This design comes from an exercise in tuning for a short achievable clock period and few clock cycles on the open sky130 flow, not from production work. The RTL was checked by simulation tests, not by an equivalence proof against the original design. The series may have gaps, and a smaller design here may also do less where the tests do not look. Power and IR drop assume default switching activity.

==> run_1/zoom.png <==
Scale bar: 5 microns. Window x 358 to 378, y 358 to 378 microns. Cells in gray, sequential cells in the stronger gray; small squares are vias.
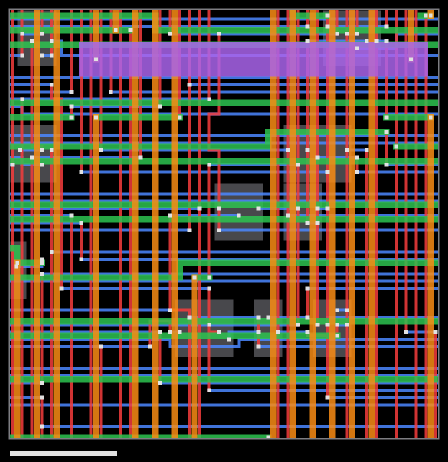
==> run_1/final_congestion.png <==
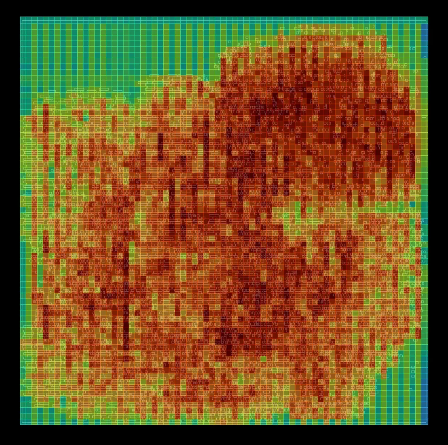
==> run_1/port_nets.png <==
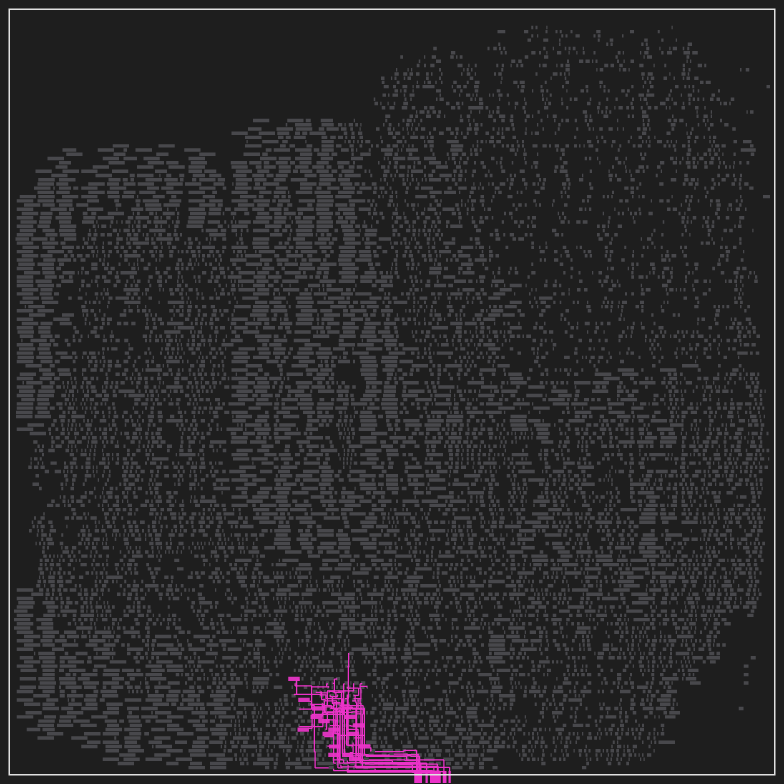
==> run_1/registers.png <==
Other sequential cells in the stronger gray, the rest of the logic in the fainter gray.
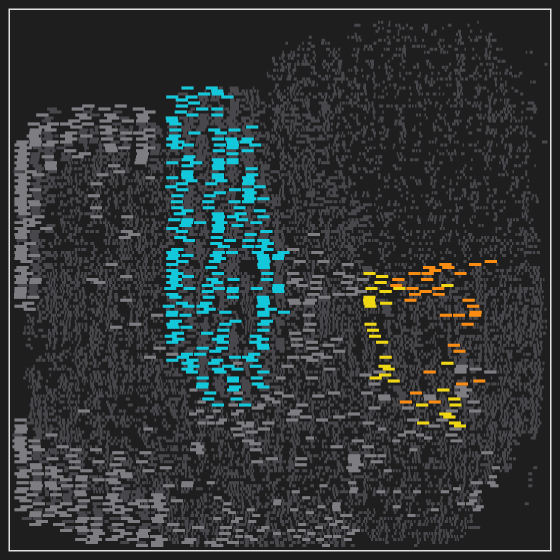
File: design/flow/run.sh
#!/bin/bash
# synth_recipe.tcl (not shown) runs the flow's synth.tcl, then flattens the netlist and writes it again
# the make line also repeats each setting of config.mk as NAME=value (left out here)
make -C /OpenROAD-flow-scripts/flow DESIGN_CONFIG=/design/flow/config.mk WORK_HOME=/design/flow/orfs CLKGATE_MAP_FILE= SYNTH_SCRIPT=/design/flow/synth_recipe.tcl finish
File: design/flow/config.mk
export PLATFORM = sky130hd
export DESIGN_NAME = micro68k
export DESIGN_NICKNAME = micro68k
export VERILOG_FILES = /design/flow/design.v
export SDC_FILE = /design/flow/constraint.sdc
export NUM_CORES = 4
export LEC_CHECK = 0
export CAP_MARGIN = 20
export CELL_PAD_IN_SITES_DETAIL_PLACEMENT = 1
export CORE_MARGIN = 2
export CORE_UTILIZATION = 35
export SLEW_MARGIN = 20
File: design/flow/constraint.sdc
create_clock -name core_clock -period 12.0 [get_ports {clk}]
set_input_delay 2.4000 -clock core_clock [delete_from_list [all_inputs] [get_ports {clk}]]
set_output_delay 2.4000 -clock core_clock [all_outputs]
set_load 0.01 [all_outputs]
File: design/flow/design.v
module micro68k
(
  input clk,
  input reset_n,
  output reg [15:0] mem_address,
  output reg [15:0] mem_write,
  output reg [1:0] mem_write_mask,
  output reg mem_write_enable,
  input [15:0] mem_read,
  output halted,
  output error
);
reg mem_bus_enable;
reg [31:0] data [7:0];
reg [31:0] address [7:0];
reg [15:0] pc;
reg [15:0] pc_current;
reg [15:0] instruction;
reg [31:0] arg1;
reg [2:0] arg1_reg;
reg [31:0] temp;
reg [5:0] ea_code;
wire [2:0] op_reg;
wire [2:0] op_mode;
wire [2:0] ea_mode;
wire [2:0] ea_reg;
assign op_reg = instruction[11:9];
assign op_mode = instruction[8:6];
assign ea_mode = ea_code[5:3];
assign ea_reg  = ea_code[2:0];
reg is_address;
reg is_immediate;
reg [2:0] size;
reg direction;
reg is_lea;
reg do_branch;
reg [5:0] shift_count;
reg [2:0] shift_type;
wire[1:0] shift_size;
assign shift_size = instruction[7:6];
wire xn_type;
wire [3:0] xn_reg;
wire xn_size;
wire [2:0] xn_scale;
wire signed [7:0] xn_disp;
assign xn_type = temp[15];
assign xn_reg = temp[14:12];
assign xn_size = temp[11];
assign xn_scale = temp[10:9];
assign xn_disp = temp[7:0];
reg [2:0] dest_reg;
reg [3:0] alu_op;
reg [31:0] dest_value;
reg [32:0] result;
reg [31:0] alu_mask;
reg alu_reverse_sign;
reg [5:0] state;
reg [5:0] state_after_fetch_data;
reg [5:0] state_after_ea;
reg mem_count;
reg mem_last;
reg [31:0] ea;
reg [31:0] ea_value;
reg [31:0] ea_wb;
reg [15:0]flags;
parameter FLAG_EXTEND   = 4;
parameter FLAG_NEGATIVE = 3;
parameter FLAG_ZERO     = 2;
parameter FLAG_OVERFLOW = 1;
parameter FLAG_CARRY    = 0;
parameter STATE_RESET =        0;
parameter STATE_DELAY_LOOP =   1;
parameter STATE_FETCH_OP_0 =   2;
parameter STATE_FETCH_OP_1 =   3;
parameter STATE_START_DECODE = 4;
parameter STATE_FETCH_DATA_0 = 5;
parameter STATE_FETCH_DATA_1 = 6;
parameter STATE_FETCH_EA_0 =   7;
parameter STATE_FETCH_EA_1 =   8;
parameter STATE_WRITE_EA_0 =   9;
parameter STATE_WRITE_EA_1 =   10;
parameter STATE_COMPUTE_EA_0 = 11;
parameter STATE_COMPUTE_EA_1 = 12;
parameter STATE_COMPUTE_EA_2 = 13;
parameter STATE_ALU_IMM_0 =    14;
parameter STATE_ALU_IMM_1 =    15;
parameter STATE_ALU_CCR =      16;
parameter STATE_ALU_0 =        17;
parameter STATE_ALU_1 =        18;
parameter STATE_ALU_2 =        19;
parameter STATE_ALU_3 =        20;
parameter STATE_ALU_4 =        21;
parameter STATE_ALU_WB =       22;
parameter STATE_ALU_WB_MEM =   23;
parameter STATE_MOVE_0 =       24;
parameter STATE_MOVE_1 =       25;
parameter STATE_EXT =          26;
parameter STATE_SHIFT_0 =      27;
parameter STATE_SHIFT_1 =      28;
parameter STATE_SHIFT_2 =      29;
parameter STATE_BRANCH_0 =     30;
parameter STATE_BRANCH_1 =     31;
parameter STATE_PUSH_TEMP_0 =  32;
parameter STATE_PUSH_TEMP_1 =  33;
parameter STATE_POP_PC_0 =     34;
parameter STATE_POP_PC_1 =     35;
parameter STATE_SWAP =         36;
parameter STATE_BIT_UPDATE   = 37;
parameter STATE_ALU_QUICK_0  = 38;
parameter STATE_DEBUG_0 =      50;
parameter STATE_DEBUG_1 =      51;
parameter STATE_HALTED =       57;  
parameter STATE_ERROR =        58;  
parameter STATE_EEPROM_START = 59;
parameter STATE_EEPROM_READ =  60;
parameter STATE_EEPROM_WAIT =  61;
parameter STATE_EEPROM_WRITE = 62;
parameter STATE_EEPROM_DONE =  63;
parameter ALU_OR  = 0;
parameter ALU_AND = 1;
parameter ALU_SUB = 2;
parameter ALU_ADD = 3;
parameter ALU_BIT = 4;
parameter ALU_EOR = 5;
parameter ALU_CMP = 6;
parameter ALU_MOV = 7;
parameter ALU_JMP = 8;
parameter ALU_JSR = 9;
parameter ALU_LEA = 10;
parameter ALU_CLR = 11;
parameter ALU_NEG = 12;
parameter ALU_SR  = 13;
task set_flags8_nocf(input [8:0] value);
  begin
    flags[FLAG_NEGATIVE] <= value[7];
    flags[FLAG_ZERO]     <= value[7:0] == 0;
    flags[FLAG_OVERFLOW] <= 0;
    flags[FLAG_CARRY]    <= 0;
  end
endtask
task set_flags16_nocf(input [16:0] value);
  begin
    flags[FLAG_NEGATIVE] <= value[15];
    flags[FLAG_ZERO]     <= value[15:0] == 0;
    flags[FLAG_OVERFLOW] <= 0;
    flags[FLAG_CARRY]    <= 0;
  end
endtask
task set_flags32_nocf(input [32:0] value);
  begin
    flags[FLAG_NEGATIVE] <= value[31];
    flags[FLAG_ZERO]     <= value[31:0] == 0;
    flags[FLAG_OVERFLOW] <= 0;
    flags[FLAG_CARRY]    <= 0;
  end
endtask
task set_flags8(input [8:0] value, input [7:0] old, input [31:0] src, input alu_reverse_sign);
  begin
    flags[FLAG_NEGATIVE] <= value[7];
    flags[FLAG_ZERO]     <= value[7:0] == 0;
    flags[FLAG_OVERFLOW] <= old[7] == (src[7] ^ alu_reverse_sign) && value[7] != old[7];
    flags[FLAG_CARRY]    <= value[8];
  end
endtask
task set_flags16(input [16:0] value, input [15:0] old, input [31:0] src, input alu_reverse_sign);
  begin
    flags[FLAG_NEGATIVE] <= value[15];
    flags[FLAG_ZERO]     <= value[15:0] == 0;
    flags[FLAG_OVERFLOW] <= old[15] == (src[15] ^ alu_reverse_sign) && value[15] != old[15];
    flags[FLAG_CARRY]    <= value[16];
  end
endtask
task set_flags32(input [32:0] value, input [31:0] old, input [31:0] src, input alu_reverse_sign);
  begin
    flags[FLAG_NEGATIVE] <= value[31];
    flags[FLAG_ZERO]     <= value[31:0] == 0;
    flags[FLAG_OVERFLOW] <= old[31] == (src[31] ^ alu_reverse_sign) && value[31] != old[31];
    flags[FLAG_CARRY]    <= value[32];
  end
endtask
always @(posedge clk) begin
  if (!reset_n) begin
    state <= STATE_RESET;
    mem_address <= 0;
    mem_write <= 0;
    mem_write_mask <= 0;
    mem_bus_enable <= 0;
    mem_write_enable <= 0;
    pc <= 0;
    pc_current <= 0;
    is_address <= 0;
    is_immediate <= 0;
    size <= 0;
    direction <= 0;
    alu_op <= 0;
    state_after_fetch_data <= 0;
    state_after_ea <= 0;
    mem_count <= 0;
    mem_last <= 0;
  end else
    case (state)
      STATE_RESET:
        begin
          mem_address <= 0;
          mem_write_enable <= 0;
          mem_write <= 0;
          instruction <= 0;
          flags <= 0;
          arg1 <= 0;
          arg1_reg <= 0;
          pc <= 16'h4000;
          state <= STATE_FETCH_OP_0;
          address[7] <= 16'h1000;
        end
      STATE_FETCH_OP_0:
        begin
          is_lea <= 0;
          is_address <= 0;
          is_immediate <= 0;
          alu_mask <= 32'hffffffff;
          do_branch <= 0;
          direction <= 0;
          mem_count <= 0;
          mem_bus_enable <= 1;
          mem_address <= pc;
          pc <= pc + 2;
          state <= STATE_FETCH_OP_1;
        end
      STATE_FETCH_OP_1:
        begin
          pc_current <= pc;
          mem_bus_enable <= 0;
          instruction <= mem_read;
          state <= STATE_START_DECODE;
        end
      STATE_START_DECODE:
        case (instruction[15:14])
          2'b00:
            case (instruction[13:12])
              2'b00:
                if (instruction[8] == 0) begin
                  alu_op <= instruction[11:9];
                  state <= STATE_ALU_IMM_0;
                end else begin
                  alu_op <= ALU_BIT;
                  state <= STATE_ALU_0;
                end
              default:
                begin
                  alu_op <= ALU_MOV;
                  state <= STATE_ALU_0;
                end
            endcase
          2'b01:
            case (instruction[13:12])
              2'b00:
                if (instruction[8] == 1) begin
                  is_lea <= 1;
                  alu_op <= ALU_LEA;
                  state <= STATE_ALU_0;
                end else begin
                  case (instruction[11:9])
                    3'b000:
                      begin
                        alu_op <= ALU_SR;
                        state <= STATE_ALU_0;
                      end
                    3'b001:
                      begin
                        if (instruction[7:6] == 2'b11)
                          alu_op <= ALU_SR;
                        else
                          alu_op <= ALU_CLR;
                        state <= STATE_ALU_0;
                      end
                    3'b010:
                      begin
                        if (instruction[7:6] == 2'b11)
                          alu_op <= ALU_SR;
                        else
                          alu_op <= ALU_NEG;
                        state <= STATE_ALU_0;
                      end
                    3'b011:
                      begin
                        alu_op <= ALU_SR;
                        state <= STATE_ALU_0;
                      end
                    3'b100:
                      begin
                        arg1 <= data[instruction[2:0]];
                        if (instruction[7:6] == 2'b01)
                          state <= STATE_SWAP;
                        else
                          state <= STATE_EXT;
                      end
                    3'b111:
                      case (instruction[7:6])
                        2'b01:
                          if (instruction[5:4] == 2'b00)
                            if (instruction[3:0] == 1)
                              state <= STATE_ERROR;
                            else
                              state <= STATE_HALTED;
                          else
                            case (instruction[3:0])
                              4'b0101: state <= STATE_POP_PC_0;
                              default: state <= STATE_FETCH_OP_0;
                            endcase
                        2'b10:
                          begin
                            is_lea <= 1;
                            alu_op <= ALU_JSR;
                            state <= STATE_ALU_0;
                          end
                        2'b11:
                          begin
                            is_lea <= 1;
                            alu_op <= ALU_JMP;
                            state <= STATE_ALU_0;
                          end
                      endcase
                  endcase
                end
              2'b01:
                begin
                  if (instruction[8] == 0)
                    alu_op <= ALU_ADD;
                  else
                    alu_op <= ALU_SUB;
                  state <= STATE_ALU_QUICK_0;
                end
              2'b10:
                begin
                  state <= STATE_BRANCH_0;
                end
              2'b11:
                begin
                  data[op_reg] <= {{24{instruction[7]}}, instruction[7:0]};
                  state <= STATE_FETCH_OP_0;
                end
              default: state <= STATE_ERROR;
            endcase
          2'b10:
            case (instruction[13:12])
              2'b00:
                begin
                  alu_op <= ALU_OR;
                  state <= STATE_ALU_0;
                end
              2'b01:
                begin
                  alu_op <= ALU_SUB;
                  state <= STATE_ALU_0;
                end
              2'b11:
                begin
                  if (op_mode[2] == 1) begin
                    alu_op <= ALU_EOR;
                  end else begin
                    alu_op <= ALU_CMP;
                  end
                  state <= STATE_ALU_0;
                end
              default: state <= STATE_HALTED;
            endcase
          2'b11:
            case (instruction[13:12])
              4'b00:
                begin
                  alu_op <= ALU_AND;
                  state <= STATE_ALU_0;
                end
              2'b01:
                begin
                  alu_op <= ALU_ADD;
                  state <= STATE_ALU_0;
                end
              4'b10:
                begin
                  state <= STATE_SHIFT_0;
                end
            endcase
        endcase
      STATE_FETCH_DATA_0:
        begin
          mem_bus_enable <= 1;
          mem_address <= pc;
          state <= STATE_FETCH_DATA_1;
        end
      STATE_FETCH_DATA_1:
        begin
          mem_bus_enable <= 0;
          mem_count <= mem_count + 1;
          pc <= pc + 2;
          if (mem_last == 1)
            case (mem_count)
              0: temp[31:16] <= mem_read;
              1: temp[15:0]  <= mem_read;
            endcase
          else
            begin
              temp[31:0] <= 0;
              temp[15:0] <= mem_read;
            end
          if (mem_count == mem_last)
            state <= state_after_fetch_data;
          else
            state <= STATE_FETCH_DATA_0;
        end
      STATE_FETCH_EA_0:
        begin
          mem_bus_enable <= 1;
          mem_address <= { ea[15:1], 1'b0 };
          state <= STATE_FETCH_EA_1;
        end
      STATE_FETCH_EA_1:
        begin
          mem_bus_enable <= 0;
          mem_count <= mem_count + 1;
          ea <= ea + 2;
          if (mem_last == 1)
            case (mem_count)
              0: temp[31:16] <= mem_read;
              1: temp[15:0]  <= mem_read;
            endcase
          else
            begin
              temp[31:16] <= 0;
              if (size == 2) begin
                temp[15:0] <= mem_read;
              end else begin
                temp[15:8] <= 0;
                if (ea[0] == 0)
                  temp[7:0] <= mem_read[7:0];
                else
                  temp[7:0] <= mem_read[15:8];
              end
            end
          if (mem_count == mem_last)
            state <= state_after_ea;
          else
            state <= STATE_FETCH_EA_0;
        end
      STATE_WRITE_EA_0:
        begin
          mem_bus_enable <= 1;
          mem_write_enable <= 1;
          mem_address <= { ea_wb[15:1], 1'b0 };
          if (mem_last == 1) begin
            mem_write_mask <= 2'b00;
            case (mem_count)
              0: mem_write <= temp[31:16];
              1: mem_write <= temp[15:0];
            endcase
          end else begin
            if (size == 2) begin
              mem_write_mask <= 2'b00;
              mem_write <= temp[15:0];
            end else begin
              if (ea_wb[0] == 0) begin
                mem_write_mask <= 2'b01;
                mem_write[7:0] <= temp[7:0];
              end else begin
                mem_write_mask <= 2'b10;
                mem_write[15:8] <= temp[7:0];
              end
            end
          end
          state <= STATE_WRITE_EA_1;
        end
      STATE_WRITE_EA_1:
        begin
          mem_bus_enable <= 0;
          mem_write_enable <= 0;
          ea_wb <= ea_wb + 2;
          if (mem_count == mem_last)
            state <= state_after_ea;
          else
            state <= STATE_WRITE_EA_0;
          mem_count <= mem_count + 1;
        end
      STATE_COMPUTE_EA_0:
        begin
          mem_count <= 0;
          case (ea_mode)
            3'b010:
              begin
                ea <= address[ea_reg];
                state <= state_after_ea;
              end
            3'b011:
              begin
                ea <= address[ea_reg];
                address[ea_reg] <= address[ea_reg] + size;
                state <= state_after_ea;
              end
            3'b100:
              begin
                ea <= address[ea_reg] - size;
                address[ea_reg] <= address[ea_reg] - size;
                state <= state_after_ea;
              end
            3'b101:
              begin
                mem_last <= 0;
                state_after_fetch_data <= STATE_COMPUTE_EA_1;
                state <= STATE_FETCH_DATA_0;
              end
            3'b110:
              begin
                mem_last <= 0;
                state_after_fetch_data <= STATE_COMPUTE_EA_1;
                state <= STATE_FETCH_DATA_0;
              end
            3'b111:
              begin
                mem_last <= ea_reg == 3'b001 ? 1 : 0;
                state_after_fetch_data <= STATE_COMPUTE_EA_1;
                state <= STATE_FETCH_DATA_0;
              end
            default:
              state <= STATE_ERROR;
          endcase
        end
      STATE_COMPUTE_EA_1:
        begin
          case (ea_mode)
            3'b101:
              begin
                ea <= address[ea_reg] + $signed(temp[15:0]);
              end
            3'b110:
              begin
                if (xn_size == 0)
                  if (xn_type == 0)
                    ea <= address[ea_reg] + xn_disp + (data[xn_reg][15:0] << xn_scale);
                  else
                    ea <= address[ea_reg] + xn_disp + (address[xn_reg][15:0] << xn_scale);
                else
                  if (xn_type == 0)
                    ea <= address[ea_reg] + xn_disp + (data[xn_reg] << xn_scale);
                  else
                    ea <= address[ea_reg] + xn_disp + (address[xn_reg] << xn_scale);
              end
            3'b111:
              begin
                mem_count <= 0;
                case (ea_reg)
                  3'b000:
                    begin
                      ea <= temp;
                    end
                  3'b001:
                    begin
                      ea <= temp;
                    end
                  3'b010:
                    begin
                      ea <= pc_current + $signed(temp[15:0]);
                    end
                  3'b011:
                    begin
                      if (xn_size == 0)
                        if (xn_type == 0)
                          ea <= pc_current + xn_disp + (data[xn_reg][15:0] << xn_scale);
                        else
                          ea <= pc_current + xn_disp + (address[xn_reg][15:0] << xn_scale);
                      else
                        if (xn_type == 0)
                          ea <= pc_current + xn_disp + (data[xn_reg] << xn_scale);
                        else
                          ea <= pc_current + xn_disp + (address[xn_reg] << xn_scale);
                    end
                endcase
              end
          endcase
          state <= state_after_ea;
        end
      STATE_ALU_IMM_0:
        begin
          mem_count <= 0;
          is_immediate <= 1;
          direction <= 1;
          if (alu_op == ALU_BIT) begin
            mem_last <= 0;
            size <= ea_mode == 0 ? 4 : 1;
          end else begin
            mem_last <= instruction[7:6] == 2 ? 1 : 0;
            case (instruction[7:6])
              2'b00: size <= 1;
              2'b01: size <= 2;
              2'b10: size <= 4;
            endcase
          end
          state_after_fetch_data <= STATE_ALU_IMM_1;
          state <= STATE_FETCH_DATA_0;
        end
      STATE_ALU_IMM_1:
        begin
          arg1 <= temp;
          ea_code <= instruction[5:0];
          if (instruction[5:0] == 6'b111100)
            state <= STATE_ALU_CCR;
          else
            state <= STATE_ALU_1;
        end
      STATE_ALU_QUICK_0:
        begin
          is_immediate <= 1;
          direction <= 1;
          arg1 <= op_reg == 0 ? 8 : op_reg;
          ea_code <= instruction[5:0];
          mem_count <= 0;
          mem_last <= instruction[7:6] == 2 ? 1 : 0;
          case (instruction[7:6])
            2'b00: size <= 1;
            2'b01: size <= 2;
            2'b10: size <= 4;
          endcase
          state <= STATE_ALU_1;
        end
      STATE_ALU_CCR:
        begin
          case (alu_op)
            ALU_OR:  flags[4:0] <= arg1 | flags[4:0];
            ALU_AND: flags[4:0] <= arg1 & flags[4:0];
            ALU_ADD: flags[4:0] <= arg1 + flags[4:0];
            ALU_EOR: flags[4:0] <= arg1 ^ flags[4:0];
          endcase
          state <= STATE_FETCH_OP_0;
        end
      STATE_ALU_0:
        begin
          if (alu_op == ALU_MOV) begin
            direction <= 0;
            mem_last <= instruction[13:12] == 2'b10 ? 1 : 0;
            case (instruction[13:12])
              2'b01: size <= 1;
              2'b11: size <= 2;
              2'b10: size <= 4;
            endcase
          end else if (alu_op == ALU_BIT) begin
            direction <= 1;
            size <= ea_mode == 0 ? 4 : 1;
            is_immediate <= 1;
            mem_last <= 0;
          end else if (alu_op == ALU_SR) begin
            direction <= ~instruction[10];
            size <= 2;
          end else if (op_mode[1:0] == 2'b11) begin
            direction <= 0;
            mem_last <= op_mode[2];
            is_address <= 1;
            size <= op_mode[2] == 0 ? 2 : 4;
          end else begin
            direction <= op_mode[2];
            mem_last <= op_mode[1];
            case (op_mode[1:0])
              0: size <= 1;
              1: size <= 2;
              2: size <= 4;
            endcase
          end
          arg1 <= data[op_reg];
          arg1_reg <= op_reg;
          ea_code <= instruction[5:0];
          state_after_ea <= STATE_ALU_2;
          state <= STATE_ALU_1;
        end
      STATE_ALU_1:
        begin
          case (ea_mode)
            3'b000:
              begin
                temp <= data[ea_reg];
                state <= STATE_ALU_3;
              end
            3'b001:
              begin
                temp <= address[ea_reg];
                state <= STATE_ALU_3;
              end
            3'b111:
              begin
                if (ea_reg == 3'b100) begin
                  mem_count <= 0;
                  mem_last <= size == 4 ? 1 : 0;
                  state_after_fetch_data <= STATE_ALU_3;
                  state <= STATE_FETCH_DATA_0;
                end else begin
                  state_after_ea <= STATE_ALU_2;
                  state <= STATE_COMPUTE_EA_0;
                end
              end
            default:
              begin
                state_after_ea <= STATE_ALU_2;
                state <= STATE_COMPUTE_EA_0;
              end
          endcase
          case (size)
            1: alu_mask <= 8'hff;
            2: alu_mask <= 16'hffff;
            4: alu_mask <= 32'hffffffff;
          endcase
        end
      STATE_ALU_2:
        begin
          mem_count <= 0;
          mem_last <= size == 4 ? 1 : 0;
          ea_wb <= ea;
          if (is_lea == 1) begin
            if (alu_op == ALU_JMP || alu_op == ALU_JSR)
              pc <= ea;
            else
              address[op_reg] <= ea;
            if (alu_op == ALU_JSR) begin
              temp <= pc;
              state <= STATE_PUSH_TEMP_0;
            end else begin
              state <= STATE_FETCH_OP_0;
            end
          end else begin
            state <= STATE_FETCH_EA_0;
          end
          if (alu_op == ALU_MOV) begin
            ea_code[2:0] <= instruction[11:9];
            ea_code[5:3] <= instruction[8:6];
            state_after_ea <= STATE_MOVE_0;
          end else begin
            state_after_ea <= STATE_ALU_3;
          end
        end
      STATE_ALU_3:
        begin
          if (is_immediate) begin
            dest_value <= temp & alu_mask;
            dest_reg = ea_reg;
          end else if (direction == 0) begin
            if (alu_op != ALU_BIT) arg1 <= temp;
            dest_reg = op_reg;
            dest_value <= data[op_reg] & alu_mask;
          end else begin
            dest_value <= temp & alu_mask;
            temp <= data[op_reg];
          end
          if (alu_op == ALU_MOV) begin
            ea_code[2:0] <= instruction[11:9];
            ea_code[5:3] <= instruction[8:6];
            state <= STATE_MOVE_0;
          end else begin
            state <= STATE_ALU_4;
          end
        end
      STATE_ALU_4:
        begin
          case (alu_op)
            ALU_OR:  result <= dest_value | arg1;
            ALU_AND: result <= dest_value & arg1;
            ALU_SUB: result <= dest_value - arg1;
            ALU_CMP: result <= dest_value - arg1;
            ALU_ADD: result <= dest_value + arg1;
            ALU_EOR: result <= dest_value ^ arg1;
            ALU_CLR: result <= 0;
            ALU_NEG: result <= 0 - arg1;
            ALU_SR:  result <= flags;
            ALU_BIT: begin flags[FLAG_ZERO] <= ~dest_value[arg1]; result <= dest_value; end
          endcase
          alu_reverse_sign <= alu_op == ALU_SUB || alu_op == ALU_CMP;
          if (alu_op == ALU_BIT) begin
            state <= STATE_BIT_UPDATE;
          end else if (alu_op == ALU_NEG) begin
            dest_reg = ea_reg;
            direction <= 1;
            state <= STATE_ALU_WB;
          end else if (alu_op == ALU_SR && direction == 0) begin
            flags <= temp;
            state <= STATE_FETCH_OP_0;
          end else begin
            state <= STATE_ALU_WB;
          end
        end
      STATE_ALU_WB:
        begin
          if (alu_op != ALU_BIT && alu_op != ALU_SR)
            case (size)
              1:
                begin
                  set_flags8(result, dest_value, arg1, alu_reverse_sign);
                  temp[7:0] <= result[7:0];
                end
              2:
                begin
                  set_flags16(result, dest_value, arg1, alu_reverse_sign);
                  temp[15:0] <= result[15:0];
                end
              4:
                begin
                  set_flags32(result, dest_value, arg1, alu_reverse_sign);
                  temp[31:0] <= result[31:0];
                end
            endcase
          if (alu_op == ALU_CMP) begin
            state <= STATE_FETCH_OP_0;
          end else if (is_address == 1) begin
            if (size == 2)
              address[op_reg][15:0] <= result[15:0];
            else
              address[op_reg] <= result;
            state <= STATE_FETCH_OP_0;
          end else if (direction == 0) begin
            case (size)
              1: data[op_reg][7:0] <= result[7:0];
              2: data[op_reg][15:0] <= result[15:0];
              4: data[op_reg] <= result;
            endcase
            state <= STATE_FETCH_OP_0;
          end else begin
            case (ea_mode)
              3'b000:
                begin
                  case (size)
                    1: data[ea_reg][7:0] <= result[7:0];
                    2: data[ea_reg][15:0] <= result[15:0];
                    4: data[ea_reg] <= result;
                  endcase
                  state <= STATE_FETCH_OP_0;
                end
              3'b001:
                begin
                  case (size)
                    1: address[ea_reg][7:0] <= result[7:0];
                    2: address[ea_reg][15:0] <= result[15:0];
                    4: address[ea_reg] <= result;
                  endcase
                  state <= STATE_FETCH_OP_0;
                end
              default:
                begin
                  state <= STATE_ALU_WB_MEM;
                end
            endcase
          end
        end
      STATE_ALU_WB_MEM:
        begin
          mem_count <= 0;
          mem_last <= size == 4 ? 1 : 0;
          temp <= result;
          state_after_ea <= STATE_FETCH_OP_0;
          state <= STATE_WRITE_EA_0;
        end
      STATE_MOVE_0:
        begin
          arg1 <= temp;
          case (ea_mode)
            3'b000:
              begin
                case (size)
                  1:
                    begin
                      data[ea_reg][7:0] <= temp[7:0];
                      flags[FLAG_NEGATIVE] <= temp[7];
                      flags[FLAG_ZERO] <= temp[7:0] == 0 ? 1 : 0;
                    end
                  2:
                    begin
                      data[ea_reg][15:0] <= temp[15:0];
                      flags[FLAG_NEGATIVE] <= temp[15];
                      flags[FLAG_ZERO] <= temp[15:0] == 0 ? 1 : 0;
                    end
                  4:
                    begin
                      data[ea_reg] <= temp;
                      flags[FLAG_NEGATIVE] <= temp[31];
                      flags[FLAG_ZERO] <= temp[31:0] == 0 ? 1 : 0;
                    end
                endcase
                flags[FLAG_OVERFLOW] <= 0;
                flags[FLAG_CARRY] <= 0;
                state <= STATE_FETCH_OP_0;
              end
            3'b001:
              begin
                case (size)
                  2: address[ea_reg] <= {{16{temp[15]}}, temp[15:0]};
                  4: address[ea_reg] <= temp;
                endcase
                state <= STATE_FETCH_OP_0;
              end
            default:
              begin
                state_after_ea <= STATE_MOVE_1;
                state <= STATE_COMPUTE_EA_0;
              end
          endcase
        end
      STATE_MOVE_1:
        begin
          ea_wb <= ea;
          case (instruction[13:12])
            2'b01:
              begin
                set_flags8_nocf(arg1);
                temp[7:0] <= arg1[7:0];
              end
            2'b11:
              begin
                set_flags16_nocf(arg1);
                temp[15:0] <= arg1[15:0];
              end
            2'b10:
              begin
                set_flags32_nocf(arg1);
                temp[31:0] <= arg1[31:0];
              end
          endcase
          mem_count <= 0;
          mem_last <= size == 4 ? 1 : 0;
          state_after_ea <= STATE_FETCH_OP_0;
          state <= STATE_WRITE_EA_0;
        end
      STATE_EXT:
        begin
          if (op_mode == 2) begin
            data[instruction[2:0]][15:0] <= {{8{arg1[7]}}, arg1[7:0]};
            flags[FLAG_NEGATIVE] <= arg1[7];
            flags[FLAG_ZERO]     <= arg1[7:0] == 0;
          end else begin
            data[instruction[2:0]] <= {{16{arg1[15]}}, arg1[15:0]};
            flags[FLAG_NEGATIVE] <= arg1[15];
            flags[FLAG_ZERO]     <= arg1[15:0] == 0;
          end
          flags[FLAG_OVERFLOW] <= 0;
          flags[FLAG_CARRY] <= 0;
          state <= STATE_FETCH_OP_0;
        end
      STATE_SHIFT_0:
        begin
          if (instruction[5] == 0)
            shift_count <= instruction[11:9] == 0 ? 8 : instruction[11:9];
          else
            shift_count <= data[instruction[11:9]];
          shift_type = { instruction[8], instruction[4:3] };
          state <= STATE_SHIFT_1;
        end
      STATE_SHIFT_1:
        begin
          case (shift_type)
            3'b000: result <= $signed(data[instruction[2:0]]) >> shift_count;
            3'b001: result <= data[instruction[2:0]] >> shift_count;
            3'b011:
              case (shift_size)
                2'b00:
                  begin
                    result <=
                      (data[instruction[2:0]][7:0] >> shift_count) |
                      (data[instruction[2:0]][7:0] << (8 - shift_count));
                  end
                2'b01:
                  begin
                    result <=
                      (data[instruction[2:0]][15:0] >> shift_count) |
                      (data[instruction[2:0]][15:0] << (16 - shift_count));
                  end
                2'b10:
                  begin
                    result <=
                      (data[instruction[2:0]] >> shift_count) |
                      (data[instruction[2:0]] << (32 - shift_count));
                  end
              endcase
            3'b100: result <= $signed(data[instruction[2:0]]) << shift_count;
            3'b101: result <= data[instruction[2:0]] << shift_count;
            3'b111:
              case (shift_size)
                2'b00:
                  begin
                    result <=
                      (data[instruction[2:0]][7:0] << shift_count) |
                      (data[instruction[2:0]][7:0] >> (8 - shift_count));
                  end
                2'b01:
                  begin
                    result <=
                      (data[instruction[2:0]][15:0] << shift_count) |
                      (data[instruction[2:0]][15:0] >> (16 - shift_count));
                  end
                2'b10:
                  begin
                    result <=
                      (data[instruction[2:0]] << shift_count) |
                      (data[instruction[2:0]] >> (32 - shift_count));
                  end
              endcase
          endcase
          state <= STATE_SHIFT_2;
        end
      STATE_SHIFT_2:
        begin
          case (shift_size)
            2'b00:
              begin
                data[instruction[2:0]][7:0] <= result[7:0];
                flags[FLAG_ZERO] <= result[7:0] == 0;
                flags[FLAG_NEGATIVE] <= result[7];
                if (shift_type[2] == 0)
                  flags[FLAG_CARRY] <= data[instruction[2:0]][shift_count - 1];
                else
                  flags[FLAG_CARRY] <= data[instruction[2:0]][8 - shift_count];
              end
            2'b01:
              begin
                data[instruction[2:0]][15:0] <= result[15:0];
                flags[FLAG_ZERO] <= result[15:0] == 0;
                flags[FLAG_NEGATIVE] <= result[15];
                if (shift_type[2] == 0)
                  flags[FLAG_CARRY] <= data[instruction[2:0]][shift_count - 1];
                else
                  flags[FLAG_CARRY] <= data[instruction[2:0]][16 - shift_count];
              end
            2'b10:
              begin
                data[instruction[2:0]] <= result;
                flags[FLAG_ZERO] <= result == 0;
                flags[FLAG_NEGATIVE] <= result[31];
                if (shift_type[2] == 0)
                  flags[FLAG_CARRY] <= data[instruction[2:0]][shift_count - 1];
                else
                  flags[FLAG_CARRY] <= data[instruction[2:0]][32 - shift_count];
              end
          endcase
          flags[FLAG_OVERFLOW] <= 0;
          state <= STATE_FETCH_OP_0;
        end
      STATE_BRANCH_0:
        begin
          if (instruction[7:0] == 0) begin
            mem_count <= 0;
            mem_last <= 0;
            state_after_fetch_data <= STATE_BRANCH_1;
            state <= STATE_FETCH_DATA_0;
          end else begin
            temp <= { {8{instruction[7]}}, instruction[7:0] };
            state <= STATE_BRANCH_1;
          end
          case (instruction[11:9])
            3'b000:
              begin
                do_branch <= 1;
              end
            3'b001:
              begin
                if ((~flags[FLAG_CARRY] && ~flags[FLAG_ZERO]) ^ instruction[8])
                  do_branch <= 1;
              end
            3'b010:
              begin
                if (~flags[FLAG_CARRY] ^ instruction[8])
                  do_branch <= 1;
              end
            3'b011:
              begin
                if (~flags[FLAG_ZERO] ^ instruction[8])
                  do_branch <= 1;
              end
            3'b100:
              begin
                if (~flags[FLAG_OVERFLOW] ^ instruction[8])
                  do_branch <= 1;
              end
            3'b101:
              begin
                if (~flags[FLAG_NEGATIVE] ^ instruction[8])
                  do_branch <= 1;
              end
            3'b110:
              begin
                if (((flags[FLAG_NEGATIVE] &&  flags[FLAG_OVERFLOW]) ||
                    (~flags[FLAG_NEGATIVE] && ~flags[FLAG_OVERFLOW]))
                     ^ instruction[8])
                  do_branch <= 1;
              end
            3'b111:
              begin
                if (((flags[FLAG_NEGATIVE] &&
                      flags[FLAG_OVERFLOW] &&
                     ~flags[FLAG_ZERO]) ||
                    (~flags[FLAG_NEGATIVE] &&
                     ~flags[FLAG_OVERFLOW] &&
                     ~flags[FLAG_ZERO])) ^ instruction[8])
                  do_branch <= 1;
              end
          endcase
          arg1 <= pc;
        end
      STATE_BRANCH_1:
        begin
          if (do_branch)
            pc <= $signed(arg1[15:0]) + $signed(temp[15:0]);
          temp <= pc;
          if (instruction[11:8] == 4'b0001) begin
            mem_count <= 0;
            state <= STATE_PUSH_TEMP_0;
          end else begin
            state <= STATE_FETCH_OP_0;
          end
        end
      STATE_PUSH_TEMP_0:
        begin
          mem_bus_enable <= 1;
          mem_write_enable <= 1;
          mem_address <= address[7] - 2;
          mem_write_mask <= 2'b00;
          case (mem_count)
            0: mem_write <= temp[15:0];
            1: mem_write <= temp[31:16];
          endcase
          state <= STATE_PUSH_TEMP_1;
        end
      STATE_PUSH_TEMP_1:
        begin
          mem_bus_enable <= 0;
          mem_write_enable <= 0;
          if (mem_count == 1)
            state <= STATE_FETCH_OP_0;
          else
            state <= STATE_PUSH_TEMP_0;
          address[7] <= mem_address;
          mem_count <= mem_count + 1;
        end
      STATE_POP_PC_0:
        begin
          mem_bus_enable <= 1;
          mem_address <= address[7];
          state <= STATE_POP_PC_1;
        end
      STATE_POP_PC_1:
        begin
          case (mem_count)
            1: pc[15:0]  <= mem_read;
          endcase
          address[7] <= mem_address + 2;
          mem_count <= mem_count + 1;
          mem_bus_enable <= 0;
          if (mem_count == 1)
            state <= STATE_FETCH_OP_0;
          else
            state <= STATE_POP_PC_0;
        end
      STATE_SWAP:
        begin
          data[instruction[2:0]][31:16] <= arg1[15:0];
          data[instruction[2:0]][15:0]  <= arg1[31:16];
          state <= STATE_FETCH_OP_0;
        end
      STATE_BIT_UPDATE:
        begin
          case (instruction[7:6])
            2'b01: result[arg1] <= result[arg1] ^ 1;
            2'b10: result[arg1] <= 0;
            2'b11: result[arg1] <= 1;
          endcase
          if (instruction[7:6] == 0)
            state <= STATE_FETCH_OP_0;
          else
            state <= STATE_ALU_WB;
        end
      STATE_HALTED:
        begin
          state <= STATE_HALTED;
        end
      STATE_ERROR:
        begin
          state <= STATE_ERROR;
        end
    endcase
end
assign halted = state == STATE_HALTED;
assign error  = state == STATE_ERROR;
endmodule
==> impl_results.md, run 1 <==
* Status: finished clean
* Fin worst setup slack at 4110 ps
* Die W at 491 microns
* Post-CTS sizing at 0
* CTS buffer count at 102
* Filler cells at 27,000
* Number of global-route vias before repair at 88,800
* Worst path max stage delay at 740 ps
* Syn Nets at 9,531
* Hold slack at 498 ps
* Mapped cell area at 83,100 sq um
* Met1 Usage GRT at 55.1%
* Global-route wire length before repair at 744 mm
* Max-slew violations at 0
* Post-Synth Simple-Gate Area at 16.1%
* Gr ovfl total at 0
* Setup crit end kind: register
* DR top layer: met5
* Max_cap viols at 0
* Most common cell in the netlist: nand2_1
* Worst path required time at 12,520 ps
* Reg power frac at 21.1%
* Post-route ant nets at 0
* Initial antenna violation count at 44
* Via density at 7.51
* Vias after detailed routing at 92,800
* Min-delay src: pc_current[0]
* Core Rows at 178
* Placed wire-length estimate at 412 mm
* Compound-cell area share of the yosys netlist at 23.6%
* Setup Fix Bufs, Post-CTS at 0
* CTS tree: built
* Placed insts at 12,100
* Asr flop ratio synth at 0%
* Nets at 9,397
* Number of flops mapped to enable cells by yosys at 741
* Fin Clk Skew at 91.8 ps
* Fraction of layout cells with a size suffix above 1 at 14.7%
* Met2 wire len at 217 mm
* Routability cong. at 1.12
* Largest family of logic cells by synthesized area: compound AO/OA/AOI/OAI gates
* CP startpoint kind: register
* Sw Ratio at 54.4%
* Sum Neg Setup Slack at 0 ps
* Top-area cell type share of the netlist area at 26.8%
* Multi-input gate area at 55,700 sq um
* CTS H-tree depth at 3
* Synth Area in Adders at 4.25%
* Part of the cycle the worst path needs at 65.8%
* Slew at the pin closest to its max-slew limit at 1430 ps
* Hold Buf Count CTS at 0
* Peak supply drop at 0.154 mV
* Mux contribution to synthesized area at 18.3%
* Clock buffer depth at 3
* Setup CP Type: reg2reg
* Layout area overhead at 10.9%
* Dpl ws at 4300 ps
* Fmax at 127 MHz
* Post-synth top cells: nand2_1 (973), nor2_1 (836), edfxtp_1 (741)
* Gate Count Post-Synth at 9,238
* Met3 Use GR at 17.4%
* Biggest regs: address: 256 flops, data: 256 flops, result: 33 flops
* Final hold viol count at 0
* Core outline area at 236,000 sq um
* Clock slew seen by the registers of the worst setup and hold paths at 70 ps
* Die Height at 491 microns
* DRT Pass-1 Iters at 14
* Clock Sink Count at 847
* CP max stage cell: o41ai_1
* Post-synthesis xor/xnor area fraction at 3.95%
* Internal at 9210 uW
* Final setup vio count at 0
* Yosys cell types at 103
* Met1 WL at 201 mm
* Worst hold path type: reg2reg
* Post-route DRC at 0
* Gr usage total at 43.5%
* P_sw at 11,000 uW
* Yosys warning count at 1
* Pleak at 0.0321 uW
* Starting DRT DRC Count at 17,500
* Register area share after synthesis at 29.3%
* Worst Path Max Fanout at 44
* Top_reg_cell synth: edfxtp_1
* Met2 usage at 60.4%
* Initial Util at 35.3%
* Synthesized area per cell at 9.00 sq um
* DR WL met3 at 82.3 mm
* Die Area at 241,000 sq um
* Clk latency of the worst-skew pair at 830 ps
* Fin crit period at 7890 ps
* Largest area contributor in the netlist: edfxtp_1
* Max-slew headroom at 4.22%
* Clock share of power at 16.3%
* Yosys reg bits at 847
* PD cells at 220 nW/um^2
* Clk Tree Root Cell: clkbuf_16
* Top area cells in the synthesized netlist: edfxtp_1 (27%), mux4_2 (12%), mux2i_1 (5.0%)
* Cell Area, Placed at 88,500 sq um
* Combinational power share at 62.6%
* Most frequent cells in the layout: nand2_1 (970), nor2_1 (807), edfxtp_1 (741)
* Commonest non-fill, non-tap cell in the layout: nand2_1
* Unrepaired setup endpoints after global routing: no
* Pin count of the biggest net entering global routing at 107
* DRT Wirelength at 547 mm
* CP arrival at 8410 ps
* Non-Filler Instances at 12,400
* Overall power at 20,200 uW
* Post-route cell area at 92,100 sq um
Testbench counts for the RTL of run 1, summed over its fixed seeds: cycles 526,006.
## Picture notes: zoom.png
Key: met2 = red; met1 = blue; met5 = purple; met4 = orange; met3 = green
Most frequent: o21ai_0 (3). Sequential cells in the window: 0. 9 logic cells have their middle in the window.

## Picture notes: final_congestion.png
average wire per standard cell: 44.2 microns
Top Usage Layer GRT: met2

## Picture notes: port_nets.png
Key: `mem_address` = magenta [direction output, edge bottom, end cells 16, buffers 16, wire 2,140 microns]
num ports: 55
Port-buffer cells: 54

## Picture notes: registers.png
Key: `dest_value` = yellow [sequential cells 32]; `result` = orange [sequential cells 33, where right middle]; `data` = cyan [sequential cells 256]
Another 526 sequential cells are not colored.
Reg area: 24,400 sq um
sequential cell area share: 26.5%
P_seq: 4270 uW
final core utilization: 39.1%

==> run 1: power by group through the flow <==
stage	sequential, uW	clock [uW]	combinational (uW)
after CTS	4210	3290	11800
final	4270	3300	12700
after floorplan	3840	0	6980
after global placement	4250	0	11600
after global routing	4260	3380	12700
after detailed placement	4270	0	11700
==> run 1: worst max-delay path, delay by kind of cell, from the launching register on <==
family | cells | cell delay, ps
flip-flops | 1 | 650
XOR/XNOR | 1 | 150
adder cells (fa/ha/maj) | 3 | 870
AO/OA/AOI/OAI | 11 | 2750
multiplexers | 2 | 780
buffers and inverters | 3 | 890
AND/OR/NAND/NOR | 8 | 1460
==> run 1: layout make-up <==
class / count / area share, %
Tap cell: 3150 / 4.28
Inverter: 181 / 0.739
Sequential cell: 847 / 26.5
Antenna cell: 25 / 0.0679
Clock buffer: 129 / 2.98
Clock inverter: 58 / 0.723
Timing Repair Buffer: 496 / 4.27
Multi-Input combinational cell: 7476 / 60.4
==> run 1: worst paths after layout <==
path	endpoint	slack, ps	cells past startpoint
worst min-delay path	pc_current[0]	500	2
worst min register to register	pc_current[0]	500	2
worst max register to register	ea[30]	4110	28
worst max-delay path	ea[30]	4110	28
## Run 2: files that changed since run 1, shown whole
==> design/flow/design.v <==
module micro68k
(
  input clk,
  input reset_n,
  output reg [15:0] mem_address,
  output reg [15:0] mem_write,
  output reg [1:0] mem_write_mask,
  output reg mem_write_enable,
  input [15:0] mem_read,
  output halted,
  output error
);
localparam S_FETCH  = 4'd0;
localparam S_DEC    = 4'd1;
localparam S_FD     = 4'd2;    
localparam S_RD     = 4'd3;    
localparam S_WR     = 4'd4;    
localparam S_CE0    = 4'd5;
localparam S_CE1    = 4'd6;
localparam S_EX     = 4'd7;    
localparam S_MOVE0  = 4'd8;
localparam S_SHIFT2 = 4'd9;
localparam S_BR1    = 4'd10;
localparam S_PUSH   = 4'd11;
localparam S_HALT   = 4'd12;
localparam S_ERR    = 4'd13;
localparam FD_ALU3 = 2'd0;
localparam FD_IMM1 = 2'd1;
localparam FD_CE1  = 2'd2;
localparam FD_BR1  = 2'd3;
localparam EA_ALU2  = 3'd0;
localparam EA_MOVE0 = 3'd1;
localparam EA_MOVE1 = 3'd2;
localparam EA_ALU3  = 3'd3;
localparam EA_FETCH = 3'd4;
localparam ALU_OR  = 0;
localparam ALU_AND = 1;
localparam ALU_SUB = 2;
localparam ALU_ADD = 3;
localparam ALU_BIT = 4;
localparam ALU_EOR = 5;
localparam ALU_CMP = 6;
localparam ALU_MOV = 7;
localparam ALU_JMP = 8;
localparam ALU_JSR = 9;
localparam ALU_LEA = 10;
localparam ALU_CLR = 11;
localparam ALU_NEG = 12;
localparam ALU_SR  = 13;
localparam FLAG_EXTEND   = 4;
localparam FLAG_NEGATIVE = 3;
localparam FLAG_ZERO     = 2;
localparam FLAG_OVERFLOW = 1;
localparam FLAG_CARRY    = 0;
reg [255:0] dregs, dregs_n;      
reg [255:0] aregs, aregs_n;      
reg [15:0] pc, pc_n;
reg [15:0] pc_current, pc_current_n;
reg [15:0] instruction, instruction_n;
reg [15:0] flags, flags_n;
reg [31:0] temp, temp_n;
reg [31:0] arg1, arg1_n;
reg [31:0] dest_value, dest_value_n;
reg [32:0] result, result_n;
reg [31:0] alu_mask, alu_mask_n;
reg [3:0] alu_op, alu_op_n;
reg [2:0] size, size_n;
reg direction, direction_n;
reg is_address, is_address_n;
reg is_immediate, is_immediate_n;
reg is_lea, is_lea_n;
reg do_branch, do_branch_n;
reg alu_reverse_sign, alu_reverse_sign_n;
reg [31:0] ea, ea_n;
reg [31:0] ea_wb, ea_wb_n;
reg [5:0] ea_code, ea_code_n;
reg [5:0] shift_count, shift_count_n;
reg [2:0] shift_type, shift_type_n;
reg mem_count, mem_count_n;
reg mem_last, mem_last_n;
reg [1:0] sa_fd, sa_fd_n;
reg [2:0] sa_ea, sa_ea_n;
reg [3:0] state, state_n;
wire [2:0] op_reg  = instruction[11:9];
wire [2:0] op_mode = instruction[8:6];
wire [1:0] shift_size = instruction[7:6];
function [31:0] rsel(input [255:0] f, input [2:0] i);
  rsel = f[i * 32 +: 32];
endfunction
task wr_d(input [2:0] i, input [2:0] sz, input [31:0] v);
  integer k;
  begin
    for (k = 0; k < 8; k = k + 1)
      if (i == k)
        case (sz)
          1: dregs_n[k * 32 +: 8]  = v[7:0];
          2: dregs_n[k * 32 +: 16] = v[15:0];
          4: dregs_n[k * 32 +: 32] = v;
        endcase
  end
endtask
task wr_a(input [2:0] i, input [2:0] sz, input [31:0] v);
  integer k;
  begin
    for (k = 0; k < 8; k = k + 1)
      if (i == k)
        case (sz)
          1: aregs_n[k * 32 +: 8]  = v[7:0];
          2: aregs_n[k * 32 +: 16] = v[15:0];
          4: aregs_n[k * 32 +: 32] = v;
        endcase
  end
endtask
task set_flags8_nocf(input [8:0] value);
  begin
    flags_n[FLAG_NEGATIVE] = value[7];
    flags_n[FLAG_ZERO]     = value[7:0] == 0;
    flags_n[FLAG_OVERFLOW] = 0;
    flags_n[FLAG_CARRY]    = 0;
  end
endtask
task set_flags16_nocf(input [16:0] value);
  begin
    flags_n[FLAG_NEGATIVE] = value[15];
    flags_n[FLAG_ZERO]     = value[15:0] == 0;
    flags_n[FLAG_OVERFLOW] = 0;
    flags_n[FLAG_CARRY]    = 0;
  end
endtask
task set_flags32_nocf(input [32:0] value);
  begin
    flags_n[FLAG_NEGATIVE] = value[31];
    flags_n[FLAG_ZERO]     = value[31:0] == 0;
    flags_n[FLAG_OVERFLOW] = 0;
    flags_n[FLAG_CARRY]    = 0;
  end
endtask
task set_flags8(input [8:0] value, input [7:0] old, input [31:0] src, input rev);
  begin
    flags_n[FLAG_NEGATIVE] = value[7];
    flags_n[FLAG_ZERO]     = value[7:0] == 0;
    flags_n[FLAG_OVERFLOW] = old[7] == (src[7] ^ rev) && value[7] != old[7];
    flags_n[FLAG_CARRY]    = value[8];
  end
endtask
task set_flags16(input [16:0] value, input [15:0] old, input [31:0] src, input rev);
  begin
    flags_n[FLAG_NEGATIVE] = value[15];
    flags_n[FLAG_ZERO]     = value[15:0] == 0;
    flags_n[FLAG_OVERFLOW] = old[15] == (src[15] ^ rev) && value[15] != old[15];
    flags_n[FLAG_CARRY]    = value[16];
  end
endtask
task set_flags32(input [32:0] value, input [31:0] old, input [31:0] src, input rev);
  begin
    flags_n[FLAG_NEGATIVE] = value[31];
    flags_n[FLAG_ZERO]     = value[31:0] == 0;
    flags_n[FLAG_OVERFLOW] = old[31] == (src[31] ^ rev) && value[31] != old[31];
    flags_n[FLAG_CARRY]    = value[32];
  end
endtask
task do_fetch(input [15:0] addr);
  begin
    mem_address    = addr;
    is_lea_n       = 0;
    is_address_n   = 0;
    is_immediate_n = 0;
    alu_mask_n     = 32'hffffffff;
    do_branch_n    = 0;
    direction_n    = 0;
    mem_count_n    = 0;
    pc_n           = addr + 2;
    pc_current_n   = addr + 2;
    instruction_n  = mem_read;
    state_n        = S_DEC;
  end
endtask
reg fd_done;
task fd_word;
  reg mc;
  begin
    mc = mem_count_n;
    mem_address = pc_n;
    mem_count_n = mc + 1;
    pc_n = pc_n + 2;
    if (mem_last_n == 1) begin
      if (mc == 0) temp_n[31:16] = mem_read;
      else         temp_n[15:0]  = mem_read;
    end else
      temp_n = {16'd0, mem_read};
    fd_done = (mc == mem_last_n);
    state_n = S_FD;
  end
endtask
reg rd_done;
task rd_word;
  reg mc;
  reg e0;
  begin
    mc = mem_count_n;
    e0 = ea_n[0];
    mem_address = {ea_n[15:1], 1'b0};
    mem_count_n = mc + 1;
    ea_n = ea_n + 2;
    if (mem_last_n == 1) begin
      if (mc == 0) temp_n[31:16] = mem_read;
      else         temp_n[15:0]  = mem_read;
    end else begin
      temp_n[31:16] = 0;
      if (size_n == 2)
        temp_n[15:0] = mem_read;
      else begin
        temp_n[15:8] = 0;
        temp_n[7:0] = e0 ? mem_read[15:8] : mem_read[7:0];
      end
    end
    rd_done = (mc == mem_last_n);
    state_n = S_RD;
  end
endtask
reg wr_done;
task wr_word;
  reg mc;
  begin
    mc = mem_count_n;
    mem_write_enable = 1;
    mem_address = {ea_wb_n[15:1], 1'b0};
    if (mem_last_n == 1) begin
      mem_write_mask = 2'b00;
      mem_write = (mc == 0) ? temp_n[31:16] : temp_n[15:0];
    end else if (size_n == 2) begin
      mem_write_mask = 2'b00;
      mem_write = temp_n[15:0];
    end else begin
      mem_write = {temp_n[7:0], temp_n[7:0]};
      mem_write_mask = ea_wb_n[0] ? 2'b10 : 2'b01;
    end
    ea_wb_n = ea_wb_n + 2;
    mem_count_n = mc + 1;
    wr_done = (mc == mem_last_n);
    state_n = wr_done ? S_FETCH : S_WR;
  end
endtask
task push_word;
  reg mc;
  reg [31:0] a;
  begin
    mc = mem_count_n;
    a = rsel(aregs, 7) - 2;
    mem_write_enable = 1;
    mem_address = a[15:0];
    mem_write_mask = 2'b00;
    mem_write = (mc == 0) ? temp_n[15:0] : temp_n[31:16];
    aregs_n[7 * 32 +: 32] = {16'd0, a[15:0]};
    mem_count_n = mc + 1;
    state_n = (mc == 1) ? S_FETCH : S_PUSH;
  end
endtask
localparam D_FETCH = 4'd0, D_HALT = 4'd1, D_ERR = 4'd2, D_STUCK = 4'd3,
           D_POP = 4'd4, D_EXT = 4'd5, D_SWAP = 4'd6, D_SHIFT = 4'd7,
           D_BRANCH = 4'd8, D_IMM = 4'd9, D_QUICK = 4'd10, D_ALU0 = 4'd11;
reg [3:0] dpath;
task start_decode;
  begin
    dpath = D_STUCK;
    case (instruction[15:14])
      2'b00:
        case (instruction[13:12])
          2'b00:
            if (instruction[8] == 0) begin
              alu_op_n = instruction[11:9];
              dpath = D_IMM;
            end else begin
              alu_op_n = ALU_BIT;
              dpath = D_ALU0;
            end
          default:
            begin
              alu_op_n = ALU_MOV;
              dpath = D_ALU0;
            end
        endcase
      2'b01:
        case (instruction[13:12])
          2'b00:
            if (instruction[8] == 1) begin
              is_lea_n = 1;
              alu_op_n = ALU_LEA;
              dpath = D_ALU0;
            end else begin
              case (instruction[11:9])
                3'b000: begin alu_op_n = ALU_SR; dpath = D_ALU0; end
                3'b001:
                  begin
                    if (instruction[7:6] == 2'b11) alu_op_n = ALU_SR;
                    else alu_op_n = ALU_CLR;
                    dpath = D_ALU0;
                  end
                3'b010:
                  begin
                    if (instruction[7:6] == 2'b11) alu_op_n = ALU_SR;
                    else alu_op_n = ALU_NEG;
                    dpath = D_ALU0;
                  end
                3'b011: begin alu_op_n = ALU_SR; dpath = D_ALU0; end
                3'b100:
                  begin
                    arg1_n = rsel(dregs, instruction[2:0]);
                    if (instruction[7:6] == 2'b01) dpath = D_SWAP;
                    else dpath = D_EXT;
                  end
                3'b111:
                  case (instruction[7:6])
                    2'b01:
                      if (instruction[5:4] == 2'b00)
                        if (instruction[3:0] == 1) dpath = D_ERR;
                        else dpath = D_HALT;
                      else
                        case (instruction[3:0])
                          4'b0101: dpath = D_POP;
                          default: dpath = D_FETCH;
                        endcase
                    2'b10: begin is_lea_n = 1; alu_op_n = ALU_JSR; dpath = D_ALU0; end
                    2'b11: begin is_lea_n = 1; alu_op_n = ALU_JMP; dpath = D_ALU0; end
                    default: dpath = D_STUCK;
                  endcase
                default: dpath = D_STUCK;
              endcase
            end
          2'b01:
            begin
              if (instruction[8] == 0) alu_op_n = ALU_ADD;
              else alu_op_n = ALU_SUB;
              dpath = D_QUICK;
            end
          2'b10: dpath = D_BRANCH;
          2'b11:
            begin
              wr_d(op_reg, 4, {{24{instruction[7]}}, instruction[7:0]});
              dpath = D_FETCH;
            end
        endcase
      2'b10:
        case (instruction[13:12])
          2'b00: begin alu_op_n = ALU_OR;  dpath = D_ALU0; end
          2'b01: begin alu_op_n = ALU_SUB; dpath = D_ALU0; end
          2'b11:
            begin
              if (op_mode[2] == 1) alu_op_n = ALU_EOR;
              else alu_op_n = ALU_CMP;
              dpath = D_ALU0;
            end
          default: dpath = D_HALT;
        endcase
      2'b11:
        case (instruction[13:12])
          2'b00: begin alu_op_n = ALU_AND; dpath = D_ALU0; end
          2'b01: begin alu_op_n = ALU_ADD; dpath = D_ALU0; end
          2'b10: dpath = D_SHIFT;
          default: dpath = D_STUCK;
        endcase
    endcase
  end
endtask
task alu0;
  begin
    if (alu_op_n == ALU_MOV) begin
      direction_n = 0;
      mem_last_n = instruction[13:12] == 2'b10 ? 1 : 0;
      case (instruction[13:12])
        2'b01: size_n = 1;
        2'b11: size_n = 2;
        2'b10: size_n = 4;
      endcase
    end else if (alu_op_n == ALU_BIT) begin
      direction_n = 1;
      size_n = ea_code_n[5:3] == 0 ? 4 : 1;
      is_immediate_n = 1;
      mem_last_n = 0;
    end else if (alu_op_n == ALU_SR) begin
      direction_n = ~instruction[10];
      size_n = 2;
    end else if (op_mode[1:0] == 2'b11) begin
      direction_n = 0;
      mem_last_n = op_mode[2];
      is_address_n = 1;
      size_n = op_mode[2] == 0 ? 2 : 4;
    end else begin
      direction_n = op_mode[2];
      mem_last_n = op_mode[1];
      case (op_mode[1:0])
        0: size_n = 1;
        1: size_n = 2;
        2: size_n = 4;
      endcase
    end
    arg1_n = rsel(dregs, op_reg);
    ea_code_n = instruction[5:0];
    sa_ea_n = EA_ALU2;
  end
endtask
reg [1:0] a1_next;
task alu1;
  begin
    case (ea_code_n[5:3])
      3'b000: begin temp_n = rsel(dregs, ea_code_n[2:0]); a1_next = 0; end
      3'b001: begin temp_n = rsel(aregs, ea_code_n[2:0]); a1_next = 0; end
      3'b111:
        if (ea_code_n[2:0] == 3'b100) begin
          mem_count_n = 0;
          mem_last_n = size_n == 4 ? 1 : 0;
          sa_fd_n = FD_ALU3;
          a1_next = 1;
        end else begin
          sa_ea_n = EA_ALU2;
          a1_next = 2;
        end
      default:
        begin
          sa_ea_n = EA_ALU2;
          a1_next = 2;
        end
    endcase
    case (size_n)
      1: alu_mask_n = 32'h000000ff;
      2: alu_mask_n = 32'h0000ffff;
      4: alu_mask_n = 32'hffffffff;
    endcase
  end
endtask
task alu3;
  reg [31:0] t;
  begin
    t = temp_n;
    if (is_immediate_n) begin
      dest_value_n = t & alu_mask_n;
    end else if (direction_n == 0) begin
      if (alu_op_n != ALU_BIT) arg1_n = t;
      dest_value_n = rsel(dregs, op_reg) & alu_mask_n;
    end else begin
      dest_value_n = t & alu_mask_n;
      temp_n = rsel(dregs, op_reg);
    end
    if (alu_op_n == ALU_MOV) begin
      ea_code_n[2:0] = instruction[11:9];
      ea_code_n[5:3] = instruction[8:6];
      state_n = S_MOVE0;
    end else
      state_n = S_EX;
  end
endtask
task imm0;
  begin
    mem_count_n = 0;
    is_immediate_n = 1;
    direction_n = 1;
    if (alu_op_n == ALU_BIT) begin
      mem_last_n = 0;
      size_n = ea_code_n[5:3] == 0 ? 4 : 1;
    end else begin
      mem_last_n = instruction[7:6] == 2 ? 1 : 0;
      case (instruction[7:6])
        2'b00: size_n = 1;
        2'b01: size_n = 2;
        2'b10: size_n = 4;
      endcase
    end
    sa_fd_n = FD_IMM1;
  end
endtask
task quick0;
  begin
    is_immediate_n = 1;
    direction_n = 1;
    arg1_n = op_reg == 0 ? 8 : op_reg;
    ea_code_n = instruction[5:0];
    mem_count_n = 0;
    mem_last_n = instruction[7:6] == 2 ? 1 : 0;
    case (instruction[7:6])
      2'b00: size_n = 1;
      2'b01: size_n = 2;
      2'b10: size_n = 4;
    endcase
  end
endtask
task alu_ccr;
  begin
    case (alu_op_n)
      ALU_OR:  flags_n[4:0] = arg1_n[4:0] | flags_n[4:0];
      ALU_AND: flags_n[4:0] = arg1_n[4:0] & flags_n[4:0];
      ALU_ADD: flags_n[4:0] = arg1_n[4:0] + flags_n[4:0];
      ALU_EOR: flags_n[4:0] = arg1_n[4:0] ^ flags_n[4:0];
    endcase
  end
endtask
reg [1:0] ce0_next;
task ce0;
  reg [31:0] an;
  begin
    an = rsel(aregs, ea_code_n[2:0]);
    mem_count_n = 0;
    ce0_next = 0;
    case (ea_code_n[5:3])
      3'b010: ea_n = an;
      3'b011:
        begin
          ea_n = an;
          wr_a(ea_code_n[2:0], 4, an + size_n);
        end
      3'b100:
        begin
          ea_n = an - size_n;
          wr_a(ea_code_n[2:0], 4, an - size_n);
        end
      3'b101, 3'b110:
        begin
          mem_last_n = 0;
          sa_fd_n = FD_CE1;
          ce0_next = 1;
        end
      3'b111:
        begin
          mem_last_n = ea_code_n[2:0] == 3'b001 ? 1 : 0;
          sa_fd_n = FD_CE1;
          ce0_next = 1;
        end
      default: ce0_next = 2;
    endcase
  end
endtask
task ce1;
  reg [31:0] an;
  reg [31:0] xn;
  reg [31:0] xs;
  begin
    an = rsel(aregs, ea_code_n[2:0]);
    xn = temp_n[15] ? rsel(aregs, temp_n[14:12]) : rsel(dregs, temp_n[14:12]);
    if (temp_n[11] == 0)
      xs = {16'd0, xn[15:0]} << temp_n[10:9];
    else
      xs = xn << temp_n[10:9];
    case (ea_code_n[5:3])
      3'b101: ea_n = an + {16'd0, temp_n[15:0]};
      3'b110: ea_n = an + {24'd0, temp_n[7:0]} + xs;
      3'b111:
        begin
          mem_count_n = 0;
          case (ea_code_n[2:0])
            3'b000: ea_n = temp_n;
            3'b001: ea_n = temp_n;
            3'b010: ea_n = {16'd0, pc_current_n} + {16'd0, temp_n[15:0]};
            3'b011: ea_n = {16'd0, pc_current_n} + {24'd0, temp_n[7:0]} + xs;
          endcase
        end
    endcase
  end
endtask
reg [1:0] a2_next;
task alu2;
  reg [15:0] opc;
  begin
    opc = pc_n;
    mem_count_n = 0;
    mem_last_n = size_n == 4 ? 1 : 0;
    ea_wb_n = ea_n;
    a2_next = 0;
    if (is_lea_n == 1) begin
      if (alu_op_n == ALU_JMP || alu_op_n == ALU_JSR)
        pc_n = ea_n[15:0];
      else
        wr_a(op_reg, 4, ea_n);
      if (alu_op_n == ALU_JSR) begin
        temp_n = {16'd0, opc};
        a2_next = 2;
      end else
        a2_next = 1;
    end
    if (alu_op_n == ALU_MOV) begin
      ea_code_n[2:0] = instruction[11:9];
      ea_code_n[5:3] = instruction[8:6];
      sa_ea_n = EA_MOVE0;
    end else
      sa_ea_n = EA_ALU3;
  end
endtask
reg mv0_mem;
task move0;
  reg [31:0] t;
  begin
    t = temp_n;
    arg1_n = t;
    mv0_mem = 0;
    case (ea_code_n[5:3])
      3'b000:
        begin
          case (size_n)
            1:
              begin
                wr_d(ea_code_n[2:0], 1, t);
                flags_n[FLAG_NEGATIVE] = t[7];
                flags_n[FLAG_ZERO] = t[7:0] == 0;
              end
            2:
              begin
                wr_d(ea_code_n[2:0], 2, t);
                flags_n[FLAG_NEGATIVE] = t[15];
                flags_n[FLAG_ZERO] = t[15:0] == 0;
              end
            4:
              begin
                wr_d(ea_code_n[2:0], 4, t);
                flags_n[FLAG_NEGATIVE] = t[31];
                flags_n[FLAG_ZERO] = t[31:0] == 0;
              end
          endcase
          flags_n[FLAG_OVERFLOW] = 0;
          flags_n[FLAG_CARRY] = 0;
        end
      3'b001:
        case (size_n)
          2: wr_a(ea_code_n[2:0], 4, {{16{t[15]}}, t[15:0]});
          4: wr_a(ea_code_n[2:0], 4, t);
        endcase
      default:
        begin
          sa_ea_n = EA_MOVE1;
          mv0_mem = 1;
        end
    endcase
  end
endtask
task move1;
  begin
    ea_wb_n = ea_n;
    case (instruction[13:12])
      2'b01: begin set_flags8_nocf(arg1_n[8:0]); temp_n[7:0] = arg1_n[7:0]; end
      2'b11: begin set_flags16_nocf(arg1_n[16:0]); temp_n[15:0] = arg1_n[15:0]; end
      2'b10: begin set_flags32_nocf({1'b0, arg1_n}); temp_n[31:0] = arg1_n[31:0]; end
    endcase
    mem_count_n = 0;
    mem_last_n = size_n == 4 ? 1 : 0;
    sa_ea_n = EA_FETCH;
  end
endtask
reg ex_next;
task alu_execute;
  reg wb;
  reg [32:0] r;
  begin
    ex_next = 0;
    r = result;
    case (alu_op)
      ALU_OR:  r = dest_value | arg1;
      ALU_AND: r = dest_value & arg1;
      ALU_SUB: r = dest_value - arg1;
      ALU_CMP: r = dest_value - arg1;
      ALU_ADD: r = dest_value + arg1;
      ALU_EOR: r = dest_value ^ arg1;
      ALU_CLR: r = 0;
      ALU_NEG: r = 0 - arg1;
      ALU_SR:  r = flags;
      ALU_BIT: begin flags_n[FLAG_ZERO] = ~dest_value[arg1]; r = dest_value; end
    endcase
    alu_reverse_sign_n = alu_op == ALU_SUB || alu_op == ALU_CMP;
    wb = 1;
    if (alu_op == ALU_BIT) begin
      case (instruction[7:6])
        2'b01: r[arg1] = r[arg1] ^ 1;
        2'b10: r[arg1] = 0;
        2'b11: r[arg1] = 1;
      endcase
      if (instruction[7:6] == 0) wb = 0;
    end else if (alu_op == ALU_NEG) begin
      direction_n = 1;
    end else if (alu_op == ALU_SR && direction == 0) begin
      flags_n = temp;
      wb = 0;
    end
    result_n = r;
    if (wb) begin
      if (alu_op != ALU_BIT && alu_op != ALU_SR)
        case (size)
          1:
            begin
              set_flags8(r[8:0], dest_value[7:0], arg1, alu_reverse_sign_n);
              temp_n[7:0] = r[7:0];
            end
          2:
            begin
              set_flags16(r[16:0], dest_value[15:0], arg1, alu_reverse_sign_n);
              temp_n[15:0] = r[15:0];
            end
          4:
            begin
              set_flags32(r, dest_value, arg1, alu_reverse_sign_n);
              temp_n[31:0] = r[31:0];
            end
        endcase
      if (alu_op == ALU_CMP) begin
        ex_next = 0;
      end else if (is_address == 1) begin
        if (size == 2) wr_a(op_reg, 2, r[31:0]);
        else wr_a(op_reg, 4, r[31:0]);
      end else if (direction_n == 0) begin
        wr_d(op_reg, size, r[31:0]);
      end else begin
        case (ea_code[5:3])
          3'b000: wr_d(ea_code[2:0], size, r[31:0]);
          3'b001: wr_a(ea_code[2:0], size, r[31:0]);
          default:
            begin
              mem_count_n = 0;
              mem_last_n = size == 4 ? 1 : 0;
              temp_n = r[31:0];
              sa_ea_n = EA_FETCH;
              ex_next = 1;
            end
        endcase
      end
    end
  end
endtask
wire [31:0] sdata = rsel(dregs, instruction[2:0]);
task shift01;
  begin
    if (instruction[5] == 0)
      shift_count_n = instruction[11:9] == 0 ? 8 : instruction[11:9];
    else
      shift_count_n = rsel(dregs, instruction[11:9]);
    shift_type_n = { instruction[8], instruction[4:3] };
    case (shift_type_n)
      3'b000: result_n = $signed(sdata) >> shift_count_n;
      3'b001: result_n = sdata >> shift_count_n;
      3'b011:
        case (shift_size)
          2'b00: result_n = (sdata[7:0] >> shift_count_n) | (sdata[7:0] << (8 - shift_count_n));
          2'b01: result_n = (sdata[15:0] >> shift_count_n) | (sdata[15:0] << (16 - shift_count_n));
          2'b10: result_n = (sdata >> shift_count_n) | (sdata << (32 - shift_count_n));
        endcase
      3'b100: result_n = $signed(sdata) << shift_count_n;
      3'b101: result_n = sdata << shift_count_n;
      3'b111:
        case (shift_size)
          2'b00: result_n = (sdata[7:0] << shift_count_n) | (sdata[7:0] >> (8 - shift_count_n));
          2'b01: result_n = (sdata[15:0] << shift_count_n) | (sdata[15:0] >> (16 - shift_count_n));
          2'b10: result_n = (sdata << shift_count_n) | (sdata >> (32 - shift_count_n));
        endcase
    endcase
  end
endtask
task shift2;
  begin
    case (shift_size)
      2'b00:
        begin
          wr_d(instruction[2:0], 1, result[31:0]);
          flags_n[FLAG_ZERO] = result[7:0] == 0;
          flags_n[FLAG_NEGATIVE] = result[7];
          if (shift_type[2] == 0)
            flags_n[FLAG_CARRY] = sdata[shift_count - 1];
          else
            flags_n[FLAG_CARRY] = sdata[8 - shift_count];
        end
      2'b01:
        begin
          wr_d(instruction[2:0], 2, result[31:0]);
          flags_n[FLAG_ZERO] = result[15:0] == 0;
          flags_n[FLAG_NEGATIVE] = result[15];
          if (shift_type[2] == 0)
            flags_n[FLAG_CARRY] = sdata[shift_count - 1];
          else
            flags_n[FLAG_CARRY] = sdata[16 - shift_count];
        end
      2'b10:
        begin
          wr_d(instruction[2:0], 4, result[31:0]);
          flags_n[FLAG_ZERO] = result == 0;
          flags_n[FLAG_NEGATIVE] = result[31];
          if (shift_type[2] == 0)
            flags_n[FLAG_CARRY] = sdata[shift_count - 1];
          else
            flags_n[FLAG_CARRY] = sdata[32 - shift_count];
        end
    endcase
    flags_n[FLAG_OVERFLOW] = 0;
  end
endtask
reg br_fetch;
task branch0;
  begin
    br_fetch = 0;
    if (instruction[7:0] == 0) begin
      mem_count_n = 0;
      mem_last_n = 0;
      sa_fd_n = FD_BR1;
      br_fetch = 1;
    end else
      temp_n = { 16'd0, {8{instruction[7]}}, instruction[7:0] };
    case (instruction[11:9])
      3'b000: do_branch_n = 1;
      3'b001: if ((~flags[FLAG_CARRY] && ~flags[FLAG_ZERO]) ^ instruction[8]) do_branch_n = 1;
      3'b010: if (~flags[FLAG_CARRY] ^ instruction[8]) do_branch_n = 1;
      3'b011: if (~flags[FLAG_ZERO] ^ instruction[8]) do_branch_n = 1;
      3'b100: if (~flags[FLAG_OVERFLOW] ^ instruction[8]) do_branch_n = 1;
      3'b101: if (~flags[FLAG_NEGATIVE] ^ instruction[8]) do_branch_n = 1;
      3'b110:
        if (((flags[FLAG_NEGATIVE] &&  flags[FLAG_OVERFLOW]) ||
             (~flags[FLAG_NEGATIVE] && ~flags[FLAG_OVERFLOW])) ^ instruction[8])
          do_branch_n = 1;
      3'b111:
        if (((flags[FLAG_NEGATIVE] && flags[FLAG_OVERFLOW] && ~flags[FLAG_ZERO]) ||
             (~flags[FLAG_NEGATIVE] && ~flags[FLAG_OVERFLOW] && ~flags[FLAG_ZERO]))
             ^ instruction[8])
          do_branch_n = 1;
    endcase
    arg1_n = {16'd0, pc_n};
  end
endtask
reg br_push;
task branch1;
  reg [15:0] opc;
  begin
    opc = pc_n;
    if (do_branch_n)
      pc_n = arg1_n[15:0] + temp_n[15:0];
    temp_n = {16'd0, opc};
    br_push = 0;
    if (instruction[11:8] == 4'b0001) begin
      mem_count_n = 0;
      br_push = 1;
    end
  end
endtask
task ce0_chain;
  begin
    ce0;
    if (ce0_next == 2)
      state_n = S_ERR;
    else if (ce0_next == 1) begin
      fd_word;
      state_n = fd_done ? S_CE1 : S_FD;
    end else
      after_ea;
  end
endtask
task after_ea;
  begin
    if (sa_ea_n == EA_MOVE1) begin
      move1;
      wr_word;
    end else begin
      alu2;
      if (a2_next == 2) begin
        state_n = S_PUSH;
      end else if (a2_next == 1) begin
        do_fetch(pc_n);
      end else begin
        rd_word;
        if (rd_done) begin
          if (sa_ea_n == EA_ALU3) alu3;
          else state_n = S_MOVE0;
        end
      end
    end
  end
endtask
task alu1_chain;
  begin
    alu1;
    if (a1_next == 0) begin
      alu3;
      if (state_n == S_MOVE0) begin
        move0;
        if (mv0_mem) ce0_chain;
        else do_fetch(pc_n);
      end
    end else if (a1_next == 1) begin
      fd_word;
      if (fd_done) alu3;
    end else
      ce0_chain;
  end
endtask
always @* begin
  dregs_n = dregs;
  aregs_n = aregs;
  pc_n = pc;
  pc_current_n = pc_current;
  instruction_n = instruction;
  flags_n = flags;
  temp_n = temp;
  arg1_n = arg1;
  dest_value_n = dest_value;
  result_n = result;
  alu_mask_n = alu_mask;
  alu_op_n = alu_op;
  size_n = size;
  direction_n = direction;
  is_address_n = is_address;
  is_immediate_n = is_immediate;
  is_lea_n = is_lea;
  do_branch_n = do_branch;
  alu_reverse_sign_n = alu_reverse_sign;
  ea_n = ea;
  ea_wb_n = ea_wb;
  ea_code_n = ea_code;
  shift_count_n = shift_count;
  shift_type_n = shift_type;
  mem_count_n = mem_count;
  mem_last_n = mem_last;
  sa_fd_n = sa_fd;
  sa_ea_n = sa_ea;
  state_n = state;
  mem_address = pc;
  mem_write = 16'd0;
  mem_write_mask = 2'b00;
  mem_write_enable = 0;
  fd_done = 0;
  rd_done = 0;
  wr_done = 0;
  dpath = 0;
  a1_next = 0;
  ce0_next = 0;
  a2_next = 0;
  mv0_mem = 0;
  ex_next = 0;
  br_fetch = 0;
  br_push = 0;
  case (state)
    S_FETCH: do_fetch(pc);
    S_DEC:
      begin
        start_decode;
        case (dpath)
          D_FETCH: do_fetch(pc_n);
          D_HALT:  state_n = S_HALT;
          D_ERR:   state_n = S_ERR;
          D_STUCK: state_n = S_DEC;
          D_POP:
            begin : pop
              reg [31:0] a1;
              a1 = {16'd0, aregs[7 * 32 +: 16]} + 2;
              mem_address = a1[15:0];
              pc_n = mem_read;
              aregs_n[7 * 32 +: 32] = {16'd0, a1[15:0]} + 2;
              mem_count_n = 0;
              state_n = S_FETCH;
            end
          D_EXT:
            begin
              if (op_mode == 2) begin
                wr_d(instruction[2:0], 2, {16'd0, {8{arg1_n[7]}}, arg1_n[7:0]});
                flags_n[FLAG_NEGATIVE] = arg1_n[7];
                flags_n[FLAG_ZERO]     = arg1_n[7:0] == 0;
              end else begin
                wr_d(instruction[2:0], 4, {{16{arg1_n[15]}}, arg1_n[15:0]});
                flags_n[FLAG_NEGATIVE] = arg1_n[15];
                flags_n[FLAG_ZERO]     = arg1_n[15:0] == 0;
              end
              flags_n[FLAG_OVERFLOW] = 0;
              flags_n[FLAG_CARRY] = 0;
              do_fetch(pc_n);
            end
          D_SWAP:
            begin
              wr_d(instruction[2:0], 4, {arg1_n[15:0], arg1_n[31:16]});
              do_fetch(pc_n);
            end
          D_SHIFT:
            begin
              shift01;
              state_n = S_SHIFT2;
            end
          D_BRANCH:
            begin
              branch0;
              if (br_fetch) begin
                fd_word;
                state_n = S_BR1;
              end else begin
                branch1;
                if (br_push) push_word;
                else do_fetch(pc_n);
              end
            end
          D_IMM:
            begin
              imm0;
              fd_word;
              if (fd_done) begin
                arg1_n = temp_n;
                ea_code_n = instruction[5:0];
                if (instruction[5:0] == 6'b111100) begin
                  alu_ccr;
                  state_n = S_FETCH;
                end else begin
                  alu1;
                  if (a1_next == 0) alu3;
                  else if (a1_next == 1) state_n = S_FD;
                  else state_n = S_CE0;
                end
              end
            end
          D_QUICK:
            begin
              quick0;
              alu1_chain;
            end
          D_ALU0:
            begin
              alu0;
              alu1_chain;
            end
        endcase
      end
    S_FD:
      begin
        fd_word;
        if (fd_done)
          case (sa_fd)
            FD_ALU3: alu3;
            FD_IMM1:
              begin
                arg1_n = temp_n;
                ea_code_n = instruction[5:0];
                if (instruction[5:0] == 6'b111100) begin
                  alu_ccr;
                  state_n = S_FETCH;
                end else begin
                  alu1;
                  if (a1_next == 0) alu3;
                  else if (a1_next == 1) state_n = S_FD;
                  else state_n = S_CE0;
                end
              end
            FD_CE1: state_n = S_CE1;
            FD_BR1: state_n = S_BR1;
          endcase
      end
    S_RD:
      begin
        rd_word;
        if (rd_done) begin
          if (sa_ea == EA_ALU3) alu3;
          else state_n = S_MOVE0;
        end
      end
    S_WR: wr_word;
    S_CE0: ce0_chain;
    S_CE1:
      begin
        ce1;
        after_ea;
      end
    S_MOVE0:
      begin
        move0;
        if (mv0_mem) ce0_chain;
        else do_fetch(pc_n);
      end
    S_EX:
      begin
        alu_execute;
        if (ex_next) state_n = S_WR;
        else do_fetch(pc_n);
      end
    S_SHIFT2:
      begin
        shift2;
        do_fetch(pc_n);
      end
    S_BR1:
      begin
        branch1;
        if (br_push) push_word;
        else do_fetch(pc_n);
      end
    S_PUSH: push_word;
    default: ;
  endcase
end
always @(posedge clk) begin
  if (!reset_n) begin
    state <= S_FETCH;
    pc <= 16'h4000;
    pc_current <= 0;
    flags <= 0;
    instruction <= 0;
    arg1 <= 0;
    is_address <= 0;
    is_immediate <= 0;
    size <= 0;
    direction <= 0;
    alu_op <= 0;
    sa_fd <= 0;
    sa_ea <= 0;
    mem_count <= 0;
    mem_last <= 0;
    aregs[7 * 32 +: 32] <= 32'h00001000;
  end else begin
    state <= state_n;
    pc <= pc_n;
    pc_current <= pc_current_n;
    flags <= flags_n;
    instruction <= instruction_n;
    arg1 <= arg1_n;
    is_address <= is_address_n;
    is_immediate <= is_immediate_n;
    size <= size_n;
    direction <= direction_n;
    alu_op <= alu_op_n;
    sa_fd <= sa_fd_n;
    sa_ea <= sa_ea_n;
    mem_count <= mem_count_n;
    mem_last <= mem_last_n;
    dregs <= dregs_n;
    aregs <= aregs_n;
    temp <= temp_n;
    dest_value <= dest_value_n;
    result <= result_n;
    alu_mask <= alu_mask_n;
    is_lea <= is_lea_n;
    do_branch <= do_branch_n;
    alu_reverse_sign <= alu_reverse_sign_n;
    ea <= ea_n;
    ea_wb <= ea_wb_n;
    ea_code <= ea_code_n;
    shift_count <= shift_count_n;
    shift_type <= shift_type_n;
  end
end
assign halted = state == S_HALT;
assign error  = state == S_ERR;
endmodule
==> run 2 against run 1 <==
The flow now stops in 5_1_grt. Synthesized area rose by 130%. Synthesized cell count grew to 3.2 times the previous value.
==> impl_results.md, run 2 <==
* Status: aborted with a tool error
* Stopped at: 5_1_grt
* Tool error: [ERROR GRT-0116] Global routing finished with congestion. Check the congestion regions in the DRC Viewer.
* Top_reg_cell synth: edfxtp_1
* Yosys warning count at 1
* Placed wire-length estimate at 1960 mm
* Post-synth top cells: nand2_1 (3,885), a21oi_1 (3,772), nor2_1 (3,299)
* Number of flops mapped to enable cells by yosys at 672
* Initial Util at 35.1%
* Syn Nets at 29,600
* Met2 usage at 109%
* Global-route wire length before repair at 3830 mm
* Gate Count Post-Synth at 29,200
* Pin count of the biggest net entering global routing at 112
* Synthesized area per cell at 6.45 sq um
* Clk Tree Root Cell: clkbuf_16
* Top area cells in the synthesized netlist: edfxtp_1 (11%), a21oi_1 (10%), o21ai_0 (8.4%)
* Gr ovfl total at 26,000
* Yosys cell types at 130
* Number of global-route vias before repair at 360,000
* Met3 Use GR at 95.8%
* Dpl ws at 742 ps
* Gr usage total at 100%
* Die W at 737 microns
* Top Usage Layer GRT: met2
* Routability cong. at 1.44
* Mapped cell area at 188,000 sq um
* CTS buffer count at 147
* Clock Sink Count at 821
* Setup Fix Bufs, Post-CTS at 0
* Placed insts at 35,800
* Largest area contributor in the netlist: edfxtp_1
* Clock buffer depth at 4
* Die Height at 737 microns
* Register area share after synthesis at 12.3%
* Num ports at 55
* CTS H-tree depth at 4
* Top-area cell type share of the netlist area at 10.7%
* Most common cell in the netlist: nand2_1
* Core Rows at 269
* Asr flop ratio synth at 0%
* Met1 Usage GRT at 97.7%
* Port-buffer cells at 54
* Yosys reg bits at 821
Testbench counts for the RTL of run 2, summed over its fixed seeds: cycles 139,570.
==> run 2: cell count changes after synthesis, sizes merged, moves of 553 or more <==
cell,delta
nor2,+2467
clkbuf,+2159
a211oi,+553
o22ai,+583
a21oi,+3113
o21ai,+2602
nand2,+2913
o221ai,+659
==> run 2: what timing repair did <==
action                     4_1_cts
gates resized for setup          5
hold buffers                     0
setup endpoints to repair        3
pin swaps                        0
==> run 2: logic make-up after synthesis <==
logic type | after synthesis | synth area share, %
buffers and inverters | 3540 | 7.19
muxes | 1110 | 8.73
and+or+nand+nor | 9652 | 22.0
adders and majority gates | 360 | 2.54
DFF | 821 | 12.3
AOI/OAI and AO/OA | 12900 | 43.4
xor gates and xnor gates | 830 | 3.87
==> run 2: power by group through the flow <==
stage                     clock (uW)  combinational (uW)  sequential [uW]
after CTS                       4870              133000             7990
after detailed placement           0              132000             8030
after floorplan                    0               59400             6190
after global placement             0              131000             7990
==> run 2: stage by stage <==
step                      utilization, %  area (sq um)  hold WS [ps]
after floorplan                        -        188000           418
after global placement              39.0        209000           448
after detailed placement            39.1        210000           455
after CTS                           40.1        215000           464

-- afterwards: timing with drivers on the ports --
The flow's constraints put no driver on any port. The routed layout listed below was extracted and timed again, unchanged, in two steps.
Step 1 (the two cells are an assumption about what drives the block):
set clk [get_ports {clk}]
set_driving_cell -lib_cell sky130_fd_sc_hd__clkbuf_16 $clk
set_driving_cell -lib_cell sky130_fd_sc_hd__buf_2 [delete_from_list [all_inputs] $clk]
Step 2 also shifts input and output timing later by t, the mid clock arrival at the registers, as if the neighbouring blocks saw the same clock.
Slacks: ideal ports / drivers / drivers and shift; pairs: ideal ports / drivers.
run: run 1
shift t [ns]: 0.878
setup WS [ns]: 4.108 / 4.108 / 4.108
hold WS [ns]: 0.498 / 0.498 / 0.498
worst setup path at the end: register to register
latest minus earliest clock arrival (ns): 0.092 / 0.092
After both steps run 1 still meets setup and hold. For run 1, drivers alone change the setup slack by 0.000 ns; drivers and shift together by 0.000 ns.
